This is an optimization exercise on Yosys and OpenROAD, whose aim is small area, a short achievable clock period and few clock cycles per item, not a production implementation. RTL that was checked went through simulation tests only; none was proved equivalent to the original. The series may have gaps, and a smaller design here may also do less where the tests do not look. For runs 2, 7 to 10, 12 and 13, only the layout was checked, not whether the RTL still works. Power figures rest on the tool's default switching activity, not on a simulated workload.

**design/flow/config.mk**
```make
export PLATFORM = sky130hd
export DESIGN_NAME = firewall
export DESIGN_NICKNAME = firewall
export VERILOG_FILES = /design/flow/design.v
export SDC_FILE = /design/flow/constraint.sdc
export NUM_CORES = 4
export LEC_CHECK = 0
export CAP_MARGIN = 20
export CORE_MARGIN = 2
export CORE_UTILIZATION = 40
export PLACE_DENSITY = 0.6
export SLEW_MARGIN = 20
```
**design/flow/constraint.sdc**
```tcl
create_clock -name core_clock -period 5.5 [get_ports {clk}]
set_input_delay 1.1000 -clock core_clock [delete_from_list [all_inputs] [get_ports {clk}]]
set_output_delay 1.1000 -clock core_clock [all_outputs]
set_load 0.01 [all_outputs]
```
**design/flow/design.v**
```verilog
`timescale 1ns/1ps
module generic_regs
   #(
      parameter UDP_REG_SRC_WIDTH = 2,
      parameter TAG = 0,
      parameter REG_ADDR_WIDTH = 5,
      parameter NUM_SOFTWARE_REGS = 4
   )
   (
      input                                  reg_req_in,
      input                                  reg_ack_in,
      input                                  reg_rd_wr_L_in,
      input  [23-1:0]       reg_addr_in,
      input  [32-1:0]      reg_data_in,
      input  [UDP_REG_SRC_WIDTH-1:0]         reg_src_in,
      output reg                             reg_req_out,
      output reg                             reg_ack_out,
      output reg                             reg_rd_wr_L_out,
      output reg [23-1:0]   reg_addr_out,
      output reg [32-1:0]  reg_data_out,
      output reg [UDP_REG_SRC_WIDTH-1:0]     reg_src_out,
      output [32*NUM_SOFTWARE_REGS-1:0]      software_regs,
      output reg                             sw_access,
      input                                  clk,
      input                                  reset
   );
   reg [31:0] sw_reg [0:NUM_SOFTWARE_REGS-1];
   wire tag_match = reg_addr_in[23-1:REG_ADDR_WIDTH] == TAG;
   wire [REG_ADDR_WIDTH-1:0] offset = reg_addr_in[REG_ADDR_WIDTH-1:0];
   wire hit = reg_req_in && !reg_ack_in && tag_match && (offset < NUM_SOFTWARE_REGS);
   genvar g;
   generate
      for (g = 0; g < NUM_SOFTWARE_REGS; g = g + 1) begin : sw
         assign software_regs[32*g +: 32] = sw_reg[g];
         always @(posedge clk)
            if (reset)
               sw_reg[g] <= 32'h0;
            else if (hit && !reg_rd_wr_L_in && offset == g)
               sw_reg[g] <= reg_data_in;
      end
   endgenerate
   always @(posedge clk) begin
      reg_rd_wr_L_out <= reg_rd_wr_L_in;
      reg_addr_out    <= reg_addr_in;
      reg_src_out     <= reg_src_in;
      reg_ack_out     <= reg_ack_in | hit;
      reg_data_out    <= (hit && reg_rd_wr_L_in) ? sw_reg[offset[1:0]] : reg_data_in;
   end
   always @(posedge clk) begin
      if (reset) begin
         reg_req_out <= 1'b0;
         sw_access   <= 1'b0;
      end
      else begin
         reg_req_out <= reg_req_in;
         sw_access   <= hit;
      end
   end
endmodule
`timescale 1ns/1ps
module firewall
   #(
      parameter DATA_WIDTH = 64,
      parameter CTRL_WIDTH = DATA_WIDTH/8,
      parameter SRAM_ADDR_WIDTH = 19,
      parameter SRAM_DATA_WIDTH = DATA_WIDTH+CTRL_WIDTH,
      parameter UDP_REG_SRC_WIDTH = 2
   )
   (
      input  [DATA_WIDTH-1:0]             in_data,
      input  [CTRL_WIDTH-1:0]             in_ctrl,
      input                               in_wr,
      output                              in_rdy,
      output reg [DATA_WIDTH-1:0]         out_data,
      output reg [CTRL_WIDTH-1:0]         out_ctrl,
      output reg                          out_wr,
      input                               out_rdy,
      input                               reg_req_in,
      input                               reg_ack_in,
      input                               reg_rd_wr_L_in,
      input  [23-1:0]    reg_addr_in,
      input  [32-1:0]   reg_data_in,
      input  [UDP_REG_SRC_WIDTH-1:0]      reg_src_in,
      output                              reg_req_out,
      output                              reg_ack_out,
      output                              reg_rd_wr_L_out,
      output  [23-1:0]   reg_addr_out,
      output  [32-1:0]  reg_data_out,
      output  [UDP_REG_SRC_WIDTH-1:0]     reg_src_out,
      output reg                          sram_rd_req,
      output reg [SRAM_ADDR_WIDTH-1:0]    sram_rd_addr,
      input [DATA_WIDTH-1:0]              sram_rd_data,
      input                               sram_rd_ack,
      input                               sram_rd_vld,
      output reg                          sram_wr_req,
      output reg [SRAM_ADDR_WIDTH-1:0]    sram_wr_addr,
      output reg [DATA_WIDTH-1:0]         sram_wr_data,
      input                               sram_wr_ack,
      input                                reset,
      input                                clk
   );
   localparam W = DATA_WIDTH+CTRL_WIDTH;
   localparam TCP = 8'h06;
   wire [31:0] reg0, reg1, reg2, reg3;
   wire        sw_access;
   generic_regs
   #(
      .UDP_REG_SRC_WIDTH   (UDP_REG_SRC_WIDTH),
      .TAG                 (18'h00002),
      .REG_ADDR_WIDTH      (5),
      .NUM_SOFTWARE_REGS   (4)
   ) module_regs (
      .reg_req_in       (reg_req_in),
      .reg_ack_in       (reg_ack_in),
      .reg_rd_wr_L_in   (reg_rd_wr_L_in),
      .reg_addr_in      (reg_addr_in),
      .reg_data_in      (reg_data_in),
      .reg_src_in       (reg_src_in),
      .reg_req_out      (reg_req_out),
      .reg_ack_out      (reg_ack_out),
      .reg_rd_wr_L_out  (reg_rd_wr_L_out),
      .reg_addr_out     (reg_addr_out),
      .reg_data_out     (reg_data_out),
      .reg_src_out      (reg_src_out),
      .software_regs    ({reg3, reg2, reg1, reg0}),
      .sw_access        (sw_access),
      .clk              (clk),
      .reset            (reset)
    );
   always @(*) begin
      sram_wr_req  = sw_access;
      sram_wr_addr = 'h0;
      sram_wr_data = {reg0[15:0], reg1[15:0], reg2[15:0], reg3[15:0]};
   end
   reg [2:0]   wc;
   reg         ipv4, tcp;
   reg [15:0]  dport;
   reg         dv, dd;       
   wire        tcp_now = ipv4 && in_data[7:0] == TCP;
   wire [16:0] chksum = {1'b0, in_data[63:48]} + 17'h100;
   wire [15:0] chksum_cout = chksum[15:0] + {15'h0, chksum[16]};
   reg [W-1:0] win;
   always @(*) begin
      win = {in_ctrl, in_data};
      if (wc == 3'd3 && tcp_now)
         win[15:8] = in_data[15:8] - 8'h1;
      if (wc == 3'd4 && tcp)
         win[63:48] = chksum_cout;
      sram_rd_req  = in_wr && wc == 3'd5 && tcp;
      sram_rd_addr = 'h0;
   end
   wire match = sram_rd_data[15:0]  == dport || sram_rd_data[31:16] == dport ||
                sram_rd_data[47:32] == dport || sram_rd_data[63:48] == dport;
   always @(posedge clk) begin
      if (reset) begin
         wc <= 3'd0;
         dv <= 1'b0;
      end
      else begin
         if (in_wr)
            case (wc)
               3'd0: if (in_ctrl == 8'hff) begin wc <= 3'd1; dv <= 1'b0; end
               3'd1: if (in_ctrl == 8'h00) wc <= 3'd2;
               3'd2: wc <= 3'd3;
               3'd3: begin
                  wc <= 3'd4;
                  if (!tcp_now) dv <= 1'b1;
               end
               3'd4: wc <= 3'd5;
               default: wc <= 3'd0;
            endcase
         if (sram_rd_vld)
            dv <= 1'b1;
      end
   end
   always @(posedge clk) begin
      if (in_wr && wc == 3'd2)
         ipv4 <= in_data[31:16] == 16'h0800 && in_data[15:12] == 4'h4;
      if (in_wr && wc == 3'd3)
         tcp <= tcp_now;
      if (in_wr && wc == 3'd5)
         dport <= in_data[31:16];
      if (in_wr && wc == 3'd3)
         dd <= 1'b0;
      else if (sram_rd_vld)
         dd <= match;
   end
   reg [W-1:0] s0, s1, s2, s3, s4, s5, s6;
   reg [6:0]   v;
   reg         hd_drop;      
   wire        hdr0    = s0[W-1:DATA_WIDTH] == 8'hff;
   wire        ready0  = v[0] && (!hdr0 || dv);
   wire        drop0   = hdr0 ? dd : hd_drop;
   wire        consume = ready0 && (drop0 || out_rdy);
   wire [5:0]  en      = {6{consume}} | ~{&v[5:0], &v[4:0], &v[3:0], &v[2:0], &v[1:0], v[0]};
   assign in_rdy = !v[6] || en[5];
   always @(*) begin
      {out_ctrl, out_data} = s0;
      out_wr = out_rdy && ready0 && !drop0;
   end
   always @(posedge clk) begin
      if (en[0]) s0 <= s1;
      if (en[1]) s1 <= s2;
      if (en[2]) s2 <= s3;
      if (en[3]) s3 <= s4;
      if (en[4]) s4 <= s5;
      if (en[5]) s5 <= s6;
      if (in_wr) s6 <= win;
      if (consume && hdr0) hd_drop <= dd;
   end
   always @(posedge clk) begin
      if (reset)
         v <= 7'h0;
      else begin
         v[5:0] <= (en & v[6:1]) | (~en & v[5:0]);
         v[6]   <= in_wr || (v[6] && !en[5]);
      end
   end
endmodule
```
**design/flow/run.sh**
```bash
#!/bin/bash
# synth_recipe.tcl (not shown) runs the flow's synth.tcl, then flattens the netlist and writes it again
# the make line also repeats each setting of config.mk as NAME=value (left out here)
make -C /OpenROAD-flow-scripts/flow DESIGN_CONFIG=/design/flow/config.mk WORK_HOME=/design/flow/orfs CLKGATE_MAP_FILE= SYNTH_SCRIPT=/design/flow/synth_recipe.tcl finish
```
run_1/clk_routes.png
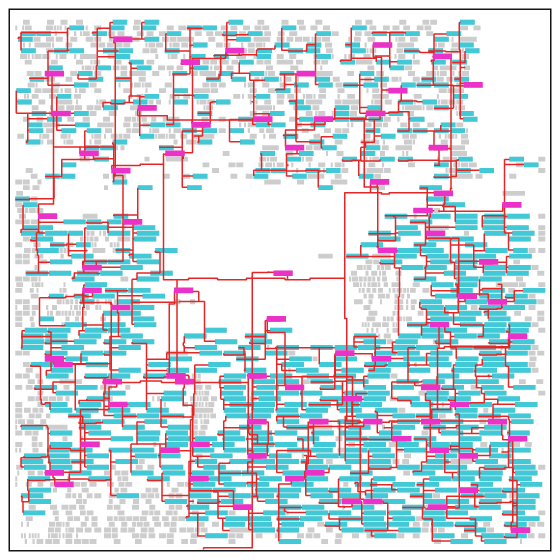
[magenta] clock drivers | count: 76
[red] clock wires | length: 8330 um
[cyan] flip-flops | count: 724
flops lie	spread over the die
routed clock nets	77
Power Clock: 5.28 mW
Clock Skew: 0.0238 ns
Skew-Pair Late Insertion Delay: 0.60 ns

run_1/layer_met4.png
Supply wires on this layer in gray. Cells faint in the background.
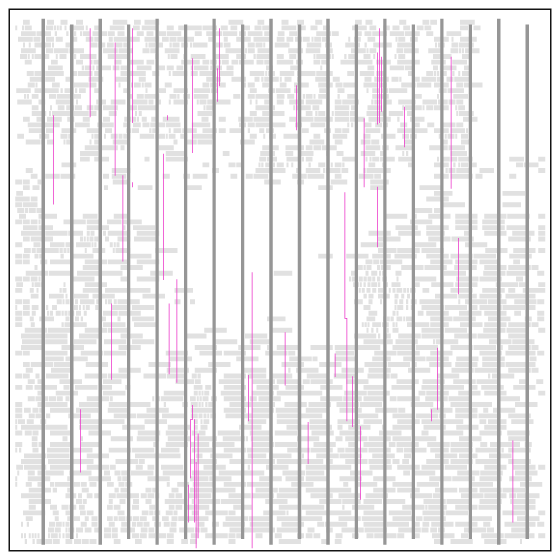
longest straight run	131 um
main direction	vertical
nets with wire on the layer	22

run_1/layer_met2.png
Bar = 100 um. Cells faint in the background.
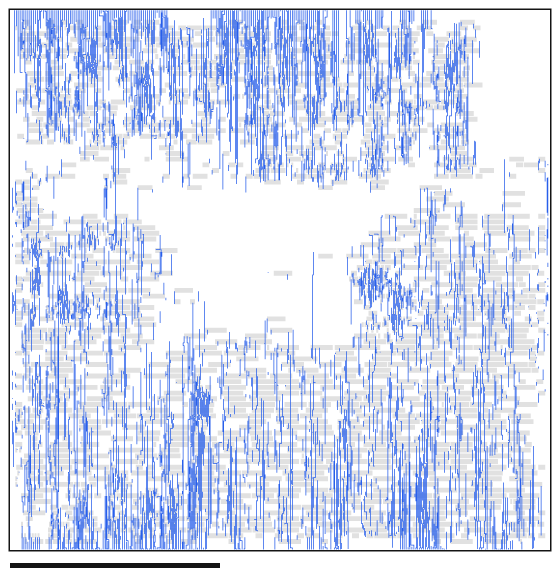
longest straight run	92.0 um
main direction	vertical
share of all routed wire	50%
nets with wire on the layer	1809
Post-Route WL: 54500 um
vias: 13000
GRT met2 Usage: 0.277

==> flow_summary.yaml, run 1 <==
cells_and_area:
  clkbuf_count: 94
  largest_reg_flops: 128
  multi_input_area_share: 0.153
  sh_seq_area: 0.606
  utilization: 0.514
  n_antenna_cell: 0
  fillerInstances: 5247
power_and_ir_drop:
  clockPowerShare: 0.439
  vdd_drop_max_v: 0.000209
  switching_share: 0.197
  power.total_mw: 12.0
synthesis:
  yosysWarnings: 3
  yosys-top-cells-count: "edfxtp_1 (523), dfxtp_1 (201), nor2_1 (160), mux2i_1 (128), buf_4 (103)"
  yosysSeqAreaShare: 0.768
  syn_area_um2: 25700
sta:
  fin_crit_ns: 3.98
  finalSetupViolations: 0
  min_period_over_period: 0.724
route:
  dr_wl_met2_um: 27400
  met1_length_um: 23600
grt:
  grt_max_degree: 110
  grt_pass1_vias: 13500
setup_path:
  crit_required_ns: 4.40
  cp-start-kind: "input port"
floorplan:
  nWellTaps: 846
  io-pin-count: 441
worst_hold_path:
  hold_path_class: "reg2reg"
  hold_end: "s1[16]$_DFFE_PP_"
run_status:
  status: "no timing/DRC/antenna violations"
placed_design:
  dpl-instance-area_um2: 29900
clock_network:
  path_clk_slew_ns: 0.06
Testbench counts for the RTL of run 1, summed over its fixed seeds: cycles 44,773, packets 1,920.
run_1/congestion.png
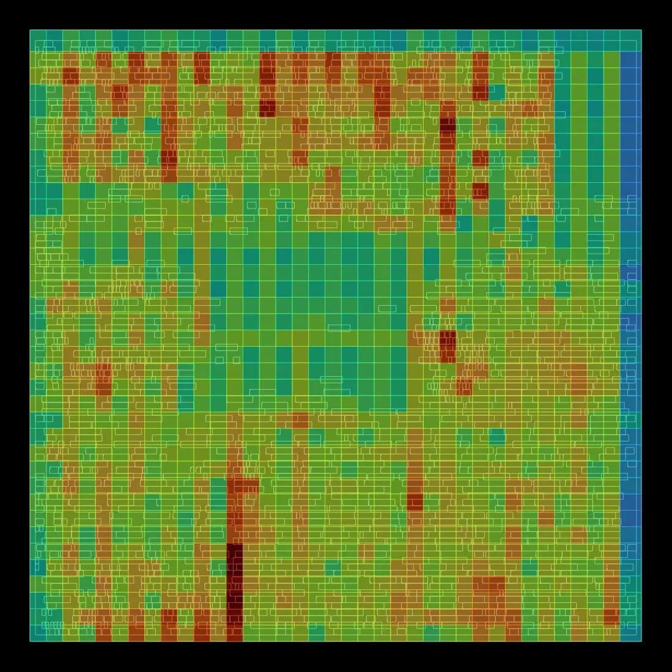

## Run 2: what changed since run 1
--- a/design/flow/design.v
+++ b/design/flow/design.v
@@ -28,15 +28,14 @@
    wire tag_match = reg_addr_in[23-1:REG_ADDR_WIDTH] == TAG;
    wire [REG_ADDR_WIDTH-1:0] offset = reg_addr_in[REG_ADDR_WIDTH-1:0];
    wire hit = reg_req_in && !reg_ack_in && tag_match && (offset < NUM_SOFTWARE_REGS);
+   wire [31:0] wdata = reg_data_in & {32{!reset}};
    genvar g;
    generate
       for (g = 0; g < NUM_SOFTWARE_REGS; g = g + 1) begin : sw
          assign software_regs[32*g +: 32] = sw_reg[g];
          always @(posedge clk)
-            if (reset)
-               sw_reg[g] <= 32'h0;
-            else if (hit && !reg_rd_wr_L_in && offset == g)
-               sw_reg[g] <= reg_data_in;
+            if (reset || (hit && !reg_rd_wr_L_in && offset == g))
+               sw_reg[g] <= wdata;
       end
    endgenerate
    always @(posedge clk) begin
@@ -151,53 +150,55 @@
    end
    wire match = sram_rd_data[15:0]  == dport || sram_rd_data[31:16] == dport ||
                 sram_rd_data[47:32] == dport || sram_rd_data[63:48] == dport;
+   wire        hdr_in = in_wr && wc == 3'd0 && in_ctrl == 8'hff;
+   wire        w3_in  = in_wr && wc == 3'd3;
+   wire        dv_n   = !hdr_in && (dv || (w3_in && !tcp_now) || sram_rd_vld);
+   wire        dd_n   = w3_in ? 1'b0 : sram_rd_vld ? match : dd;
    always @(posedge clk) begin
       if (reset) begin
          wc <= 3'd0;
          dv <= 1'b0;
       end
       else begin
+         dv <= dv_n;
          if (in_wr)
             case (wc)
-               3'd0: if (in_ctrl == 8'hff) begin wc <= 3'd1; dv <= 1'b0; end
+               3'd0: if (in_ctrl == 8'hff) wc <= 3'd1;
                3'd1: if (in_ctrl == 8'h00) wc <= 3'd2;
                3'd2: wc <= 3'd3;
-               3'd3: begin
-                  wc <= 3'd4;
-                  if (!tcp_now) dv <= 1'b1;
-               end
+               3'd3: wc <= 3'd4;
                3'd4: wc <= 3'd5;
                default: wc <= 3'd0;
             endcase
-         if (sram_rd_vld)
-            dv <= 1'b1;
       end
    end
    always @(posedge clk) begin
       if (in_wr && wc == 3'd2)
          ipv4 <= in_data[31:16] == 16'h0800 && in_data[15:12] == 4'h4;
-      if (in_wr && wc == 3'd3)
+      if (w3_in)
          tcp <= tcp_now;
       if (in_wr && wc == 3'd5)
          dport <= in_data[31:16];
-      if (in_wr && wc == 3'd3)
-         dd <= 1'b0;
-      else if (sram_rd_vld)
-         dd <= match;
+      dd <= dd_n;
    end
    reg [W-1:0] s0, s1, s2, s3, s4, s5, s6;
    reg [6:0]   v;
    reg         hd_drop;      
-   wire        hdr0    = s0[W-1:DATA_WIDTH] == 8'hff;
-   wire        ready0  = v[0] && (!hdr0 || dv);
-   wire        drop0   = hdr0 ? dd : hd_drop;
-   wire        consume = ready0 && (drop0 || out_rdy);
+   reg         go, skip, free;
+   wire        consume = skip || (go && out_rdy);
    wire [5:0]  en      = {6{consume}} | ~{&v[5:0], &v[4:0], &v[3:0], &v[2:0], &v[1:0], v[0]};
-   assign in_rdy = !v[6] || en[5];
+   assign in_rdy = free || (go && out_rdy);
    always @(*) begin
       {out_ctrl, out_data} = s0;
-      out_wr = out_rdy && ready0 && !drop0;
-   end
+      out_wr = go && out_rdy;
+   end
+   wire [W-1:0] s0_n   = en[0] ? s1 : s0;
+   wire [6:0]   v_n    = {in_wr || (v[6] && !en[5]), (en & v[6:1]) | (~en & v[5:0])};
+   wire         hdr0   = s0[W-1:DATA_WIDTH] == 8'hff;
+   wire         hdr0_n = s0_n[W-1:DATA_WIDTH] == 8'hff;
+   wire         hd_drop_n = (consume && hdr0) ? dd : hd_drop;
+   wire         ready0_n  = v_n[0] && (!hdr0_n || dv_n);
+   wire         drop0_n   = hdr0_n ? dd_n : hd_drop_n;
    always @(posedge clk) begin
       if (en[0]) s0 <= s1;
       if (en[1]) s1 <= s2;
@@ -206,14 +207,20 @@
       if (en[4]) s4 <= s5;
       if (en[5]) s5 <= s6;
       if (in_wr) s6 <= win;
-      if (consume && hdr0) hd_drop <= dd;
-   end
-   always @(posedge clk) begin
-      if (reset)
-         v <= 7'h0;
+      hd_drop <= hd_drop_n;
+   end
+   always @(posedge clk) begin
+      if (reset) begin
+         v    <= 7'h0;
+         go   <= 1'b0;
+         skip <= 1'b0;
+         free <= 1'b1;
+      end
       else begin
-         v[5:0] <= (en & v[6:1]) | (~en & v[5:0]);
-         v[6]   <= in_wr || (v[6] && !en[5]);
+         v    <= v_n;
+         go   <= ready0_n && !drop0_n;
+         skip <= ready0_n && drop0_n;
+         free <= !v_n[6] || !(&v_n[5:0]) || (ready0_n && drop0_n);
       end
    end
 endmodule
==> design/flow/flow/run.sh (new file) <==
#!/bin/bash
# The standard layout (standard.sh: the standard flow's synthesis and ORFS flow, unchanged
# scripts) with two placement/CTS choices passed through ORFS variables:
#  - every input and output port still gets its own buffer, but a small
#    sky130_fd_sc_hd__buf_1 instead of the default clkdlybuf4s50_1 delay cell;
#  - clock tree synthesis without dummy loads.
# The whole make output goes to flow.log in this folder; ORFS's own per-step
# logs stay under orfs/logs/.
set -euo pipefail
cd "$(dirname "$0")/.."
export BUFFER_PORTS_ARGS="-buffer_cell sky130_fd_sc_hd__buf_1"
export CTS_ARGS="-sink_clustering_enable -repair_clock_nets -dont_use_dummy_load"
bash standard.sh > flow.log 2>&1
==> design/flow/standard.sh (new file) <==
#!/bin/bash
# synth_recipe.tcl (not shown) runs the flow's synth.tcl, then flattens the netlist and writes it again
# the make line also repeats each setting of config.mk as NAME=value (left out here)
make -C /OpenROAD-flow-scripts/flow DESIGN_CONFIG=/design/flow/config.mk WORK_HOME=/design/flow/orfs CLKGATE_MAP_FILE= SYNTH_SCRIPT=/design/flow/synth_recipe.tcl "${@:-finish}"
removed: design/flow/run.sh
run_2/congestion.png
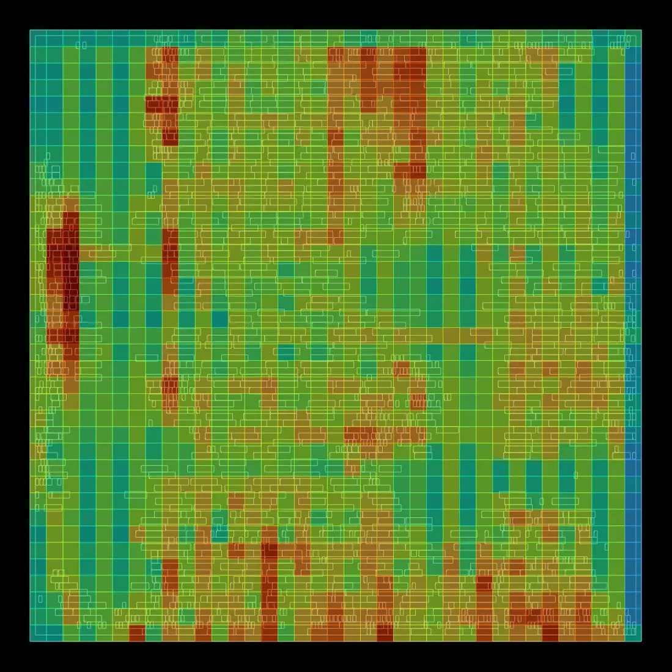
GRT met2 Usage: 0.231
drt wl/cell: 19.0 um
layer with the highest usage: met2

run_2/layer_met4.png
Supply wires on this layer in gray. Cells faint in the background.
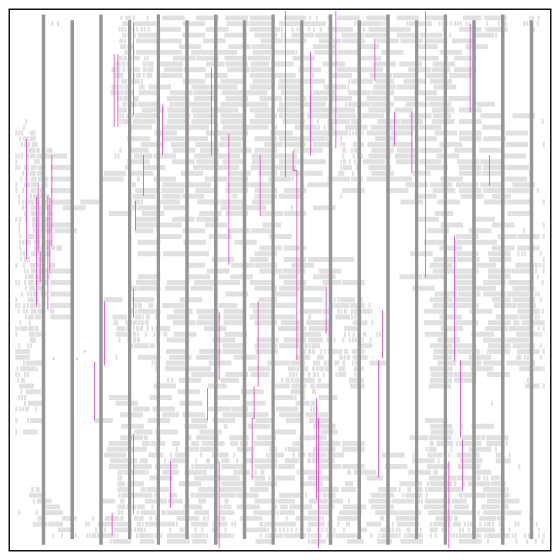
share of all routed wire	3.8%
nets with wire on the layer	28
wire length on this layer	1810 um

==> run 2 against run 1 <==
Critical path depth is 1 higher. Area after synthesis is 1.6% lower. Final cell count is 9.2% lower. Via count is 9.2% lower. Clock power is about 20% lower. Critical endpoint is now sram_rd_req. Largest power group unchanged.
==> flow_summary.yaml, run 2 <==
synthesis:
  yosysWarnings: 3
  yosys-top-cells-count: "edfxtp_1 (642), buf_4 (102), dfxtp_1 (85), xnor2_1 (77), nand2_1 (49)"
  syn_area_um2: 25300
  dominantRegCellSynth: "edfxtp_1"
  yosysSeqAreaShare: 0.830
  synth-edff-count: 642
power_and_ir_drop:
  switching_share: 0.196
  clockPowerShare: 0.378
  power.total_mw: 11.3
  p_seq_frac: 0.582
  vdd_drop_max_v: 0.000219
  p_clk_mw: 4.25
clock_network:
  path_clk_slew_ns: 0.05
  clk_latency_ns: 0.58
  clk_path_buf_depth: 3
route:
  met1_length_um: 20300
  vias: 11800
  drtIter0Drc: 838
  dr_wl_met2_um: 23200
  drc: 0
  wl_um: 48000
worst_hold_path:
  hold_end: "s1[20]$_DFFE_PP_"
  hold_path_depth: 0
  hold_path_class: "reg2reg"
grt:
  antenna_found_initial: 12
  grt_pass1_vias: 11900
  grt_max_degree: 74
cells_and_area:
  clkbuf_count: 77
  multi_input_area_share: 0.120
  final-clk-cell-share: 0.0661
  n_antenna_cell: 9
  largest_reg_flops: 128
  buffers: 415
  utilization: 0.465
  sh_seq_area: 0.719
  multi_input_cells: 437
  fillerInstances: 5333
sta:
  finalSetupViolations: 0
  fmax_ghz: 0.279
  fin_ws_ns: 1.92
  whs_ns: 0.377
  fin_skew_ns: 0.0474
  fin_crit_ns: 3.58
  slew_headroom: 0.312
  min_period_over_period: 0.651
run_status:
  status: "no timing/DRC/antenna violations"
floorplan:
  io-pin-count: 441
  nWellTaps: 846
  chipWidth_um: 255
placed_design:
  dpl-instance-area_um2: 27200
  gp_congestion: 0.866
setup_path:
  arrival_ns: 2.48
  crit_required_ns: 4.40
  cp-start-kind: "input port"
run_2/clk_routes.png
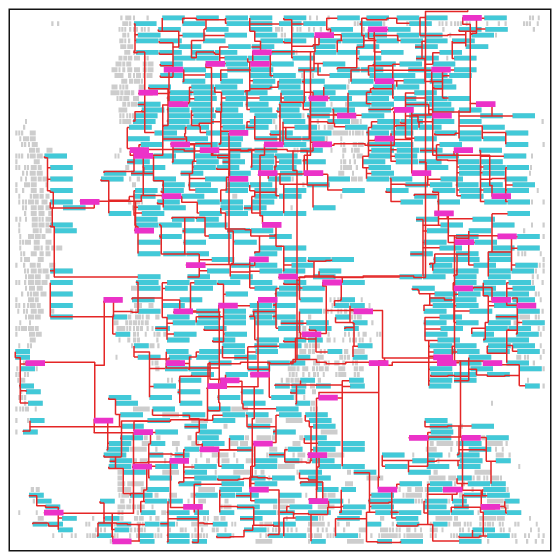

## Run 3: what changed since run 2
--- a/design/flow/design.v
+++ b/design/flow/design.v
@@ -133,6 +133,7 @@
    end
    reg [2:0]   wc;
    reg         ipv4, tcp;
+   reg         rq;           
    reg [15:0]  dport;
    reg         dv, dd;       
    wire        tcp_now = ipv4 && in_data[7:0] == TCP;
@@ -145,7 +146,7 @@
          win[15:8] = in_data[15:8] - 8'h1;
       if (wc == 3'd4 && tcp)
          win[63:48] = chksum_cout;
-      sram_rd_req  = in_wr && wc == 3'd5 && tcp;
+      sram_rd_req  = in_wr && rq;
       sram_rd_addr = 'h0;
    end
    wire match = sram_rd_data[15:0]  == dport || sram_rd_data[31:16] == dport ||
@@ -158,9 +159,12 @@
       if (reset) begin
          wc <= 3'd0;
          dv <= 1'b0;
+         rq <= 1'b0;
       end
       else begin
          dv <= dv_n;
+         if (in_wr)
+            rq <= wc == 3'd4 && tcp;
          if (in_wr)
             case (wc)
                3'd0: if (in_ctrl == 8'hff) wc <= 3'd1;
--- a/design/flow/config.mk
+++ b/design/flow/config.mk
@@ -9,4 +9,5 @@
 export CORE_MARGIN = 2
 export CORE_UTILIZATION = 40
 export PLACE_DENSITY = 0.6
+export SETUP_SLACK_MARGIN = 2.8
 export SLEW_MARGIN = 20
run_3/clk_routes.png
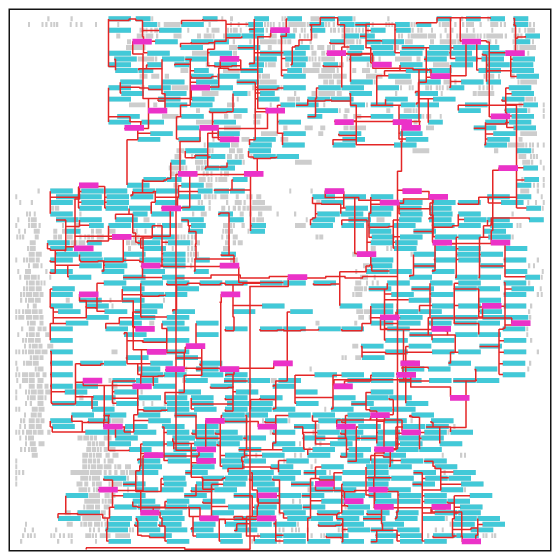
[magenta] clock drivers | count: 74
[cyan] flip-flops | count: 728
[red] clock wires | length: 7930 um
flops lie	spread over the die

==> run 3 against run 2 <==
Still clean. First-iteration DRC count down 16%. Sequential power barely moved. Clock power is 3% lower. Critical endpoint unchanged. Largest cell class unchanged. Largest power group unchanged. Highest routed layer unchanged.
==> flow_summary.yaml, run 3 <==
synthesis:
  yosys-top-cells-count: "edfxtp_1 (642), buf_4 (102), dfxtp_1 (86), xnor2_1 (77), nand2_1 (49)"
  synth-edff-count: 642
  synth.most_common_cell: "edfxtp_1"
  synth_top_family_by_area: "multiplexers"
  yosysSeqAreaShare: 0.828
  syn_area_um2: 25300
  dominantRegCellSynth: "edfxtp_1"
cells_and_area:
  nets: 1900
  sh_seq_area: 0.711
  multi_input_area_share: 0.127
  final-clk-cell-share: 0.0627
  largest_reg_flops: 128
  buffers: 429
  ff_latch_area_um2: 21000
  multi_input_cells: 445
  clkbuf_count: 74
  most-common-layout-cells: "edfxtp_1 (642), buf_1 (388), dfxtp_1 (86)"
  utilization: 0.470
  fillerInstances: 5402
grt:
  top_usage_layer: "met2"
  grt_pass1_vias: 12300
  antenna_found_initial: 7
  grt_max_degree: 73
  use_met2: 0.244
clock_network:
  cts_inserted_buffers: 74
  clk_path_buf_depth: 3
  path_clk_slew_ns: 0.06
route:
  drc: 0
  dr_wl_met2_um: 24200
  drtIter0Drc: 705
  wl_um: 48900
  met1_length_um: 20100
  vias: 11900
power_and_ir_drop:
  clockPowerShare: 0.371
  p_clk_mw: 4.14
  vdd_drop_max_v: 0.000177
  switching_share: 0.196
  power.total_mw: 11.2
setup_path:
  cp-start-kind: "input port"
  arrival_ns: 1.76
  critical_path.top_delay_family: "buffers and inverters"
  crit_buf_inv: 2
  crit_required_ns: 4.40
  reg2reg_from: "wc[0]$_SDFFE_PP0P_"
worst_hold_path:
  hold_path_depth: 0
  hold_end: "s4[38]$_DFFE_PN_"
  hold_path_class: "reg2reg"
sta:
  fmax_ghz: 0.349
  min_period_over_period: 0.520
  fin_skew_ns: 0.0400
  slew_headroom: 0.314
  fin_ws_ns: 2.64
  finalSetupViolations: 0
placed_design:
  pre_cts_ws_ns: 1.60
  gp_congestion: 0.847
floorplan:
  io-pin-count: 441
  chipWidth_um: 256
  nWellTaps: 846
run_status:
  status: "no timing/DRC/antenna violations"
Testbench counts for the RTL of run 3, summed over its fixed seeds: cycles 44,773, packets 1,920.
run_3/layer_met4.png
Supply wires on this layer in gray. Cells faint in the background.
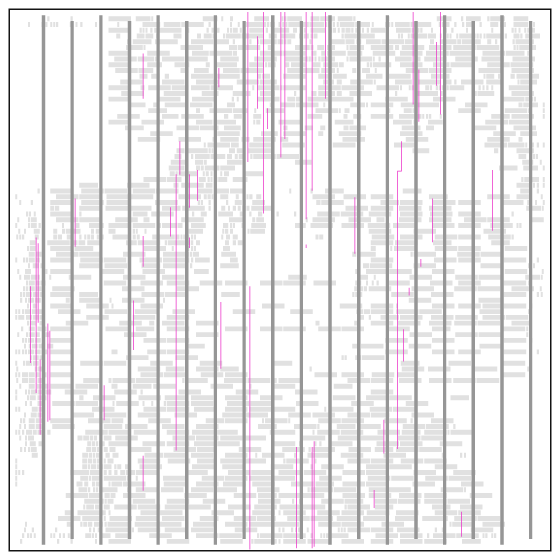
longest straight run	132 um
share of all routed wire	3.8%
nets with wire on the layer	33
main direction	vertical
wire length on this layer	1870 um

run_3/layer_met2.png
Bar = 100 um. Cells faint in the background.
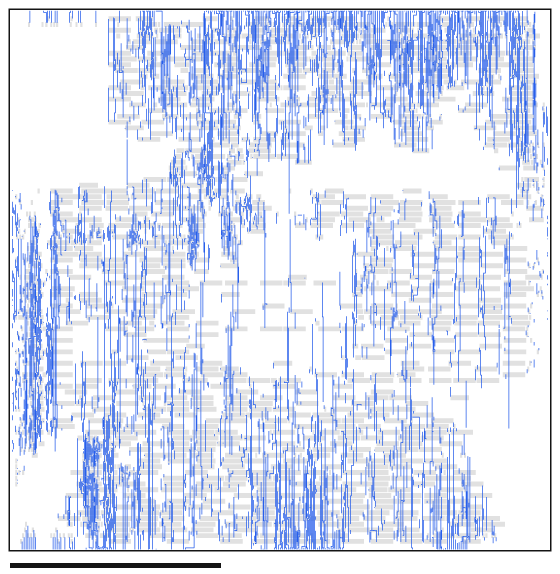

## Run 4: what changed since run 3
--- a/design/flow/flow/run.sh
+++ b/design/flow/flow/run.sh
@@ -9,5 +9,5 @@
 set -euo pipefail
 cd "$(dirname "$0")/.."
 export BUFFER_PORTS_ARGS="-buffer_cell sky130_fd_sc_hd__buf_1"
-export CTS_ARGS="-sink_clustering_enable -repair_clock_nets -dont_use_dummy_load"
+export CTS_ARGS="-sink_clustering_enable -repair_clock_nets -dont_use_dummy_load -buf_list sky130_fd_sc_hd__clkbuf_4 -sink_clustering_size 10 -sink_clustering_max_diameter 40"
 bash standard.sh > flow.log 2>&1
--- a/design/flow/config.mk
+++ b/design/flow/config.mk
@@ -9,5 +9,4 @@
 export CORE_MARGIN = 2
 export CORE_UTILIZATION = 40
 export PLACE_DENSITY = 0.6
-export SETUP_SLACK_MARGIN = 2.8
 export SLEW_MARGIN = 20
run_4/layer_met2.png
Bar = 100 um. Cells faint in the background.
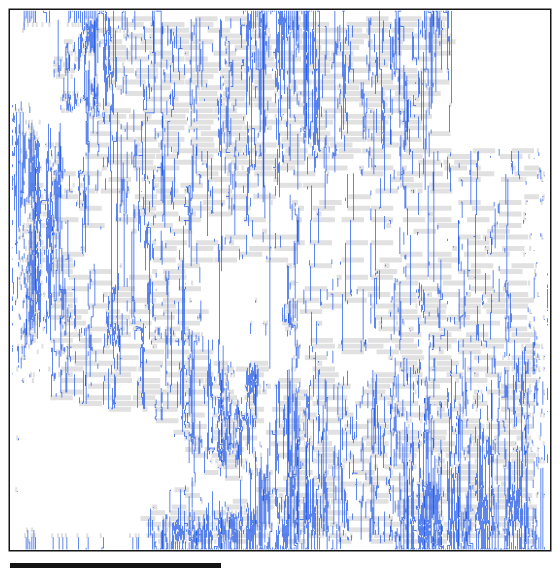
longest straight run	103 um
wire length on this layer	24.3 mm
nets with wire on the layer	1639
share of all routed wire	50%
main direction	vertical
vias: 11900
GRT met2 Usage: 0.250
Post-Route WL: 49100 um

run_4/clk_routes.png
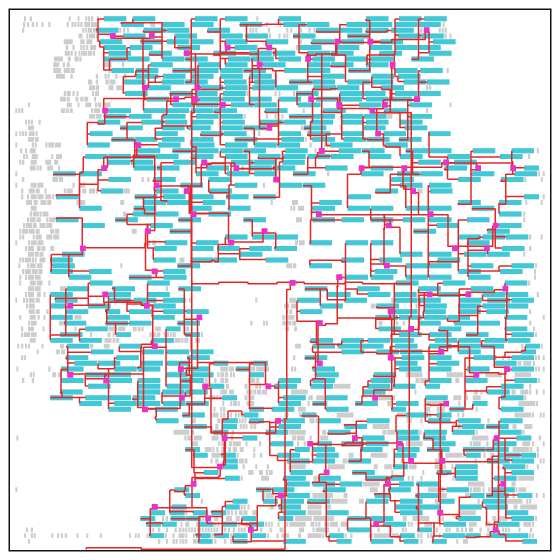
[red] clock wires | length: 7850 um
[magenta] clock drivers | count: 98
[cyan] flip-flops | count: 728
flops lie	spread over the die
routed clock nets	99

==> run 4 against run 3 <==
Still clean. Synthesized cell count unchanged. Sequential share of layout area increased by 3.6 points. Clock skew increased by 0.045 ns. Via count increased by 0.35%. Total power decreased by 16%. Design area decreased by 4.8%. Critical endpoint unchanged.
==> flow_summary.yaml, run 4 <==
cells_and_area:
  final-clk-cell-share: 0.0262
  most-common-layout-cells: "edfxtp_1 (642), buf_1 (396), clkbuf_4 (99)"
  sh_seq_area: 0.747
  final-instance-count-excl-fill: 2552
  multi_input_cells: 445
  clkbuf_count: 98
  buffers: 418
  fillerInstances: 5554
  utilization: 0.447
  largest_reg_flops: 128
  multi_input_area_share: 0.127
  nets: 1913
sta:
  slew_headroom: 0.303
  tightestPinTransition_ns: 1.05
  finalSetupViolations: 0
  fin_ws_ns: 2.17
  fmax_ghz: 0.300
  min_period_over_period: 0.606
  fin_skew_ns: 0.0849
setup_path:
  critical_path.top_delay_family: "buffers and inverters"
  crit_buf_inv: 2
  critical_path.cell_chain: "clkbuf_4 -> and2_1 -> buf_1"
  cp-start-kind: "input port"
  crit_required_ns: 4.40
  arrival_ns: 2.23
  reg2reg_from: "go$_SDFF_PP0_"
placed_design:
  gp_congestion: 0.887
  pre_cts_ws_ns: 1.59
  io_buffers: 400
clock_network:
  cts_inserted_buffers: 98
  clk_path_buf_depth: 3
  path_clk_slew_ns: 0.10
floorplan:
  chipWidth_um: 256
  nWellTaps: 846
  io-pin-count: 441
power_and_ir_drop:
  power.total_mw: 9.38
  clockPowerShare: 0.254
  switching_share: 0.209
run_status:
  status: "no timing/DRC/antenna violations"
synthesis:
  synth-edff-count: 642
  yosys-top-cells-count: "edfxtp_1 (642), buf_4 (102), dfxtp_1 (86), xnor2_1 (77), nand2_1 (49)"
  synth.most_common_cell: "edfxtp_1"
  yosysSeqAreaShare: 0.828
route:
  dr_wl_met2_um: 24300
  met1_length_um: 19800
  drtIter0Drc: 648
  drc: 0
worst_hold_path:
  hold_path_class: "reg2reg"
  hold_path_depth: 0
grt:
  top_usage_layer: "met2"
  grt_max_degree: 74
  antenna_found_initial: 9
  grt_pass1_vias: 12500
run_4/layout.png
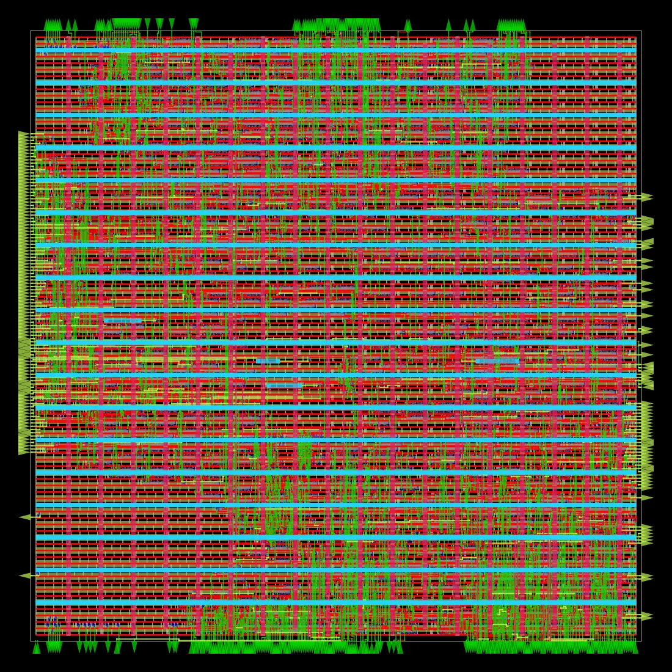

## Run 5: what changed since run 4
--- a/design/flow/config.mk
+++ b/design/flow/config.mk
@@ -9,4 +9,5 @@
 export CORE_MARGIN = 2
 export CORE_UTILIZATION = 40
 export PLACE_DENSITY = 0.6
+export SETUP_SLACK_MARGIN = 2.8
 export SLEW_MARGIN = 20
run_5/layout.png
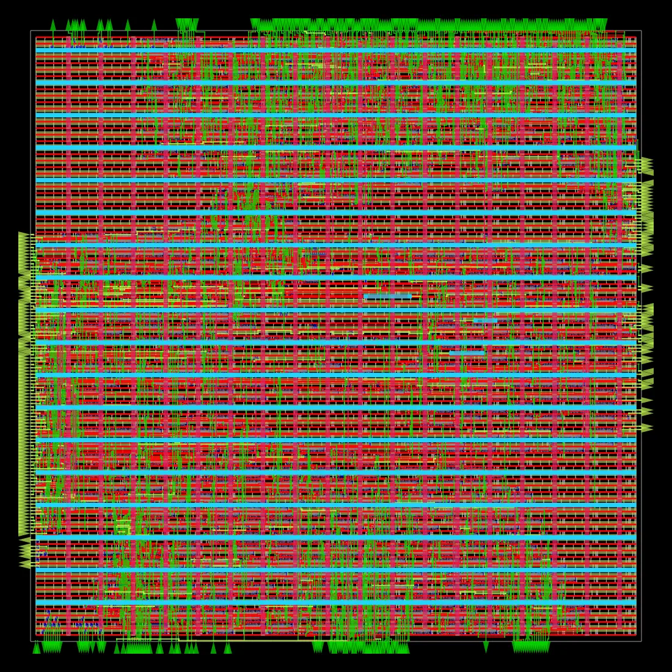
row cnt: 92
Final Core Density: 0.452
die width: 256 um

==> run 5 against run 4 <==
Combinational power increased by 3%. Worst hold slack lost 0.016 ns. Sequential share of layout area is 0.74 points lower. Final cell count increased by 0.63%. Highest routed layer unchanged. Design area rose by 1.0%. Critical path depth rose by 1. Flip-flop and latch count unchanged. Worst setup slack improved by 0.55 ns. Utilization increased by 0.45 points. Still clean on timing, DRC and antenna. Clock skew grew 0.00063 ns. First-iteration DRC count down 6.0%. Wire length rose by 0.49%.
==> flow_summary.yaml, run 5 <==
setup_path:
  reg2reg_from: "go$_SDFF_PP0_"
  crit_buf_inv: 2
  arrival_ns: 1.69
  critical_path.top_delay_family: "simple AND/OR/NAND/NOR gates"
  crit_required_ns: 4.40
synthesis:
  synth.most_common_cell: "edfxtp_1"
  synth-edff-count: 642
run_status:
  status: "no timing/DRC/antenna violations"
sta:
  tightestPinTransition_ns: 1.05
  fin_ws_ns: 2.71
  finalSetupViolations: 0
  fin_skew_ns: 0.0855
power_and_ir_drop:
  switching_share: 0.210
  clockPowerShare: 0.256
route:
  met1_length_um: 20300
  vias: 12000
  drc: 0
  dr_wl_met2_um: 24200
grt:
  top_usage_layer: "met2"
  grt_max_degree: 73
  antenna_found_initial: 11
floorplan:
  io-pin-count: 441
  nWellTaps: 846
placed_design:
  gp_congestion: 0.847
  io_buffers: 400
  pre_cts_ws_ns: 1.60
cells_and_area:
  largest_reg_flops: 128
  clkbuf_count: 100
  multi_input_cells: 445
  final-instance-count-excl-fill: 2568
  fillerInstances: 5554
  sh_seq_area: 0.739
  buffers: 428
clock_network:
  clk_path_buf_depth: 3
worst_hold_path:
  hold_path_class: "reg2reg"
run_5/logic_types.png
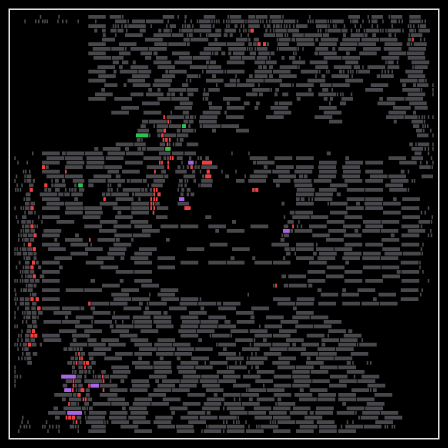
color	family	cells
purple	adder and majority cells	7
green	AND-OR and OR-AND gates	4
red	NAND gates	85

run_5/layer_met2.png
Bar = 100 um. Cells faint in the background.
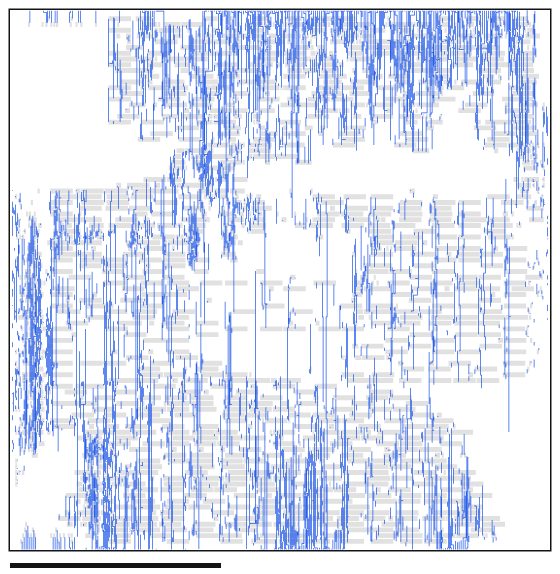

## Run 6: what changed since run 5
--- a/design/flow/config.mk
+++ b/design/flow/config.mk
@@ -7,7 +7,7 @@
 export LEC_CHECK = 0
 export CAP_MARGIN = 20
 export CORE_MARGIN = 2
-export CORE_UTILIZATION = 40
-export PLACE_DENSITY = 0.6
+export CORE_UTILIZATION = 65
+export PLACE_DENSITY = 0.75
 export SETUP_SLACK_MARGIN = 2.8
 export SLEW_MARGIN = 20
run_6/layer_met2.png
Bar = 50 um. Cells faint in the background.
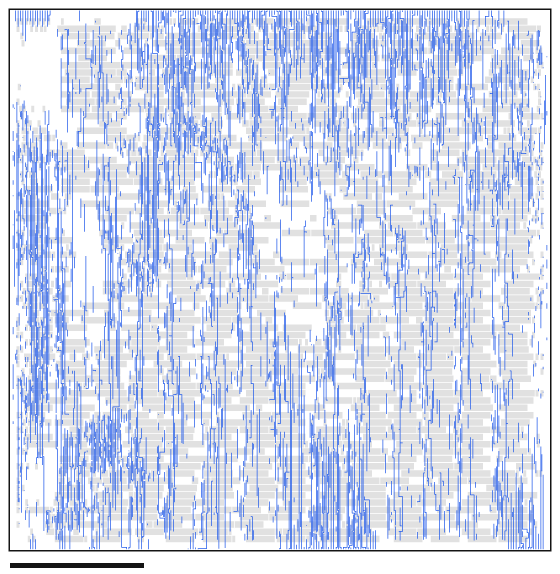
main direction	vertical
longest straight run	76.3 um
vias: 12000
Post-Route WL: 44300 um
GRT met2 Usage: 0.353

run_6/layout.png
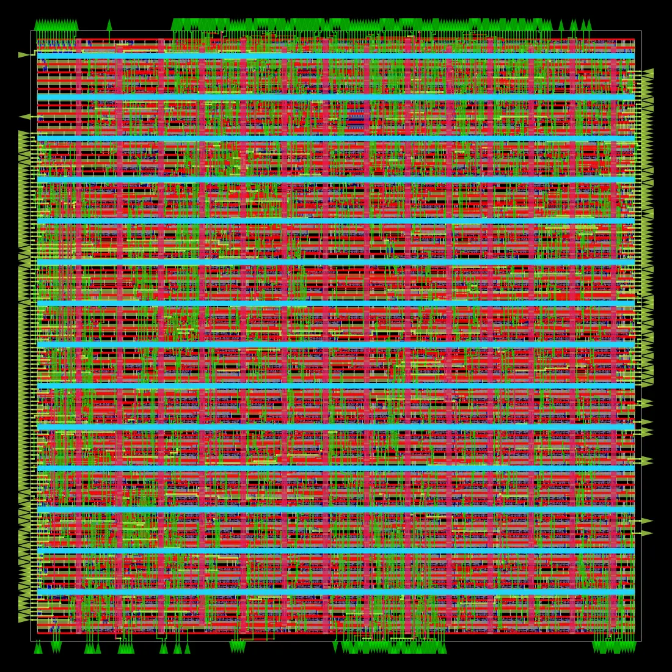
die width: 201 um
fin area: 28000 um^2
row cnt: 72

==> run 6 against run 5 <==
Still clean on timing, DRC and antenna. Combinational power about the same. Synthesized cell count unchanged. Maximum frequency up 0.52%. Register-to-register slack better by 0.17 ns. Non-clock buffer count up 1. Highest routed layer is now met4.
==> flow_summary.yaml, run 6 <==
run_status:
  status: "no timing/DRC/antenna violations"
clock_network:
  cts_inserted_buffers: 85
  cts_hold_buf: 0
  cts_tree: "done"
  clk_path_buf_depth: 3
  cts-root-buf: "clkbuf_4"
route:
  met1_length_um: 17800
  drc: 0
  dr_wl_met2_um: 22000
  drtIter0Drc: 859
floorplan:
  io-pin-count: 441
  dieArea_um2: 40600
  nWellTaps: 518
grt:
  top_usage_layer: "met2"
  antenna_found_initial: 4
  grt_max_degree: 74
  grt_pass1_wl_um: 66000
placed_design:
  gp_congestion: 0.897
  io_buffers: 400
  pre_cts_ws_ns: 1.75
synthesis:
  synth-edff-count: 642
  synth.most_common_cell: "edfxtp_1"
  synth-simple-area-share: 0.0443
  synth.distinct_cells: 58
  synthMuxAreaShare: 0.0443
worst_hold_path:
  hold_path_class: "reg2reg"
power_and_ir_drop:
  switching_share: 0.205
  clockPowerShare: 0.239
  power.total_mw: 9.21
sta:
  fin_ws_ns: 2.73
  fin_skew_ns: 0.0596
  rsz0062_at_grt: "yes"
  finalSetupViolations: 0
  tightestPinTransition_ns: 1.03
cells_and_area:
  utilization: 0.725
  final-instance-count-excl-fill: 2222
  dominant_cells: "flip-flops and latches"
  largest_reg_flops: 128
  fillerInstances: 2445
  multi_input_cells: 445
  most-common-layout-cells: "edfxtp_1 (642), buf_1 (387), clkbuf_4 (86)"
  clkbuf_count: 85
  sh_seq_area: 0.751
  buffers: 429
setup_path:
  r2r_end: "s2[18]$_DFFE_PP_"
  cpMostUsedCell: "buf_6"
  critical_path.top_delay_family: "simple AND/OR/NAND/NOR gates"
  crit_required_ns: 4.40
  arrival_ns: 1.67
  cp-end-kind: "primary output"
  crit_buf_inv: 2
  reg2reg_from: "go$_SDFF_PP0_"
  critical_path.cell_chain: "buf_6 -> and2_4 -> or2_4 -> buf_6"
run_6/layer_met4.png
Supply wires on this layer in gray. Cells faint in the background.
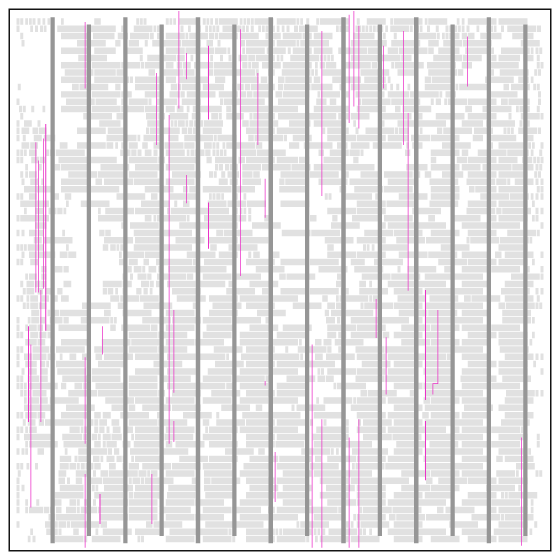

## Run 7: what changed since run 6
--- a/design/flow/design.v
+++ b/design/flow/design.v
@@ -137,15 +137,7 @@
    reg [15:0]  dport;
    reg         dv, dd;       
    wire        tcp_now = ipv4 && in_data[7:0] == TCP;
-   wire [16:0] chksum = {1'b0, in_data[63:48]} + 17'h100;
-   wire [15:0] chksum_cout = chksum[15:0] + {15'h0, chksum[16]};
-   reg [W-1:0] win;
-   always @(*) begin
-      win = {in_ctrl, in_data};
-      if (wc == 3'd3 && tcp_now)
-         win[15:8] = in_data[15:8] - 8'h1;
-      if (wc == 3'd4 && tcp)
-         win[63:48] = chksum_cout;
+   always @(*) begin
       sram_rd_req  = in_wr && rq;
       sram_rd_addr = 'h0;
    end
@@ -203,14 +195,32 @@
    wire         hd_drop_n = (consume && hdr0) ? dd : hd_drop;
    wire         ready0_n  = v_n[0] && (!hdr0_n || dv_n);
    wire         drop0_n   = hdr0_n ? dd_n : hd_drop_n;
+   reg          m3, m4;
+   wire         tcp6   = m3 && s6[7:0] == TCP;
+   wire [16:0]  chksum = {1'b0, s6[63:48]} + 17'h100;
+   wire [15:0]  chksum_cout = chksum[15:0] + {15'h0, chksum[16]};
+   reg  [W-1:0] s6_mod;
+   always @(*) begin
+      s6_mod = s6;
+      if (tcp6)
+         s6_mod[15:8] = s6[15:8] - 8'h1;
+      if (m4)
+         s6_mod[63:48] = chksum_cout;
+   end
+   always @(posedge clk) begin
+      if (in_wr) begin
+         m3 <= wc == 3'd3 && ipv4;
+         m4 <= wc == 3'd4 && tcp;
+      end
+   end
    always @(posedge clk) begin
       if (en[0]) s0 <= s1;
       if (en[1]) s1 <= s2;
       if (en[2]) s2 <= s3;
       if (en[3]) s3 <= s4;
       if (en[4]) s4 <= s5;
-      if (en[5]) s5 <= s6;
-      if (in_wr) s6 <= win;
+      if (en[5]) s5 <= s6_mod;
+      if (in_wr) s6 <= {in_ctrl, in_data};
       hd_drop <= hd_drop_n;
    end
    always @(posedge clk) begin
run_7/layer_met4.png
Supply wires on this layer in gray. Cells faint in the background.
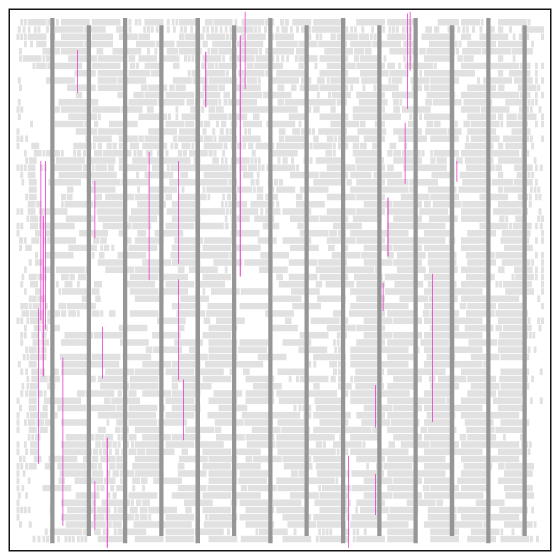
nets with wire on the layer	19
longest straight run	89.8 um
main direction	vertical
wire length on this layer	939 um

==> run 7 against run 6 <==
Still clean on timing, DRC and antenna. First-iteration DRC count down 1.0%. Design area down 0.46%. Clock skew down 0.014 ns. Maximum frequency down 0.48%. Register-to-register slack worse by 0.26 ns. Critical endpoint unchanged. Largest power group unchanged.
==> flow_summary.yaml, run 7 <==
grt:
  top_usage_layer: "met2"
  use_met2: 0.360
  grt_pass1_wl_um: 66500
  grt_max_degree: 78
synthesis:
  synth.most_common_cell: "edfxtp_1"
  synth-edff-count: 644
  synthMuxAreaShare: 0.0446
  synth.distinct_cells: 54
  synth-simple-area-share: 0.0448
cells_and_area:
  final-instance-count-excl-fill: 2228
  largest_reg_flops: 128
  most-common-layout-cells: "edfxtp_1 (644), buf_1 (392), clkbuf_4 (87)"
  sh_seq_area: 0.756
  utilization: 0.720
  clkbuf_count: 86
  multi_input_cells: 450
  buffers: 427
  fillerInstances: 2459
  dominant_cells: "flip-flops and latches"
  final_cell_area_um2: 27800
power_and_ir_drop:
  switching_share: 0.206
  clockPowerShare: 0.238
  power.total_mw: 9.28
sta:
  fin_ws_ns: 2.71
  fmax_ghz: 0.359
  rsz0062_at_grt: "yes"
  tightestPinTransition_ns: 1.01
  fin_skew_ns: 0.0451
setup_path:
  crit_required_ns: 4.40
  r2r_end: "s5[61]$_DFFE_PN_"
  critical_path.top_delay_family: "simple AND/OR/NAND/NOR gates"
  arrival_ns: 1.69
  crit_buf_inv: 2
  cp-end-kind: "primary output"
  critical_path.cell_chain: "buf_6 -> and2_4 -> or2_4 -> buf_6"
floorplan:
  dieArea_um2: 40700
  io-pin-count: 441
  num_rows: 72
run_status:
  status: "no timing/DRC/antenna violations"
placed_design:
  io_buffers: 400
  gp_congestion: 0.930
route:
  drtIter0Drc: 850
  met1_length_um: 18200
  vias: 12000
  top_layer: "met4"
  dr_wl_met2_um: 22600
clock_network:
  cts-root-buf: "clkbuf_4"
  cts_hold_buf: 0
  clk_path_buf_depth: 3
run_7/layer_met2.png
Bar = 50 um. Cells faint in the background.
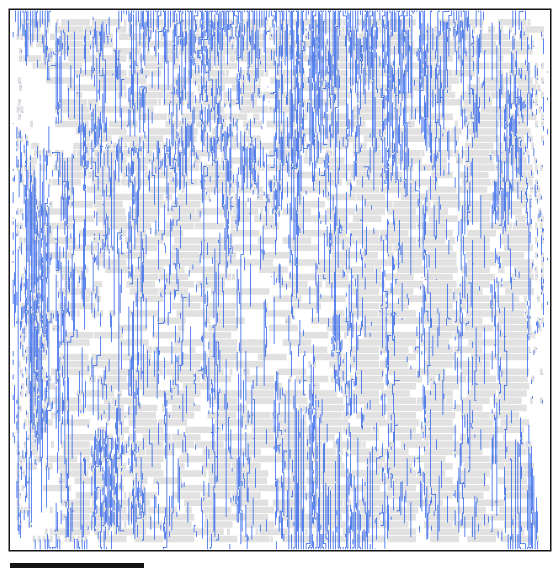
wire length on this layer	22.6 mm
main direction	vertical
share of all routed wire	50%
nets with wire on the layer	1664

run_7/congestion.png
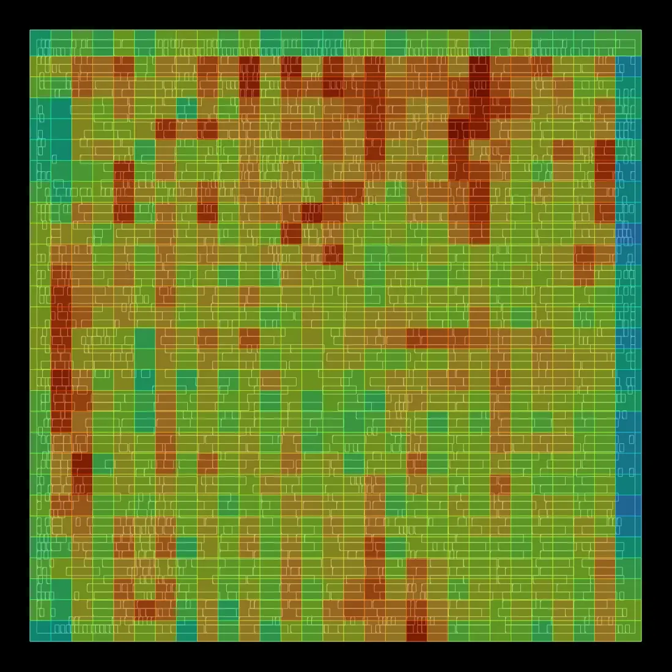

## Run 8: what changed since run 7
--- a/design/flow/design.v
+++ b/design/flow/design.v
@@ -21,6 +21,7 @@
       output reg [UDP_REG_SRC_WIDTH-1:0]     reg_src_out,
       output [32*NUM_SOFTWARE_REGS-1:0]      software_regs,
       output reg                             sw_access,
+      output reg                             sw_done,
       input                                  clk,
       input                                  reset
    );
@@ -28,13 +29,14 @@
    wire tag_match = reg_addr_in[23-1:REG_ADDR_WIDTH] == TAG;
    wire [REG_ADDR_WIDTH-1:0] offset = reg_addr_in[REG_ADDR_WIDTH-1:0];
    wire hit = reg_req_in && !reg_ack_in && tag_match && (offset < NUM_SOFTWARE_REGS);
-   wire [31:0] wdata = reg_data_in & {32{!reset}};
+   wire        wr_now = sw_access && !reg_rd_wr_L_out;
+   wire [31:0] wdata  = reg_data_out & {32{!reset}};
    genvar g;
    generate
       for (g = 0; g < NUM_SOFTWARE_REGS; g = g + 1) begin : sw
          assign software_regs[32*g +: 32] = sw_reg[g];
          always @(posedge clk)
-            if (reset || (hit && !reg_rd_wr_L_in && offset == g))
+            if (reset || (wr_now && reg_addr_out[1:0] == g))
                sw_reg[g] <= wdata;
       end
    endgenerate
@@ -49,10 +51,12 @@
       if (reset) begin
          reg_req_out <= 1'b0;
          sw_access   <= 1'b0;
+         sw_done     <= 1'b0;
       end
       else begin
          reg_req_out <= reg_req_in;
          sw_access   <= hit;
+         sw_done     <= sw_access;
       end
    end
 endmodule
@@ -101,7 +105,7 @@
    localparam W = DATA_WIDTH+CTRL_WIDTH;
    localparam TCP = 8'h06;
    wire [31:0] reg0, reg1, reg2, reg3;
-   wire        sw_access;
+   wire        sw_done;
    generic_regs
    #(
       .UDP_REG_SRC_WIDTH   (UDP_REG_SRC_WIDTH),
@@ -122,12 +126,13 @@
       .reg_data_out     (reg_data_out),
       .reg_src_out      (reg_src_out),
       .software_regs    ({reg3, reg2, reg1, reg0}),
-      .sw_access        (sw_access),
+      .sw_access        (),
+      .sw_done          (sw_done),
       .clk              (clk),
       .reset            (reset)
     );
    always @(*) begin
-      sram_wr_req  = sw_access;
+      sram_wr_req  = sw_done;
       sram_wr_addr = 'h0;
       sram_wr_data = {reg0[15:0], reg1[15:0], reg2[15:0], reg3[15:0]};
    end
run_8/congestion.png
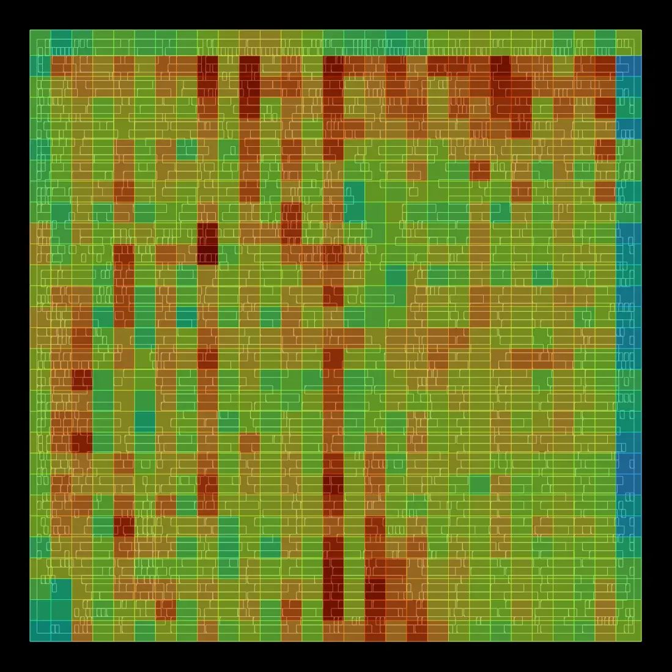
GR Util met1: 0.298
global-route met3 utilization: 0.0460

==> run 8 against run 7 <==
Critical path type unchanged. Still clean. Largest cell class unchanged. Via count fell by 1.7%. Clock skew rose by 0.021 ns. Count of clock-buffer cells in the layout rose by 1. Worst setup slack improved by 0.0068 ns. Register-to-register slack improved by 0.11 ns. Highest routed layer is now met5. Clock power barely moved.
==> flow_summary.yaml, run 8 <==
placed_design:
  gp_congestion: 0.930
  io_buffers: 400
floorplan:
  dieArea_um2: 40600
  io-pin-count: 441
  num_rows: 72
setup_path:
  critical_path.top_delay_family: "simple AND/OR/NAND/NOR gates"
  critical_path.cell_chain: "buf_8 -> and2_4 -> or2_4 -> buf_6"
  cp-end-kind: "primary output"
  crit_required_ns: 4.40
  crit_buf_inv: 2
power_and_ir_drop:
  switching_share: 0.204
  power.total_mw: 9.26
  clockPowerShare: 0.240
route:
  met1_length_um: 18000
  dr_wl_met2_um: 21500
  drtIter0Drc: 825
  top_layer: "met5"
clock_network:
  cts-root-buf: "clkbuf_4"
  cts_hold_buf: 0
  clk_path_buf_depth: 3
synthesis:
  synthMuxAreaShare: 0.0474
  synth-edff-count: 644
  synth-simple-area-share: 0.0422
  synth.distinct_cells: 52
cells_and_area:
  fillerInstances: 2476
  largest_reg_flops: 128
  clkbuf_count: 87
  buffers: 415
  multi_input_cells: 422
  most-common-layout-cells: "edfxtp_1 (644), buf_1 (393), clkbuf_4 (87)"
  final_cell_area_um2: 27700
grt:
  grt_max_degree: 74
  top_usage_layer: "met2"
sta:
  fin_skew_ns: 0.0665
  fmax_ghz: 0.360
run_status:
  status: "no timing/DRC/antenna violations"
run_8/layer_met2.png
Bar = 50 um. Cells faint in the background.
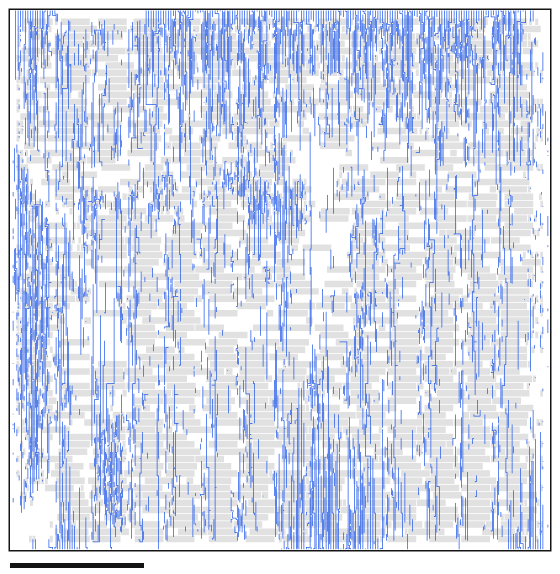
wire length on this layer	21.5 mm
share of all routed wire	49%
longest straight run	73.4 um
main direction	vertical
nets with wire on the layer	1644
vias: 11800
GRT met2 Usage: 0.347
Post-Route WL: 43900 um

run_8/logic_types.png
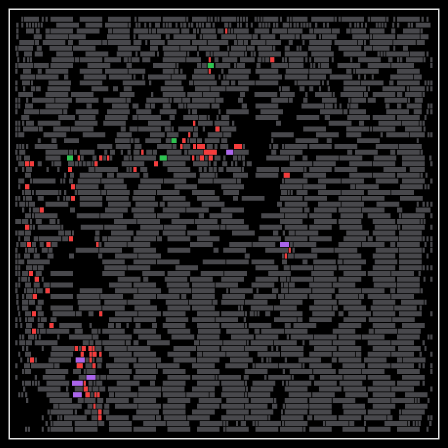

## Run 9: what changed since run 8
--- a/design/flow/design.v
+++ b/design/flow/design.v
@@ -186,9 +186,10 @@
    reg [6:0]   v;
    reg         hd_drop;      
    reg         go, skip, free;
+   reg         go_nf;        
    wire        consume = skip || (go && out_rdy);
    wire [5:0]  en      = {6{consume}} | ~{&v[5:0], &v[4:0], &v[3:0], &v[2:0], &v[1:0], v[0]};
-   assign in_rdy = free || (go && out_rdy);
+   assign in_rdy = free || (go_nf && out_rdy);
    always @(*) begin
       {out_ctrl, out_data} = s0;
       out_wr = go && out_rdy;
@@ -200,6 +201,7 @@
    wire         hd_drop_n = (consume && hdr0) ? dd : hd_drop;
    wire         ready0_n  = v_n[0] && (!hdr0_n || dv_n);
    wire         drop0_n   = hdr0_n ? dd_n : hd_drop_n;
+   wire         free_n    = !v_n[6] || !(&v_n[5:0]) || (ready0_n && drop0_n);
    reg          m3, m4;
    wire         tcp6   = m3 && s6[7:0] == TCP;
    wire [16:0]  chksum = {1'b0, s6[63:48]} + 17'h100;
@@ -234,12 +236,14 @@
          go   <= 1'b0;
          skip <= 1'b0;
          free <= 1'b1;
+         go_nf <= 1'b0;
       end
       else begin
          v    <= v_n;
          go   <= ready0_n && !drop0_n;
          skip <= ready0_n && drop0_n;
-         free <= !v_n[6] || !(&v_n[5:0]) || (ready0_n && drop0_n);
+         free <= free_n;
+         go_nf <= ready0_n && !drop0_n && !free_n;
       end
    end
 endmodule
run_9/logic_types.png
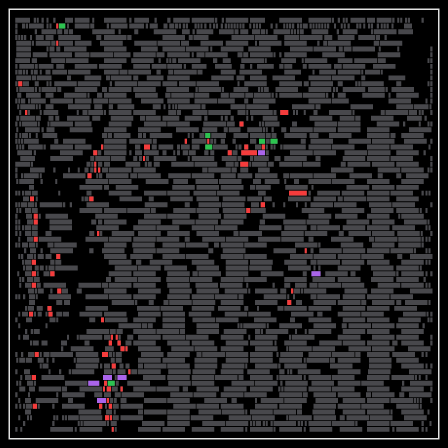
color	family	cells
green	AND-OR and OR-AND gates	6
purple	adder and majority cells	6
red	NAND gates	65

run_9/congestion.png
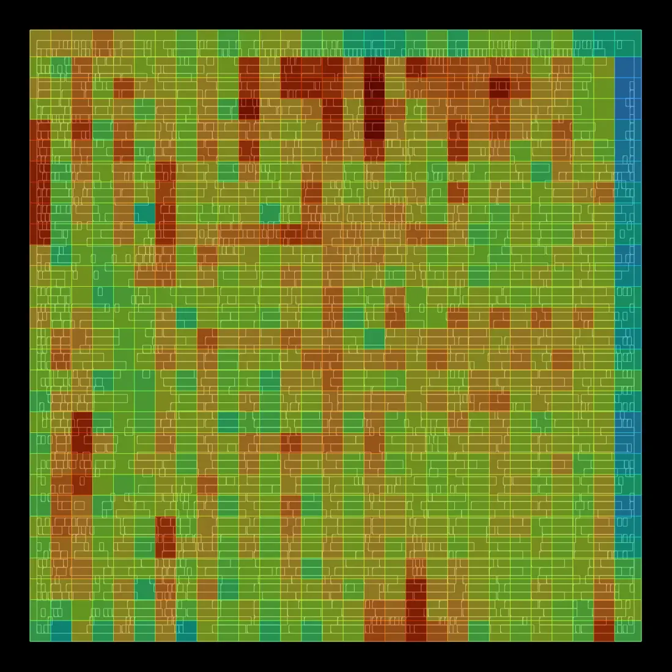
Final Core Density: 0.717
GRT Total Usage: 0.221
drt wl/cell: 20.2 um
global-route met3 utilization: 0.0532

==> run 9 against run 8 <==
Maximum frequency up 3.0%. Flip-flop and latch count up 1. Final cell count about the same. Highest routed layer is now met4.
==> flow_summary.yaml, run 9 <==
route:
  met1_length_um: 17600
  wl_um: 44100
  vias: 11700
  drtIter0Drc: 736
  top_layer: "met4"
  avgViaCountPerCell: 5.32
  dr_wl_met2_um: 21900
power_and_ir_drop:
  switching_share: 0.205
  power.total_mw: 9.29
  p_clk_mw: 2.25
  clockPowerShare: 0.242
sta:
  fmax_ghz: 0.370
  rsz0062_at_grt: "yes"
  fin_skew_ns: 0.0556
  slew_violations: 0
setup_path:
  cp-end-kind: "primary output"
  critical_path.cell_chain: "buf_8 -> and2_1 -> buf_2"
  crit_buf_inv: 2
  crit_path_end: "sram_rd_req"
  cp_max_fo: 25
  reg2reg_from: "dport[0]$_DFFE_PP_"
  critical_path.top_delay_family: "buffers and inverters"
  crit_required_ns: 4.40
synthesis:
  synth.distinct_cells: 58
  synthMuxAreaShare: 0.0485
  synth-simple-area-share: 0.0430
  synth-edff-count: 644
grt:
  top_usage_layer: "met2"
  use_met2: 0.363
  use_met1: 0.291
  grt_max_degree: 73
  grt_pass1_vias: 12000
floorplan:
  dieArea_um2: 40800
  start_util: 0.660
  num_rows: 72
cells_and_area:
  final_cell_area_um2: 27700
  most-common-layout-cells: "edfxtp_1 (644), buf_1 (392), clkbuf_4 (88), dfxtp_1 (88), xnor2_1 (78)"
  fillerInstances: 2416
  buffers: 408
  multi_input_cells: 423
  clkbuf_count: 88
  largest_reg_flops: 128
placed_design:
  gp_congestion: 0.883
clock_network:
  cts-root-buf: "clkbuf_4"
  cts_hold_buf: 0
run_status:
  status: "no timing/DRC/antenna violations"
run_9/layout.png
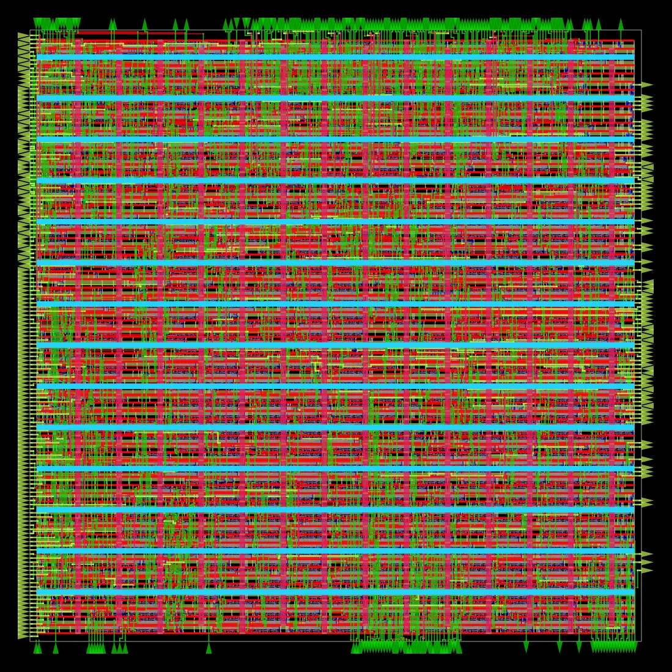

## Run 10: what changed since run 9
--- a/design/flow/design.v
+++ b/design/flow/design.v
@@ -139,13 +139,13 @@
    reg [2:0]   wc;
    reg         ipv4, tcp;
    reg         rq;           
-   reg [15:0]  dport;
    reg         dv, dd;       
    wire        tcp_now = ipv4 && in_data[7:0] == TCP;
    always @(*) begin
       sram_rd_req  = in_wr && rq;
       sram_rd_addr = 'h0;
    end
+   wire [15:0] dport;
    wire match = sram_rd_data[15:0]  == dport || sram_rd_data[31:16] == dport ||
                 sram_rd_data[47:32] == dport || sram_rd_data[63:48] == dport;
    wire        hdr_in = in_wr && wc == 3'd0 && in_ctrl == 8'hff;
@@ -178,30 +178,34 @@
          ipv4 <= in_data[31:16] == 16'h0800 && in_data[15:12] == 4'h4;
       if (w3_in)
          tcp <= tcp_now;
-      if (in_wr && wc == 3'd5)
-         dport <= in_data[31:16];
       dd <= dd_n;
    end
    reg [W-1:0] s0, s1, s2, s3, s4, s5, s6;
    reg [6:0]   v;
    reg         hd_drop;      
    reg         go, skip, free;
-   reg         go_nf;        
+   reg         go_nf, hole_f, frz;
+   assign      dport   = s6[31:16];
    wire        consume = skip || (go && out_rdy);
-   wire [5:0]  en      = {6{consume}} | ~{&v[5:0], &v[4:0], &v[3:0], &v[2:0], &v[1:0], v[0]};
-   assign in_rdy = free || (go_nf && out_rdy);
+   wire [5:0]  en_low  = {6{consume}} | ~{&v[5:0], &v[4:0], &v[3:0], &v[2:0], &v[1:0], v[0]};
+   wire [5:0]  en      = {en_low[5] && (!frz || sram_rd_vld), en_low[4:0]};
+   assign in_rdy = free || (go_nf && out_rdy) || (hole_f && sram_rd_vld);
    always @(*) begin
       {out_ctrl, out_data} = s0;
       out_wr = go && out_rdy;
    end
    wire [W-1:0] s0_n   = en[0] ? s1 : s0;
-   wire [6:0]   v_n    = {in_wr || (v[6] && !en[5]), (en & v[6:1]) | (~en & v[5:0])};
+   wire [6:0]   v_n    = {in_wr || (v[6] && !en[5]),
+                          en[5] ? v[6] : v[5] && !en[4],
+                          (en[4:0] & v[5:1]) | (~en[4:0] & v[4:0])};
    wire         hdr0   = s0[W-1:DATA_WIDTH] == 8'hff;
    wire         hdr0_n = s0_n[W-1:DATA_WIDTH] == 8'hff;
    wire         hd_drop_n = (consume && hdr0) ? dd : hd_drop;
    wire         ready0_n  = v_n[0] && (!hdr0_n || dv_n);
    wire         drop0_n   = hdr0_n ? dd_n : hd_drop_n;
-   wire         free_n    = !v_n[6] || !(&v_n[5:0]) || (ready0_n && drop0_n);
+   wire         frz_n     = (in_wr && rq) || (frz && !sram_rd_vld);
+   wire         below_n   = !(&v_n[5:0]) || (ready0_n && drop0_n);
+   wire         free_n    = !v_n[6] || (below_n && !frz_n);
    reg          m3, m4;
    wire         tcp6   = m3 && s6[7:0] == TCP;
    wire [16:0]  chksum = {1'b0, s6[63:48]} + 17'h100;
@@ -237,13 +241,17 @@
          skip <= 1'b0;
          free <= 1'b1;
          go_nf <= 1'b0;
+         hole_f <= 1'b0;
+         frz  <= 1'b0;
       end
       else begin
          v    <= v_n;
          go   <= ready0_n && !drop0_n;
          skip <= ready0_n && drop0_n;
          free <= free_n;
-         go_nf <= ready0_n && !drop0_n && !free_n;
+         go_nf <= ready0_n && !drop0_n && !free_n && !frz_n;
+         hole_f <= frz_n && below_n;
+         frz  <= frz_n;
       end
    end
 endmodule
run_10/layout.png
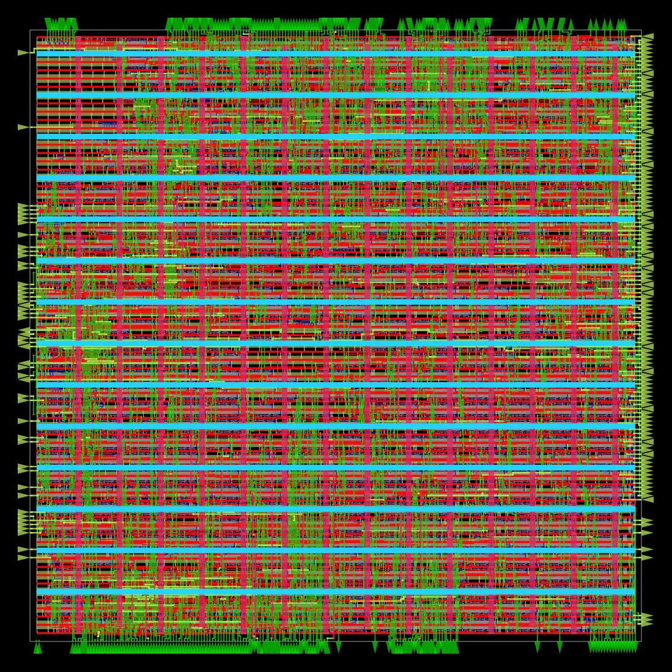
Die H: 201 um
die width: 201 um
Final Core Density: 0.720

==> run 10 against run 9 <==
Still clean on timing, DRC and antenna. Sequential share of layout area fell by 1.5 points. Non-clock buffer count rose by 18. Area after synthesis fell by 1.1%. Critical path type unchanged. Highest routed layer unchanged. Largest power group unchanged. Clock power barely moved. First-iteration DRC count rose by 5.0%. Critical path depth did not move.
==> flow_summary.yaml, run 10 <==
run_status:
  status: "no timing/DRC/antenna violations"
grt:
  grt_pass1_vias: 12100
  use_met3: 0.0523
  top_usage_layer: "met2"
  use_met1: 0.270
  grt_max_degree: 74
setup_path:
  critical_path.cell_chain: "buf_8 -> a221o_2 -> buf_6"
  cp_max_fo: 2
  cp-end-kind: "primary output"
  reg2reg_from: "s6[56]$_DFFE_PP_"
  critical_path.top_delay_family: "compound AO/OA/AOI/OAI gates"
  crit_required_ns: 4.40
power_and_ir_drop:
  switching_share: 0.209
  power.total_mw: 9.23
  p_clk_mw: 2.24
clock_network:
  cts-root-buf: "clkbuf_4"
  cts_hold_buf: 0
cells_and_area:
  fillerInstances: 2431
  clkbuf_count: 90
  multi_input_cells: 444
route:
  met1_length_um: 17200
  avgRoutedWirePerCell_um: 19.8
  avgViaCountPerCell: 5.45
sta:
  rsz0062_at_grt: "yes"
  fin_skew_ns: 0.0766
  slew_violations: 0
  fmax_ghz: 0.361
synthesis:
  synth-edff-count: 628
  synth-simple-area-share: 0.0472
floorplan:
  dieArea_um2: 40400
  start_util: 0.655
run_10/layer_met2.png
Bar = 50 um. Cells faint in the background.
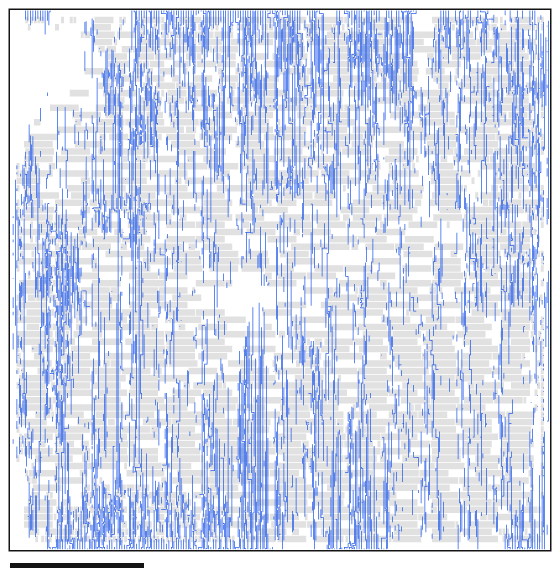
main direction	vertical
wire length on this layer	22.5 mm

run_10/logic_types.png
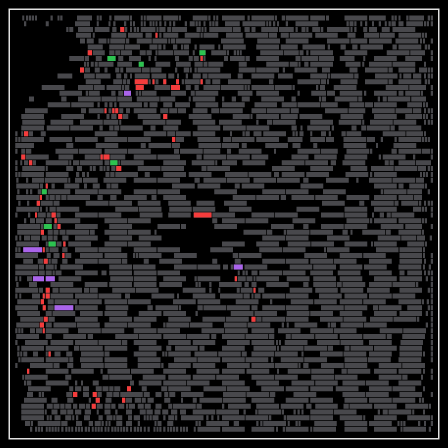

## Run 11: files that changed since run 10, shown whole
==> design/flow/design.v <==
`timescale 1ns/1ps
module generic_regs
   #(
      parameter UDP_REG_SRC_WIDTH = 2,
      parameter TAG = 0,
      parameter REG_ADDR_WIDTH = 5,
      parameter NUM_SOFTWARE_REGS = 4
   )
   (
      input                                  reg_req_in,
      input                                  reg_ack_in,
      input                                  reg_rd_wr_L_in,
      input  [23-1:0]       reg_addr_in,
      input  [32-1:0]      reg_data_in,
      input  [UDP_REG_SRC_WIDTH-1:0]         reg_src_in,
      output reg                             reg_req_out,
      output reg                             reg_ack_out,
      output reg                             reg_rd_wr_L_out,
      output reg [23-1:0]   reg_addr_out,
      output reg [32-1:0]  reg_data_out,
      output reg [UDP_REG_SRC_WIDTH-1:0]     reg_src_out,
      output [32*NUM_SOFTWARE_REGS-1:0]      software_regs,
      output reg                             sw_access,
      output reg                             sw_done,
      input                                  clk,
      input                                  reset
   );
   reg [31:0] sw_reg [0:NUM_SOFTWARE_REGS-1];
   wire tag_match = reg_addr_in[23-1:REG_ADDR_WIDTH] == TAG;
   wire [REG_ADDR_WIDTH-1:0] offset = reg_addr_in[REG_ADDR_WIDTH-1:0];
   wire hit = reg_req_in && !reg_ack_in && tag_match && (offset < NUM_SOFTWARE_REGS);
   wire        wr_now = sw_access && !reg_rd_wr_L_out;
   wire [31:0] wdata  = reg_data_out & {32{!reset}};
   genvar g;
   generate
      for (g = 0; g < NUM_SOFTWARE_REGS; g = g + 1) begin : sw
         assign software_regs[32*g +: 32] = sw_reg[g];
         always @(posedge clk)
            if (reset || (wr_now && reg_addr_out[1:0] == g))
               sw_reg[g] <= wdata;
      end
   endgenerate
   always @(posedge clk) begin
      reg_rd_wr_L_out <= reg_rd_wr_L_in;
      reg_addr_out    <= reg_addr_in;
      reg_src_out     <= reg_src_in;
      reg_ack_out     <= reg_ack_in | hit;
      reg_data_out    <= (hit && reg_rd_wr_L_in) ? sw_reg[offset[1:0]] : reg_data_in;
   end
   always @(posedge clk) begin
      if (reset) begin
         reg_req_out <= 1'b0;
         sw_access   <= 1'b0;
         sw_done     <= 1'b0;
      end
      else begin
         reg_req_out <= reg_req_in;
         sw_access   <= hit;
         sw_done     <= sw_access;
      end
   end
endmodule
`timescale 1ns/1ps
module firewall
   #(
      parameter DATA_WIDTH = 64,
      parameter CTRL_WIDTH = DATA_WIDTH/8,
      parameter SRAM_ADDR_WIDTH = 19,
      parameter SRAM_DATA_WIDTH = DATA_WIDTH+CTRL_WIDTH,
      parameter UDP_REG_SRC_WIDTH = 2
   )
   (
      input  [DATA_WIDTH-1:0]             in_data,
      input  [CTRL_WIDTH-1:0]             in_ctrl,
      input                               in_wr,
      output                              in_rdy,
      output reg [DATA_WIDTH-1:0]         out_data,
      output reg [CTRL_WIDTH-1:0]         out_ctrl,
      output reg                          out_wr,
      input                               out_rdy,
      input                               reg_req_in,
      input                               reg_ack_in,
      input                               reg_rd_wr_L_in,
      input  [23-1:0]    reg_addr_in,
      input  [32-1:0]   reg_data_in,
      input  [UDP_REG_SRC_WIDTH-1:0]      reg_src_in,
      output                              reg_req_out,
      output                              reg_ack_out,
      output                              reg_rd_wr_L_out,
      output  [23-1:0]   reg_addr_out,
      output  [32-1:0]  reg_data_out,
      output  [UDP_REG_SRC_WIDTH-1:0]     reg_src_out,
      output reg                          sram_rd_req,
      output reg [SRAM_ADDR_WIDTH-1:0]    sram_rd_addr,
      input [DATA_WIDTH-1:0]              sram_rd_data,
      input                               sram_rd_ack,
      input                               sram_rd_vld,
      output reg                          sram_wr_req,
      output reg [SRAM_ADDR_WIDTH-1:0]    sram_wr_addr,
      output reg [DATA_WIDTH-1:0]         sram_wr_data,
      input                               sram_wr_ack,
      input                                reset,
      input                                clk
   );
   localparam W = DATA_WIDTH+CTRL_WIDTH;
   localparam TCP = 8'h06;
   wire [31:0] reg0, reg1, reg2, reg3;
   wire        sw_done;
   generic_regs
   #(
      .UDP_REG_SRC_WIDTH   (UDP_REG_SRC_WIDTH),
      .TAG                 (18'h00002),
      .REG_ADDR_WIDTH      (5),
      .NUM_SOFTWARE_REGS   (4)
   ) module_regs (
      .reg_req_in       (reg_req_in),
      .reg_ack_in       (reg_ack_in),
      .reg_rd_wr_L_in   (reg_rd_wr_L_in),
      .reg_addr_in      (reg_addr_in),
      .reg_data_in      (reg_data_in),
      .reg_src_in       (reg_src_in),
      .reg_req_out      (reg_req_out),
      .reg_ack_out      (reg_ack_out),
      .reg_rd_wr_L_out  (reg_rd_wr_L_out),
      .reg_addr_out     (reg_addr_out),
      .reg_data_out     (reg_data_out),
      .reg_src_out      (reg_src_out),
      .software_regs    ({reg3, reg2, reg1, reg0}),
      .sw_access        (),
      .sw_done          (sw_done),
      .clk              (clk),
      .reset            (reset)
    );
   always @(*) begin
      sram_wr_req  = sw_done;
      sram_wr_addr = 'h0;
      sram_wr_data = {reg0[15:0], reg1[15:0], reg2[15:0], reg3[15:0]};
   end
   reg [2:0]   wc;
   reg         ipv4, tcp;
   reg         rq;           
   reg [15:0]  dport;
   wire        tcp_now = ipv4 && in_data[7:0] == TCP;
   always @(*) begin
      sram_rd_req  = in_wr && rq;
      sram_rd_addr = 'h0;
   end
   wire match = sram_rd_data[15:0]  == dport || sram_rd_data[31:16] == dport ||
                sram_rd_data[47:32] == dport || sram_rd_data[63:48] == dport;
   wire        hdr_in = in_wr && wc == 3'd0 && in_ctrl == 8'hff;
   wire        w3_in  = in_wr && wc == 3'd3;
   always @(posedge clk) begin
      if (reset) begin
         wc <= 3'd0;
         rq <= 1'b0;
      end
      else begin
         if (in_wr)
            rq <= wc == 3'd4 && tcp;
         if (in_wr)
            case (wc)
               3'd0: if (in_ctrl == 8'hff) wc <= 3'd1;
               3'd1: if (in_ctrl == 8'h00) wc <= 3'd2;
               3'd2: wc <= 3'd3;
               3'd3: wc <= 3'd4;
               3'd4: wc <= 3'd5;
               default: wc <= 3'd0;
            endcase
      end
   end
   always @(posedge clk) begin
      if (in_wr && wc == 3'd2)
         ipv4 <= in_data[31:16] == 16'h0800 && in_data[15:12] == 4'h4;
      if (w3_in)
         tcp <= tcp_now;
      if (in_wr && wc == 3'd5)
         dport <= in_data[31:16];
   end
   reg [W-1:0] r0, r1, r2, r3, r4, r5, r6, r7, r8, r9;
   reg [9:0]   rv;           
   reg [3:0]   sup;          
   reg [3:0]   tp;           
   reg         hd_drop;      
   reg         a_use, a_dv, a_dd;
   reg         b_use, b_dv, b_dd;
   reg         go, skip, in_f, in_g;
   wire        cons9 = skip || (go && out_rdy);
   assign in_rdy = in_f || (in_g && out_rdy);
   always @(*) begin
      {out_ctrl, out_data} = r9;
      out_wr = go && out_rdy;
   end
   wire        hdr8  = r8[W-1:DATA_WIDTH] == 8'hff;
   wire        hdr9  = r9[W-1:DATA_WIDTH] == 8'hff;
   wire        cons_hdr = cons9 && hdr9;
   reg          m3, m4;
   wire         tcp0   = m3 && r0[7:0] == TCP;
   wire [16:0]  chksum = {1'b0, r0[63:48]} + 17'h100;
   wire [15:0]  chksum_cout = chksum[15:0] + {15'h0, chksum[16]};
   reg  [W-1:0] r0_mod;
   always @(*) begin
      r0_mod = r0;
      if (tcp0)
         r0_mod[15:8] = r0[15:8] - 8'h1;
      if (m4)
         r0_mod[63:48] = chksum_cout;
   end
   always @(posedge clk) begin
      m3 <= in_wr && wc == 3'd3 && ipv4;
      m4 <= in_wr && wc == 3'd4 && tcp;
      r0 <= in_wr ? {in_ctrl, in_data} : r9;
      r1 <= r0_mod;
      r2 <= r1;
      r3 <= r2;
      r4 <= r3;
      r5 <= r4;
      r6 <= r5;
      r7 <= r6;
      r8 <= r7;
      r9 <= r8;
   end
   reg          a_use_n, a_dv_n, a_dd_n, b_use_n, b_dv_n, b_dd_n;
   always @(*) begin
      a_use_n = a_use; a_dv_n = a_dv; a_dd_n = a_dd;
      b_use_n = b_use; b_dv_n = b_dv; b_dd_n = b_dd;
      if (cons_hdr) begin
         a_use_n = b_use; a_dv_n = b_dv; a_dd_n = b_dd;
         b_use_n = 1'b0;
      end
      if (hdr_in) begin
         if (!a_use_n) begin
            a_use_n = 1'b1; a_dv_n = 1'b0;
         end
         else begin
            b_use_n = 1'b1; b_dv_n = 1'b0;
         end
      end
      if (w3_in && !tcp_now) begin
         if (b_use_n) begin
            b_dv_n = 1'b1; b_dd_n = 1'b0;
         end
         else begin
            a_dv_n = 1'b1; a_dd_n = 1'b0;
         end
      end
      if (sram_rd_vld) begin
         if (!a_dv_n) begin
            a_dv_n = 1'b1; a_dd_n = match;
         end
         else begin
            b_dv_n = 1'b1; b_dd_n = match;
         end
      end
   end
   wire         head9   = rv[9] && sup == 4'd0;
   wire [3:0]   sup_n   = (head9 && !cons9) ? 4'd9 : (sup != 4'd0) ? sup - 4'd1 : 4'd0;
   wire [9:0]   rv_n    = {rv[8:0], in_wr || (rv[9] && !cons9)};
   wire [3:0]   tp_n    = (in_wr || tp == 4'd9) ? 4'd0 : tp + 4'd1;
   wire         hd_drop_n = cons_hdr ? a_dd : hd_drop;
   wire         head_n  = rv[8] && sup_n == 4'd0;
   wire         go_n    = head_n && (hdr8 ? a_dv_n && !a_dd_n : !hd_drop_n);
   wire         skip_n  = head_n && (hdr8 ? a_dv_n && a_dd_n : hd_drop_n);
   wire         behind_n = tp_n == 4'd0 || rv_n == 10'h0;
   always @(posedge clk) begin
      hd_drop <= hd_drop_n;
      a_dv <= a_dv_n; a_dd <= a_dd_n;
      b_dv <= b_dv_n; b_dd <= b_dd_n;
      tp   <= tp_n;
   end
   always @(posedge clk) begin
      if (reset) begin
         rv    <= 10'h0;
         sup   <= 4'd0;
         a_use <= 1'b0;
         b_use <= 1'b0;
         go    <= 1'b0;
         skip  <= 1'b0;
         in_f  <= 1'b1;
         in_g  <= 1'b0;
      end
      else begin
         rv    <= rv_n;
         sup   <= sup_n;
         a_use <= a_use_n;
         b_use <= b_use_n;
         go    <= go_n;
         skip  <= skip_n;
         in_f  <= behind_n && (!rv_n[9] || skip_n);
         in_g  <= behind_n && go_n;
      end
   end
endmodule
run_11/logic_types.png
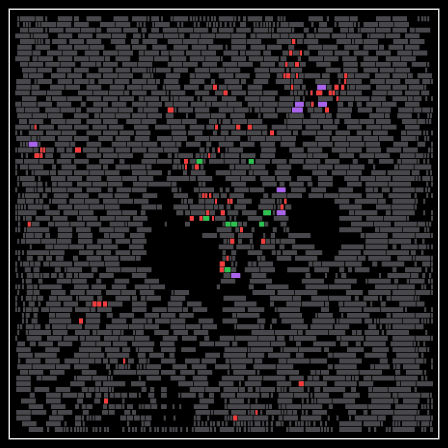
color	family	cells
green	AND-OR and OR-AND gates	8
purple	adder and majority cells	8
red	NAND gates	67
multi-input combinational area share: 0.160
commonest non-fill, non-tap cell in the layout: dfxtp_1

run_11/layout.png
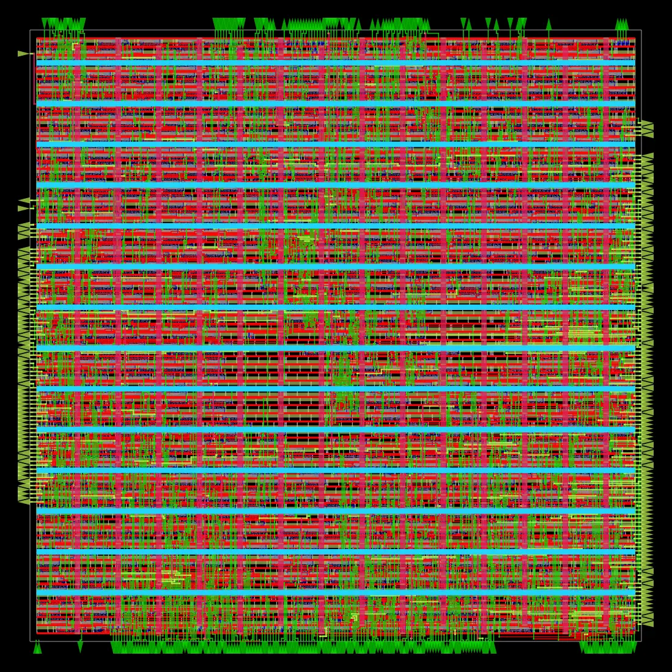
die area: 41700 um^2
Die H: 204 um
row cnt: 73
die width: 204 um
fin area: 28400 um^2

==> run 11 against run 10 <==
Via count is 6.3% higher. Highest routed layer unchanged. Critical path depth stayed put. Design area is 2.7% higher. Largest power group unchanged.
==> flow_summary.yaml, run 11 <==
power_and_ir_drop:
  p_clk_mw: 2.83
  pg_comb_mw: 0.618
  switching_share: 0.217
  power.total_mw: 11.5
  cellPowerDensity_nw_per_um2: 404
cells_and_area:
  ff_latch_area_um2: 20700
  fillerInstances: 2644
  final-instance-count-excl-fill: 2552
  multi_input_cells: 528
  n_all_inverters: 15
  n_antenna_cell: 3
  clkbuf_count: 109
worst_hold_path:
  hold_end: "r6[6]$_DFF_P_"
sta:
  fin_skew_ns: 0.0809
  slew_violations: 0
  rsz0062_at_grt: "yes"
run_status:
  status: "no timing/DRC/antenna violations"
synthesis:
  synth_area_leaders: "dfxtp_1 (63%), edfxtp_1 (17%), mux2_2 (4.5%), buf_4 (2.9%), mux4_2 (2.8%)"
  synth-edff-count: 146
  synth-simple-area-share: 0.0457
grt:
  use_met1: 0.293
  top_usage_layer: "met2"
  use_met3: 0.0513
  grt_pass1_vias: 12600
floorplan:
  start_util: 0.657
setup_path:
  cp-end-kind: "primary output"
  cp_max_fo: 21
  reg2reg_from: "r0[57]$_DFF_P_"
  critical_path.top_delay_family: "buffers and inverters"
  critical_path.cell_chain: "clkbuf_16 -> and2_4 -> clkbuf_2"
route:
  avgViaCountPerCell: 5.03
  met1_length_um: 20300
  avgRoutedWirePerCell_um: 17.9
Testbench counts for the RTL of run 11, summed over its fixed seeds: cycles 42,052, packets 1,920.
run_11/congestion.png
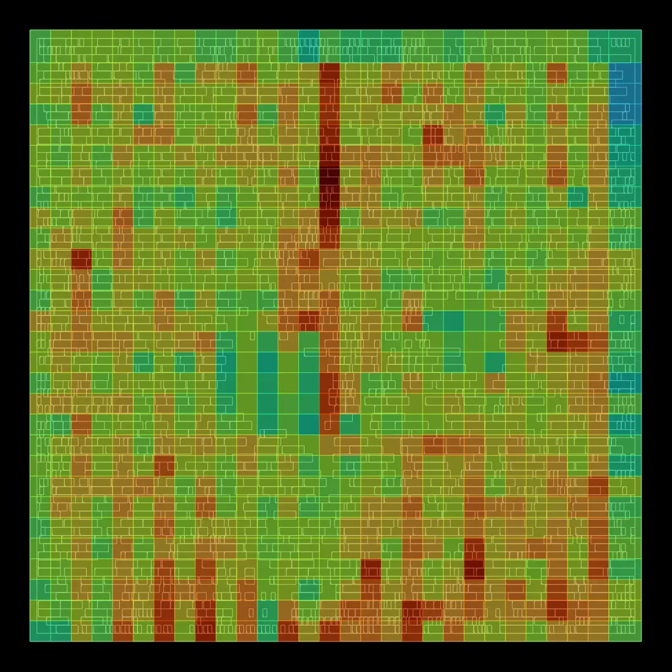

## Run 12: what changed since run 11
--- a/design/flow/design.v
+++ b/design/flow/design.v
@@ -19,45 +19,72 @@
       output reg [23-1:0]   reg_addr_out,
       output reg [32-1:0]  reg_data_out,
       output reg [UDP_REG_SRC_WIDTH-1:0]     reg_src_out,
-      output [32*NUM_SOFTWARE_REGS-1:0]      software_regs,
-      output reg                             sw_access,
-      output reg                             sw_done,
+      output [63:0]                          rule_word,
+      output                                 sw_done,
       input                                  clk,
       input                                  reset
    );
-   reg [31:0] sw_reg [0:NUM_SOFTWARE_REGS-1];
    wire tag_match = reg_addr_in[23-1:REG_ADDR_WIDTH] == TAG;
    wire [REG_ADDR_WIDTH-1:0] offset = reg_addr_in[REG_ADDR_WIDTH-1:0];
    wire hit = reg_req_in && !reg_ack_in && tag_match && (offset < NUM_SOFTWARE_REGS);
-   wire        wr_now = sw_access && !reg_rd_wr_L_out;
-   wire [31:0] wdata  = reg_data_out & {32{!reset}};
-   genvar g;
-   generate
-      for (g = 0; g < NUM_SOFTWARE_REGS; g = g + 1) begin : sw
-         assign software_regs[32*g +: 32] = sw_reg[g];
-         always @(posedge clk)
-            if (reset || (wr_now && reg_addr_out[1:0] == g))
-               sw_reg[g] <= wdata;
+   reg [31:0] q0, q1, q2, q3;
+   reg [1:0]  ph;
+   reg [1:0]  clr;         
+   reg        wr_pend;     
+   reg [1:0]  wr_off;
+   reg        wb_pend;     
+   wire       clearing = reset || clr != 2'd0;
+   wire       wr_go    = wr_pend && ph == wr_off && !clearing;
+   assign rule_word = {q0[15:0], q1[15:0], q2[15:0], q3[15:0]};
+   assign sw_done   = wb_pend && ph == 2'd0;
+   wire [1:0]  rsel = offset[1:0] - ph;
+   reg  [31:0] rd_val;
+   always @(*) begin
+      case (rsel)
+         2'd0: rd_val = q0;
+         2'd1: rd_val = q1;
+         2'd2: rd_val = q2;
+         default: rd_val = q3;
+      endcase
+      if (clearing)
+         rd_val = 32'h0;
+   end
+   always @(posedge clk) begin
+      q0 <= q1;
+      q1 <= q2;
+      q2 <= q3;
+      q3 <= clearing ? 32'h0 : wr_go ? reg_data_out : q0;
+      if (hit && !reg_rd_wr_L_in)
+         wr_off <= offset[1:0];
+   end
+   always @(posedge clk) begin
+      if (reset) begin
+         ph      <= 2'd0;
+         clr     <= 2'd3;
+         wr_pend <= 1'b0;
+         wb_pend <= 1'b0;
       end
-   endgenerate
+      else begin
+         ph      <= ph + 2'd1;
+         if (clr != 2'd0)
+            clr <= clr - 2'd1;
+         wr_pend <= (hit && !reg_rd_wr_L_in) || (wr_pend && !wr_go);
+         wb_pend <= wr_go || (wb_pend && !sw_done);
+      end
+   end
    always @(posedge clk) begin
       reg_rd_wr_L_out <= reg_rd_wr_L_in;
       reg_addr_out    <= reg_addr_in;
       reg_src_out     <= reg_src_in;
       reg_ack_out     <= reg_ack_in | hit;
-      reg_data_out    <= (hit && reg_rd_wr_L_in) ? sw_reg[offset[1:0]] : reg_data_in;
+      if (reg_req_in)
+         reg_data_out <= (hit && reg_rd_wr_L_in) ? rd_val : reg_data_in;
    end
    always @(posedge clk) begin
-      if (reset) begin
+      if (reset)
          reg_req_out <= 1'b0;
-         sw_access   <= 1'b0;
-         sw_done     <= 1'b0;
-      end
-      else begin
+      else
          reg_req_out <= reg_req_in;
-         sw_access   <= hit;
-         sw_done     <= sw_access;
-      end
    end
 endmodule
 `timescale 1ns/1ps
@@ -104,7 +131,7 @@
    );
    localparam W = DATA_WIDTH+CTRL_WIDTH;
    localparam TCP = 8'h06;
-   wire [31:0] reg0, reg1, reg2, reg3;
+   wire [63:0] rule_word;
    wire        sw_done;
    generic_regs
    #(
@@ -125,8 +152,7 @@
       .reg_addr_out     (reg_addr_out),
       .reg_data_out     (reg_data_out),
       .reg_src_out      (reg_src_out),
-      .software_regs    ({reg3, reg2, reg1, reg0}),
-      .sw_access        (),
+      .rule_word        (rule_word),
       .sw_done          (sw_done),
       .clk              (clk),
       .reset            (reset)
@@ -134,7 +160,7 @@
    always @(*) begin
       sram_wr_req  = sw_done;
       sram_wr_addr = 'h0;
-      sram_wr_data = {reg0[15:0], reg1[15:0], reg2[15:0], reg3[15:0]};
+      sram_wr_data = rule_word;
    end
    reg [2:0]   wc;
    reg         ipv4, tcp;
run_12/congestion.png
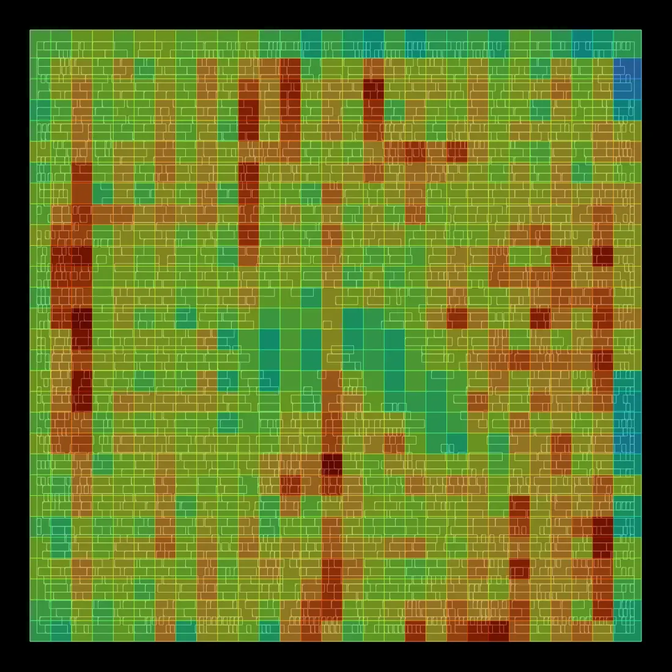
GR Util met1: 0.291
GRT met2 Usage: 0.355
global-route met3 utilization: 0.0555

run_12/layer_met2.png
Bar = 50 um. Cells faint in the background.
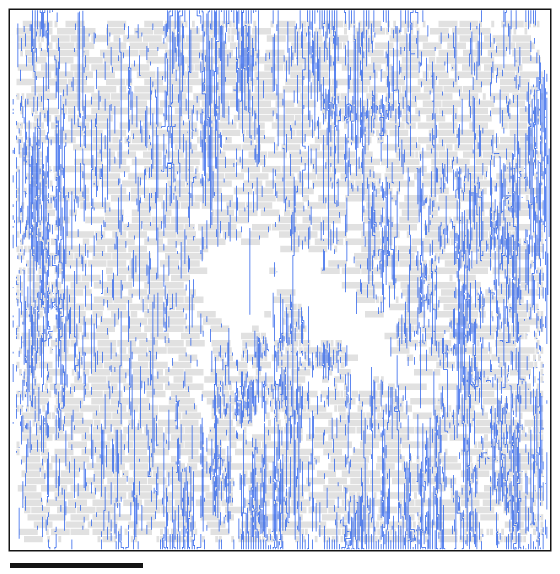
main direction	vertical
wire length on this layer	21.7 mm
longest straight run	92.1 um
nets with wire on the layer	2079
share of all routed wire	47%

==> run 12 against run 11 <==
Die area is 1.6% lower. Worst setup slack worse by 0.017 ns. Global-route usage grew 0.37 points. Critical path depth unchanged. Combinational power fell by 3%. Design area is 1.6% lower. Count of clock-buffer cells in the layout did not move. Critical path type unchanged.
==> flow_summary.yaml, run 12 <==
run_status:
  status: "no timing/DRC/antenna violations"
cells_and_area:
  final-instance-count-excl-fill: 2638
  multi_input_area_share: 0.173
  n_all_inverters: 15
  n_antenna_cell: 3
  clkbuf_count: 109
  dominant_cells: "flip-flops and latches"
  utilization: 0.723
  multi_input_cells: 608
  fillerInstances: 2610
  final_cell_area_um2: 28000
  ff_latch_area_um2: 19900
synthesis:
  synth_top_cell_area_share: 0.717
  synth-simple-area-share: 0.0504
  synth_area_leaders: "dfxtp_1 (72%), edfxtp_1 (6.1%), mux2_2 (3.3%), buf_4 (3.1%), mux4_2 (2.8%)"
  synth-edff-count: 52
  synth_area_leader_cell: "dfxtp_1"
setup_path:
  cp-end-kind: "primary output"
  reg2reg_from: "r0[57]$_DFF_P_"
  critical_path.cell_chain: "clkbuf_16 -> and2_1 -> clkbuf_2"
  cp_max_fo: 18
  critical_path.top_delay_family: "buffers and inverters"
grt:
  grt_pass1_vias: 13200
  top_usage_layer: "met2"
  track_usage: 0.221
clock_network:
  cts_inserted_buffers: 109
sta:
  fmax_ghz: 0.372
  rsz0062_at_grt: "yes"
  fin_skew_ns: 0.0674
route:
  dr_wl_met2_um: 21700
  wl_met3_um: 3240
  met1_length_um: 19900
  avgViaCountPerCell: 5.00
  avgRoutedWirePerCell_um: 17.5
power_and_ir_drop:
  pg_comb_mw: 0.601
  power.total_mw: 11.3
  switching_share: 0.218
  cellPowerDensity_nw_per_um2: 405
  p_clk_mw: 2.85
  pg_seq_mw: 7.88
  p_seq_frac: 0.696
floorplan:
  chipWidth_um: 202
  num_rows: 72
  fp.dieH_um: 202
  dieArea_um2: 41000
  start_util: 0.661
worst_hold_path:
  hold_end: "r7[47]$_DFF_P_"
placed_design:
  gp_congestion: 0.912
run_12/layout.png
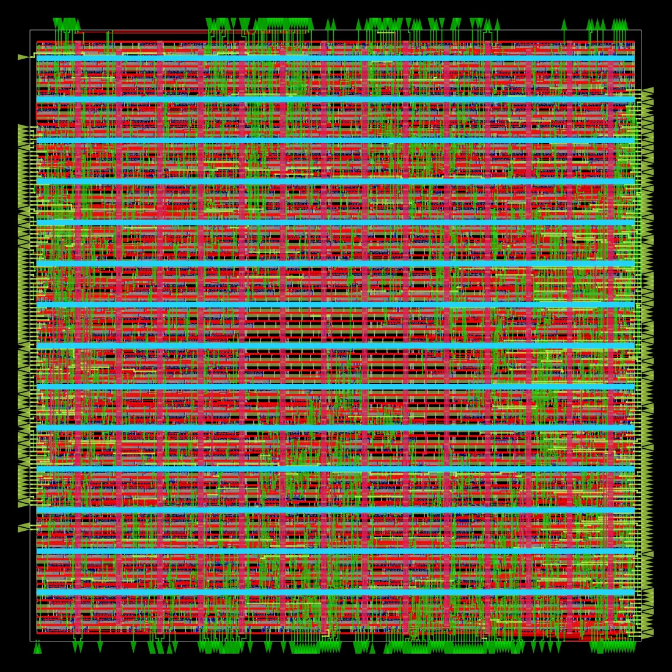

## Run 13: what changed since run 12
--- a/design/flow/design.v
+++ b/design/flow/design.v
@@ -211,6 +211,7 @@
    reg         b_use, b_dv, b_dd;
    reg         go, skip, in_f, in_g;
    wire        cons9 = skip || (go && out_rdy);
+   wire        keep9 = rv[9] && !cons9;
    assign in_rdy = in_f || (in_g && out_rdy);
    always @(*) begin
       {out_ctrl, out_data} = r9;
@@ -234,7 +235,7 @@
    always @(posedge clk) begin
       m3 <= in_wr && wc == 3'd3 && ipv4;
       m4 <= in_wr && wc == 3'd4 && tcp;
-      r0 <= in_wr ? {in_ctrl, in_data} : r9;
+      r0 <= ({W{in_wr}} & {in_ctrl, in_data}) | ({W{keep9}} & r9);
       r1 <= r0_mod;
       r2 <= r1;
       r3 <= r2;
@@ -280,7 +281,7 @@
    end
    wire         head9   = rv[9] && sup == 4'd0;
    wire [3:0]   sup_n   = (head9 && !cons9) ? 4'd9 : (sup != 4'd0) ? sup - 4'd1 : 4'd0;
-   wire [9:0]   rv_n    = {rv[8:0], in_wr || (rv[9] && !cons9)};
+   wire [9:0]   rv_n    = {rv[8:0], in_wr || keep9};
    wire [3:0]   tp_n    = (in_wr || tp == 4'd9) ? 4'd0 : tp + 4'd1;
    wire         hd_drop_n = cons_hdr ? a_dd : hd_drop;
    wire         head_n  = rv[8] && sup_n == 4'd0;
run_13/layout.png
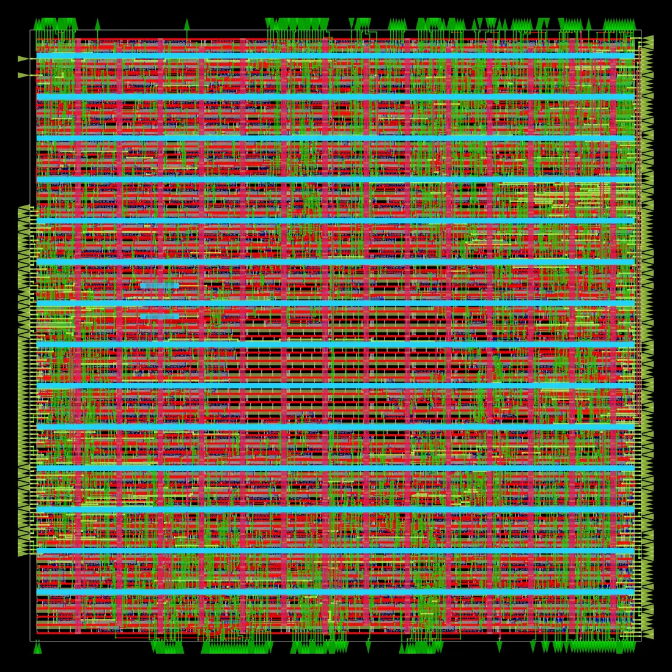
die area: 40600 um^2
die width: 202 um
Final Core Density: 0.721
Post-Route WL: 48500 um
Die H: 202 um

run_13/layer_met4.png
Supply wires on this layer in gray. Cells faint in the background.
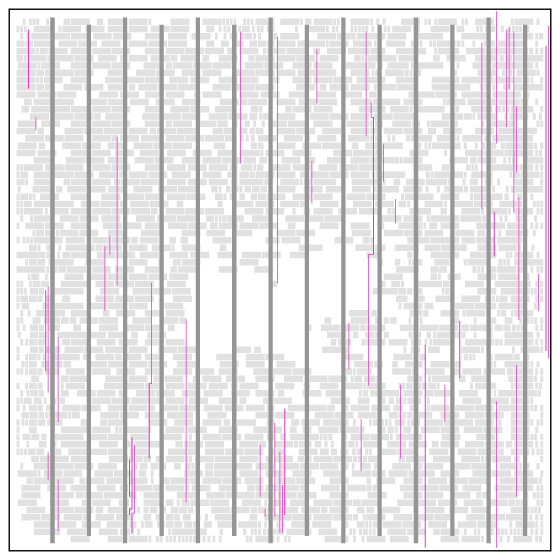
main direction	vertical
longest straight run	124 um
share of all routed wire	3.7%
wire length on this layer	1790 um

==> run 13 against run 12 <==
Design area is 0.66% lower. Clock skew is 0.022 ns higher. Worst setup slack lost 0.045 ns. Critical path depth grew 4. Worst hold slack lost 0.0093 ns. Register-to-register slack worse by 0.15 ns. Utilization is 0.14 points lower. Non-clock buffer count unchanged. Maximum frequency is 1.7% lower.
==> flow_summary.yaml, run 13 <==
run_status:
  status: "no timing/DRC/antenna violations"
synthesis:
  synth-edff-count: 52
  synth_area_leaders: "dfxtp_1 (72%), edfxtp_1 (6.2%), a22o_1 (3.6%), buf_4 (3.0%), mux4_2 (2.8%)"
  synth-simple-area-share: 0.0490
  synth_top_cell_area_share: 0.723
  synth_area_leader_cell: "dfxtp_1"
grt:
  use_met3: 0.0549
  track_usage: 0.236
  grt_pass1_vias: 13600
  top_usage_layer: "met2"
  use_met1: 0.291
placed_design:
  gp_congestion: 0.902
cells_and_area:
  n_all_inverters: 16
  multi_input_area_share: 0.166
  final-instance-count-excl-fill: 2640
  ff_latch_area_um2: 19900
  multi_input_cells: 608
  clkbuf_count: 111
sta:
  slew_headroom: 0.373
  fmax_ghz: 0.366
  fin_skew_ns: 0.0891
power_and_ir_drop:
  pg_comb_mw: 0.506
  switching_share: 0.216
  pg_seq_mw: 7.54
  power.total_mw: 10.9
  p_clk_mw: 2.87
  cellPowerDensity_nw_per_um2: 392
floorplan:
  start_util: 0.658
setup_path:
  cp_max_fo: 4
  critical_path.top_delay_family: "compound AO/OA/AOI/OAI gates"
  cp-end-kind: "flip-flop"
  critical_path.cell_chain: "buf_1 -> or3_1 -> o31ai_1 -> a22oi_1 -> or3_4 -> o311a_1 -> o41ai_2"
  r2r.worst_path.cells: 6
route:
  avgRoutedWirePerCell_um: 18.4
  avgViaCountPerCell: 5.15
  wl_met3_um: 3010
  dr_wl_met2_um: 23800
clock_network:
  cts_inserted_buffers: 111
run_13/logic_types.png
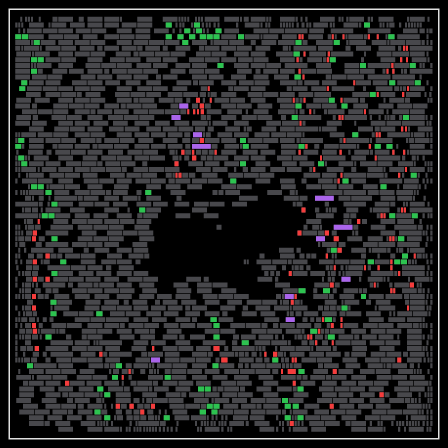

## Run 14: what changed since run 13
--- a/design/flow/design.v
+++ b/design/flow/design.v
@@ -175,6 +175,7 @@
                 sram_rd_data[47:32] == dport || sram_rd_data[63:48] == dport;
    wire        hdr_in = in_wr && wc == 3'd0 && in_ctrl == 8'hff;
    wire        w3_in  = in_wr && wc == 3'd3;
+   reg         nontcp;       
    always @(posedge clk) begin
       if (reset) begin
          wc <= 3'd0;
@@ -199,6 +200,7 @@
          ipv4 <= in_data[31:16] == 16'h0800 && in_data[15:12] == 4'h4;
       if (w3_in)
          tcp <= tcp_now;
+      nontcp <= w3_in && !tcp_now;
       if (in_wr && wc == 3'd5)
          dport <= in_data[31:16];
    end
@@ -262,7 +264,7 @@
             b_use_n = 1'b1; b_dv_n = 1'b0;
          end
       end
-      if (w3_in && !tcp_now) begin
+      if (nontcp) begin
          if (b_use_n) begin
             b_dv_n = 1'b1; b_dd_n = 1'b0;
          end
--- a/design/flow/config.mk
+++ b/design/flow/config.mk
@@ -9,5 +9,5 @@
 export CORE_MARGIN = 2
 export CORE_UTILIZATION = 65
 export PLACE_DENSITY = 0.75
-export SETUP_SLACK_MARGIN = 2.8
+export SETUP_SLACK_MARGIN = 3.0
 export SLEW_MARGIN = 20
run_14/logic_types.png
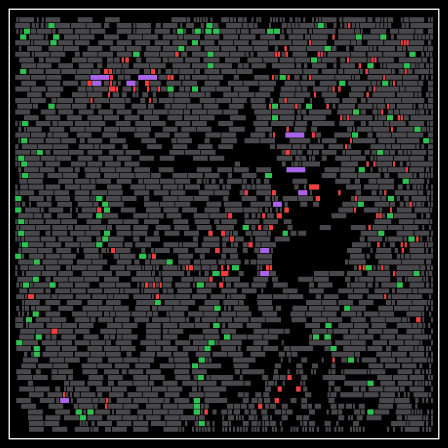
color	family	cells
green	AND-OR and OR-AND gates	112
red	NAND gates	132
purple	adder and majority cells	11

run_14/layout.png
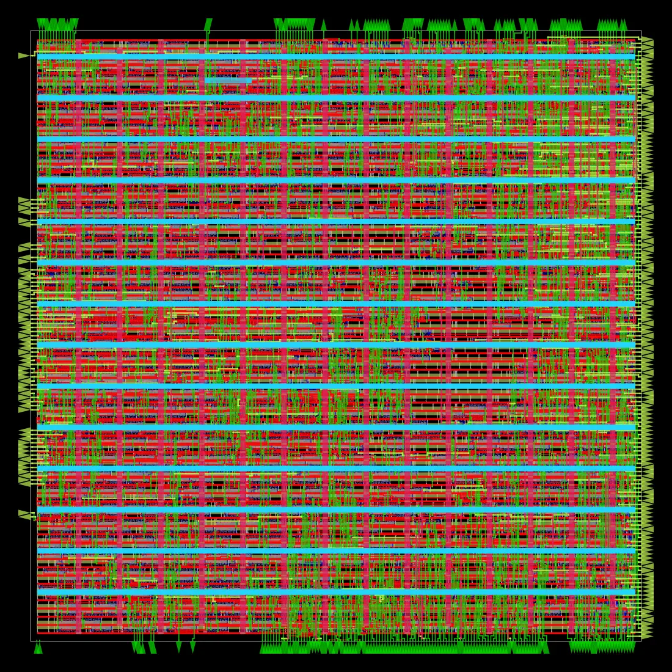
Final Core Density: 0.749
Die H: 202 um

==> run 14 against run 13 <==
Worst hold slack got worse by 0.0090 ns. Worst setup slack improved by 0.081 ns. Flip-flop and latch count rose by 1. Die area rose by 0.16%. Highest routed layer unchanged.
==> flow_summary.yaml, run 14 <==
route:
  avgViaCountPerCell: 5.09
  antenna_left: 0
  vias: 13800
  avgRoutedWirePerCell_um: 18.2
  wl_met3_um: 3330
  wl_um: 49500
  dr_wl_met2_um: 23500
sta:
  fin_skew_ns: 0.0984
  slew_headroom: 0.445
  fmax_ghz: 0.377
  finalSetupViolations: 0
  tightestPinTransition_ns: 0.832
synthesis:
  synth_area_leader_cell: "dfxtp_1"
  synth-edff-count: 52
  synth_area_leaders: "dfxtp_1 (72%), edfxtp_1 (6.1%), a22o_1 (3.6%), buf_4 (3.0%), mux4_2 (2.8%)"
  synth_top_cell_area_share: 0.723
  synth-simple-area-share: 0.0499
setup_path:
  critical_path.top_delay_family: "flip-flops"
  cp_max_fo: 2
  r2r.worst_path.cells: 9
clock_network:
  clk_path_buf_depth: 3
  cts_tree: "done"
run_status:
  status: "no timing/DRC/antenna violations"
cells_and_area:
  n_all_inverters: 18
  multi_input_cells: 609
  sh_seq_area: 0.693
  ff_latch_area_um2: 20100
  final-instance-count-excl-fill: 2718
  clkbuf_count: 112
  multi_input_area_share: 0.164
grt:
  use_met3: 0.0556
  grt_pass1_vias: 13800
  top_usage_layer: "met2"
  track_usage: 0.238
  use_met1: 0.309
power_and_ir_drop:
  switching_share: 0.218
  pg_comb_mw: 0.592
  pg_seq_mw: 7.56
  cellPowerDensity_nw_per_um2: 381
  power.total_mw: 11.0
floorplan:
  chipWidth_um: 202
  start_util: 0.658
placed_design:
  gp_congestion: 0.888
Testbench counts for the RTL of run 14, summed over its fixed seeds: cycles 42,052, packets 1,920.
run_14/layer_met4.png
Supply wires on this layer in gray. Cells faint in the background.
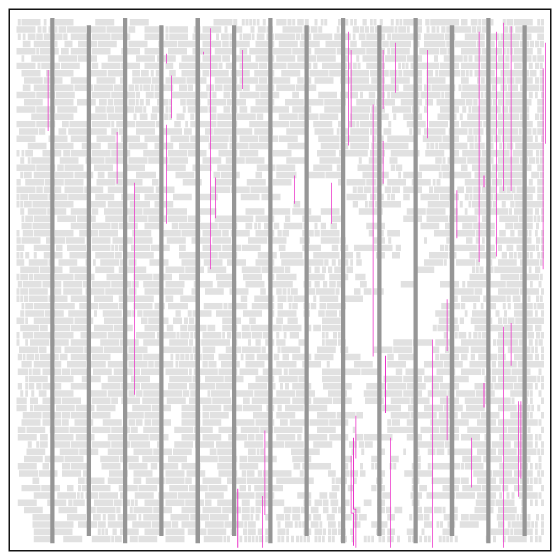

## Run 15: what changed since run 14
--- a/design/flow/config.mk
+++ b/design/flow/config.mk
@@ -11,3 +11,4 @@
 export PLACE_DENSITY = 0.75
 export SETUP_SLACK_MARGIN = 3.0
 export SLEW_MARGIN = 20
+export TNS_END_PERCENT = 5
run_15/layer_met4.png
Supply wires on this layer in gray. Cells faint in the background.
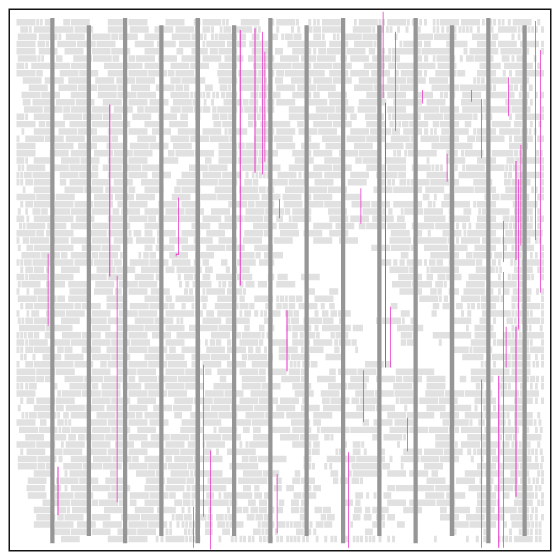
nets with wire on the layer	30
longest straight run	103 um
share of all routed wire	3.3%
vias: 13500
Post-Route WL: 47400 um

run_15/layout.png
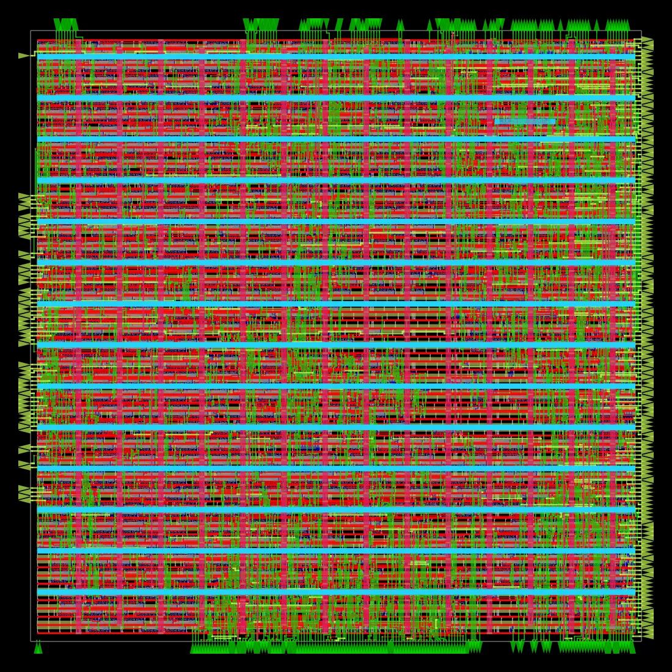
die width: 202 um
row cnt: 72
final std cells w/o fill: 2649
die area: 40700 um^2
fin area: 28000 um^2

==> run 15 against run 14 <==
Global-route usage decreased by 0.92 points. Utilization decreased by 2.5 points. Total power decreased by 0.99%. Clock power decreased by 1%. Worst setup slack got worse by 0.055 ns. Wire length decreased by 4.3%. Critical path type unchanged.
==> flow_summary.yaml, run 15 <==
cells_and_area:
  multi_input_cells: 609
  multi_input_area_share: 0.169
  utilization: 0.724
  ff_latch_area_um2: 20000
  n_all_inverters: 18
sta:
  slew_headroom: 0.459
  fin_skew_ns: 0.0701
  fmax_ghz: 0.369
synthesis:
  synth-edff-count: 52
  synth_area_leader_cell: "dfxtp_1"
  synth_top_cell_area_share: 0.723
route:
  avgRoutedWirePerCell_um: 17.9
  dr_wl_met2_um: 23000
  antenna_left: 0
  avgViaCountPerCell: 5.11
grt:
  use_met3: 0.0525
  top_usage_layer: "met2"
  track_usage: 0.229
power_and_ir_drop:
  cellPowerDensity_nw_per_um2: 391
  power.total_mw: 10.9
  pg_comb_mw: 0.524
  pg_seq_mw: 7.56
setup_path:
  cp_max_fo: 2
  r2r.worst_path.cells: 9
floorplan:
  start_util: 0.658
clock_network:
  cts_tree: "done"
run_status:
  status: "no timing/DRC/antenna violations"

## Gallery

Selected gate families.
image #1
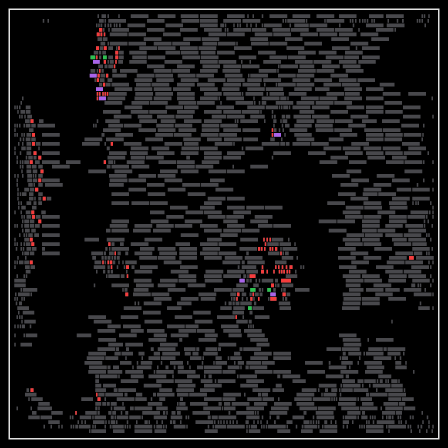
image #2
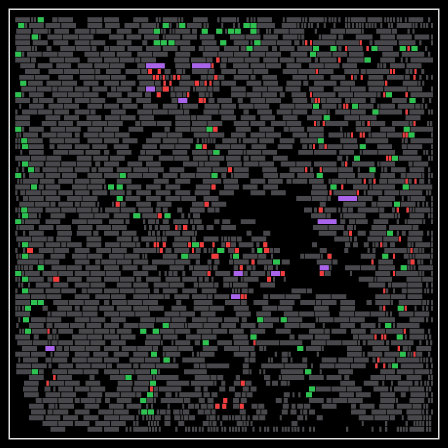
image #3
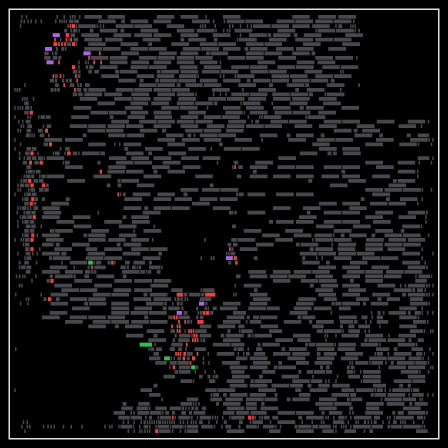
image #4
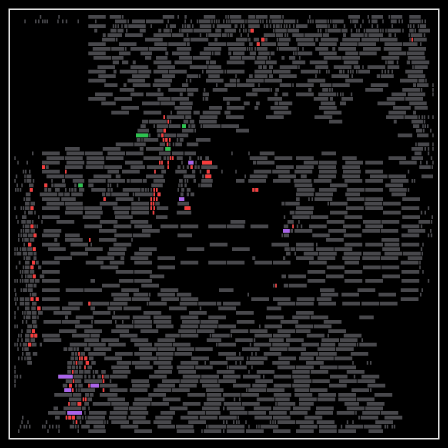
image #5
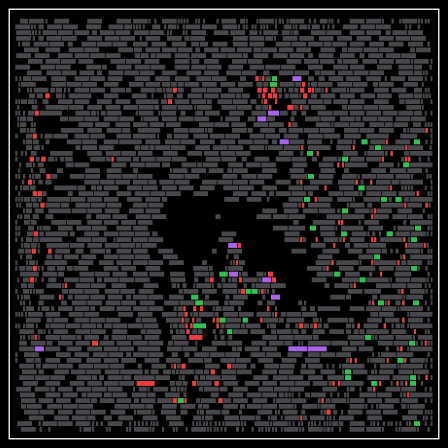
image #6
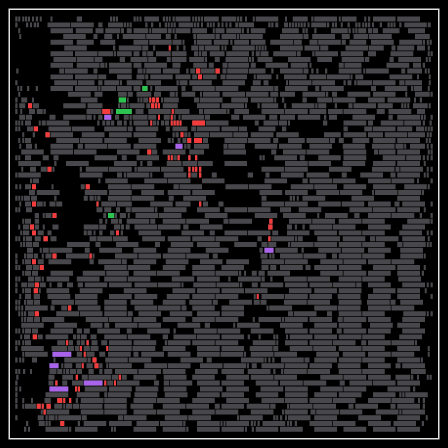
image #5: run 12
image #1: run 2
image #3: run 4
image #6: run 6
image #4: run 3
image #2: run 15


## Gallery

Routed clock nets over the placement.
shot_01.png
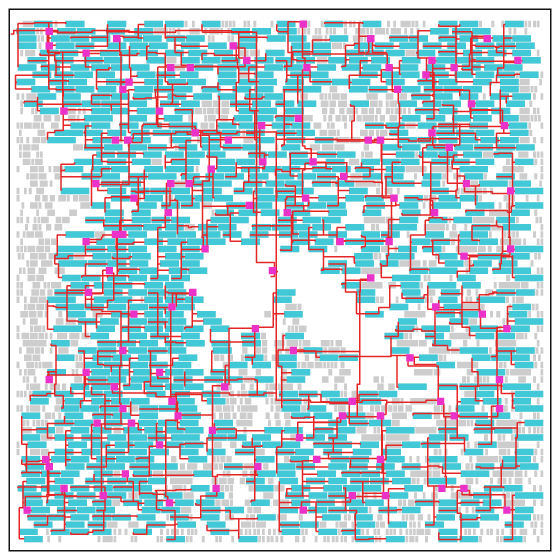
shot_02.png
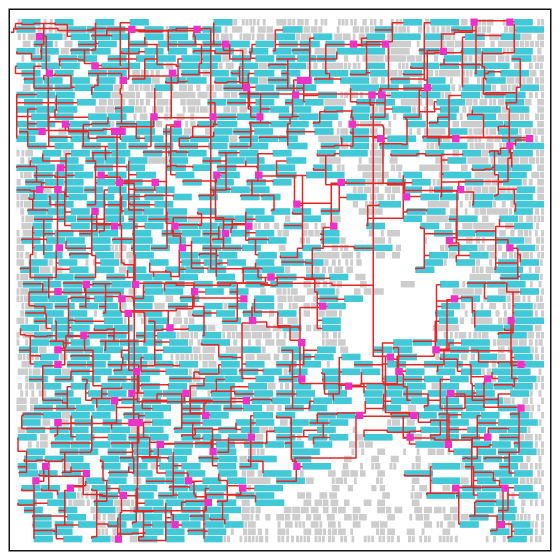
shot_03.png
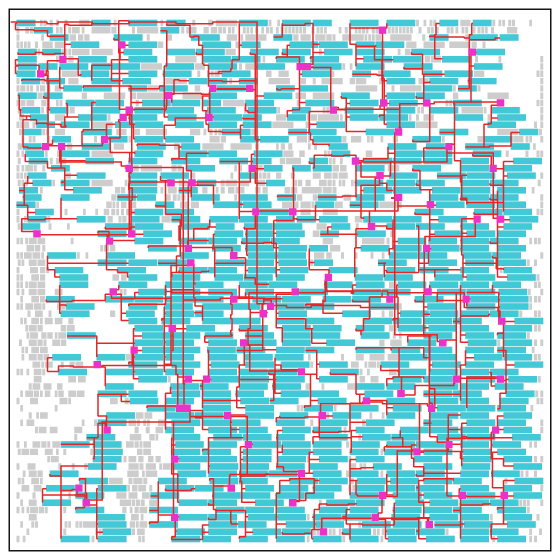
shot_04.png
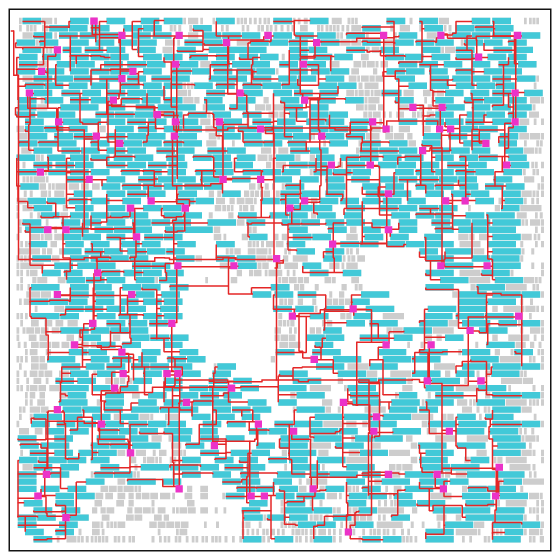
shot_05.png
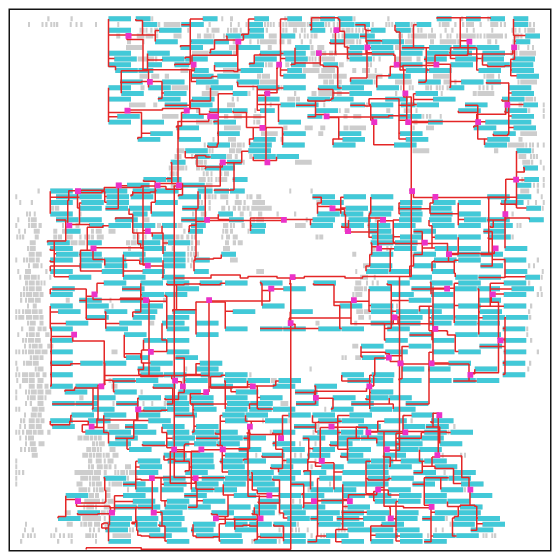
shot_06.png
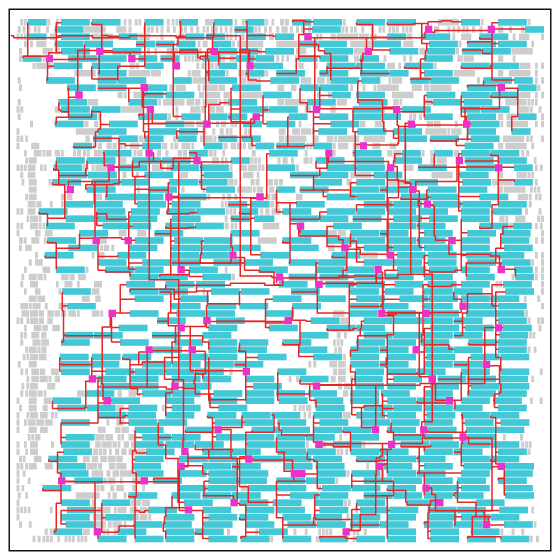
- run 7 = shot_06.png
- run 9 = shot_03.png
- run 12 = shot_01.png
- run 5 = shot_05.png
- run 14 = shot_02.png
- run 11 = shot_04.png

Key to shot_05.png:
[cyan] flip-flops | count: 728
[magenta] clock drivers | count: 100
[red] clock wires | length: 7920 um
routed clock nets	101
flops lie	spread over the die

-- separate check: timing with driven ports --
In the flow no input, the clock included, has a driving cell. The finished layouts below were timed again as built, in two steps.
Step 1: set_driving_cell puts a clkbuf_16 on clk and a buf_2 on each other input, an assumption about the parent block.
Step 2, shift: input delay + t, output delay - t, t = (earliest + latest rising clock arrival at the registers) / 2. This alone moves slack from input paths to output paths.
Three values: no drivers, after step 1, after step 2; two values: the first two.
| run | shift t [ns] | setup WS [ns] | worst register clock-pin slew, ns | worst data-port slew with drivers (ns) |
|---|---|---|---|---|
| run 1 | 0.635 | 1.516 / 1.494 / 0.990 | 0.06 / 0.06 | 0.09 |
| run 2 | 0.627 | 1.920 / 1.891 / 1.723 | 0.06 / 0.06 | 0.09 |
| run 3 | 0.624 | 2.638 / 2.574 / 2.175 | 0.06 / 0.06 | 0.12 |
| run 4 | 0.857 | 2.165 / 2.140 / 1.548 | 0.11 / 0.11 | 0.13 |
| run 5 | 0.838 | 2.711 / 2.613 / 1.959 | 0.11 / 0.11 | 0.24 |
| run 6 | 0.794 | 2.726 / 2.680 / 1.949 | 0.11 / 0.11 | 0.08 |
| run 7 | 0.789 | 2.712 / 2.664 / 2.019 | 0.10 / 0.10 | 0.08 |
| run 8 | 0.774 | 2.719 / 2.664 / 2.124 | 0.11 / 0.11 | 0.11 |
| run 9 | 0.804 | 2.799 / 2.743 / 2.221 | 0.11 / 0.11 | 0.10 |
| run 10 | 0.771 | 2.727 / 2.677 / 2.217 | 0.11 / 0.11 | 0.16 |
| run 11 | 0.829 | 2.829 / 2.621 / 2.384 | 0.11 / 0.11 | 0.20 |
| run 12 | 0.823 | 2.812 / 2.687 / 2.167 | 0.11 / 0.11 | 0.13 |
| run 13 | 0.807 | 2.767 / 2.645 / 1.990 | 0.11 / 0.11 | 0.21 |
| run 14 | 0.828 | 2.847 / 2.778 / 2.111 | 0.11 / 0.11 | 0.17 |
| run 15 | 0.811 | 2.792 / 2.659 / 2.077 | 0.11 / 0.11 | 0.28 |
After both steps setup and hold are still met in every run listed.
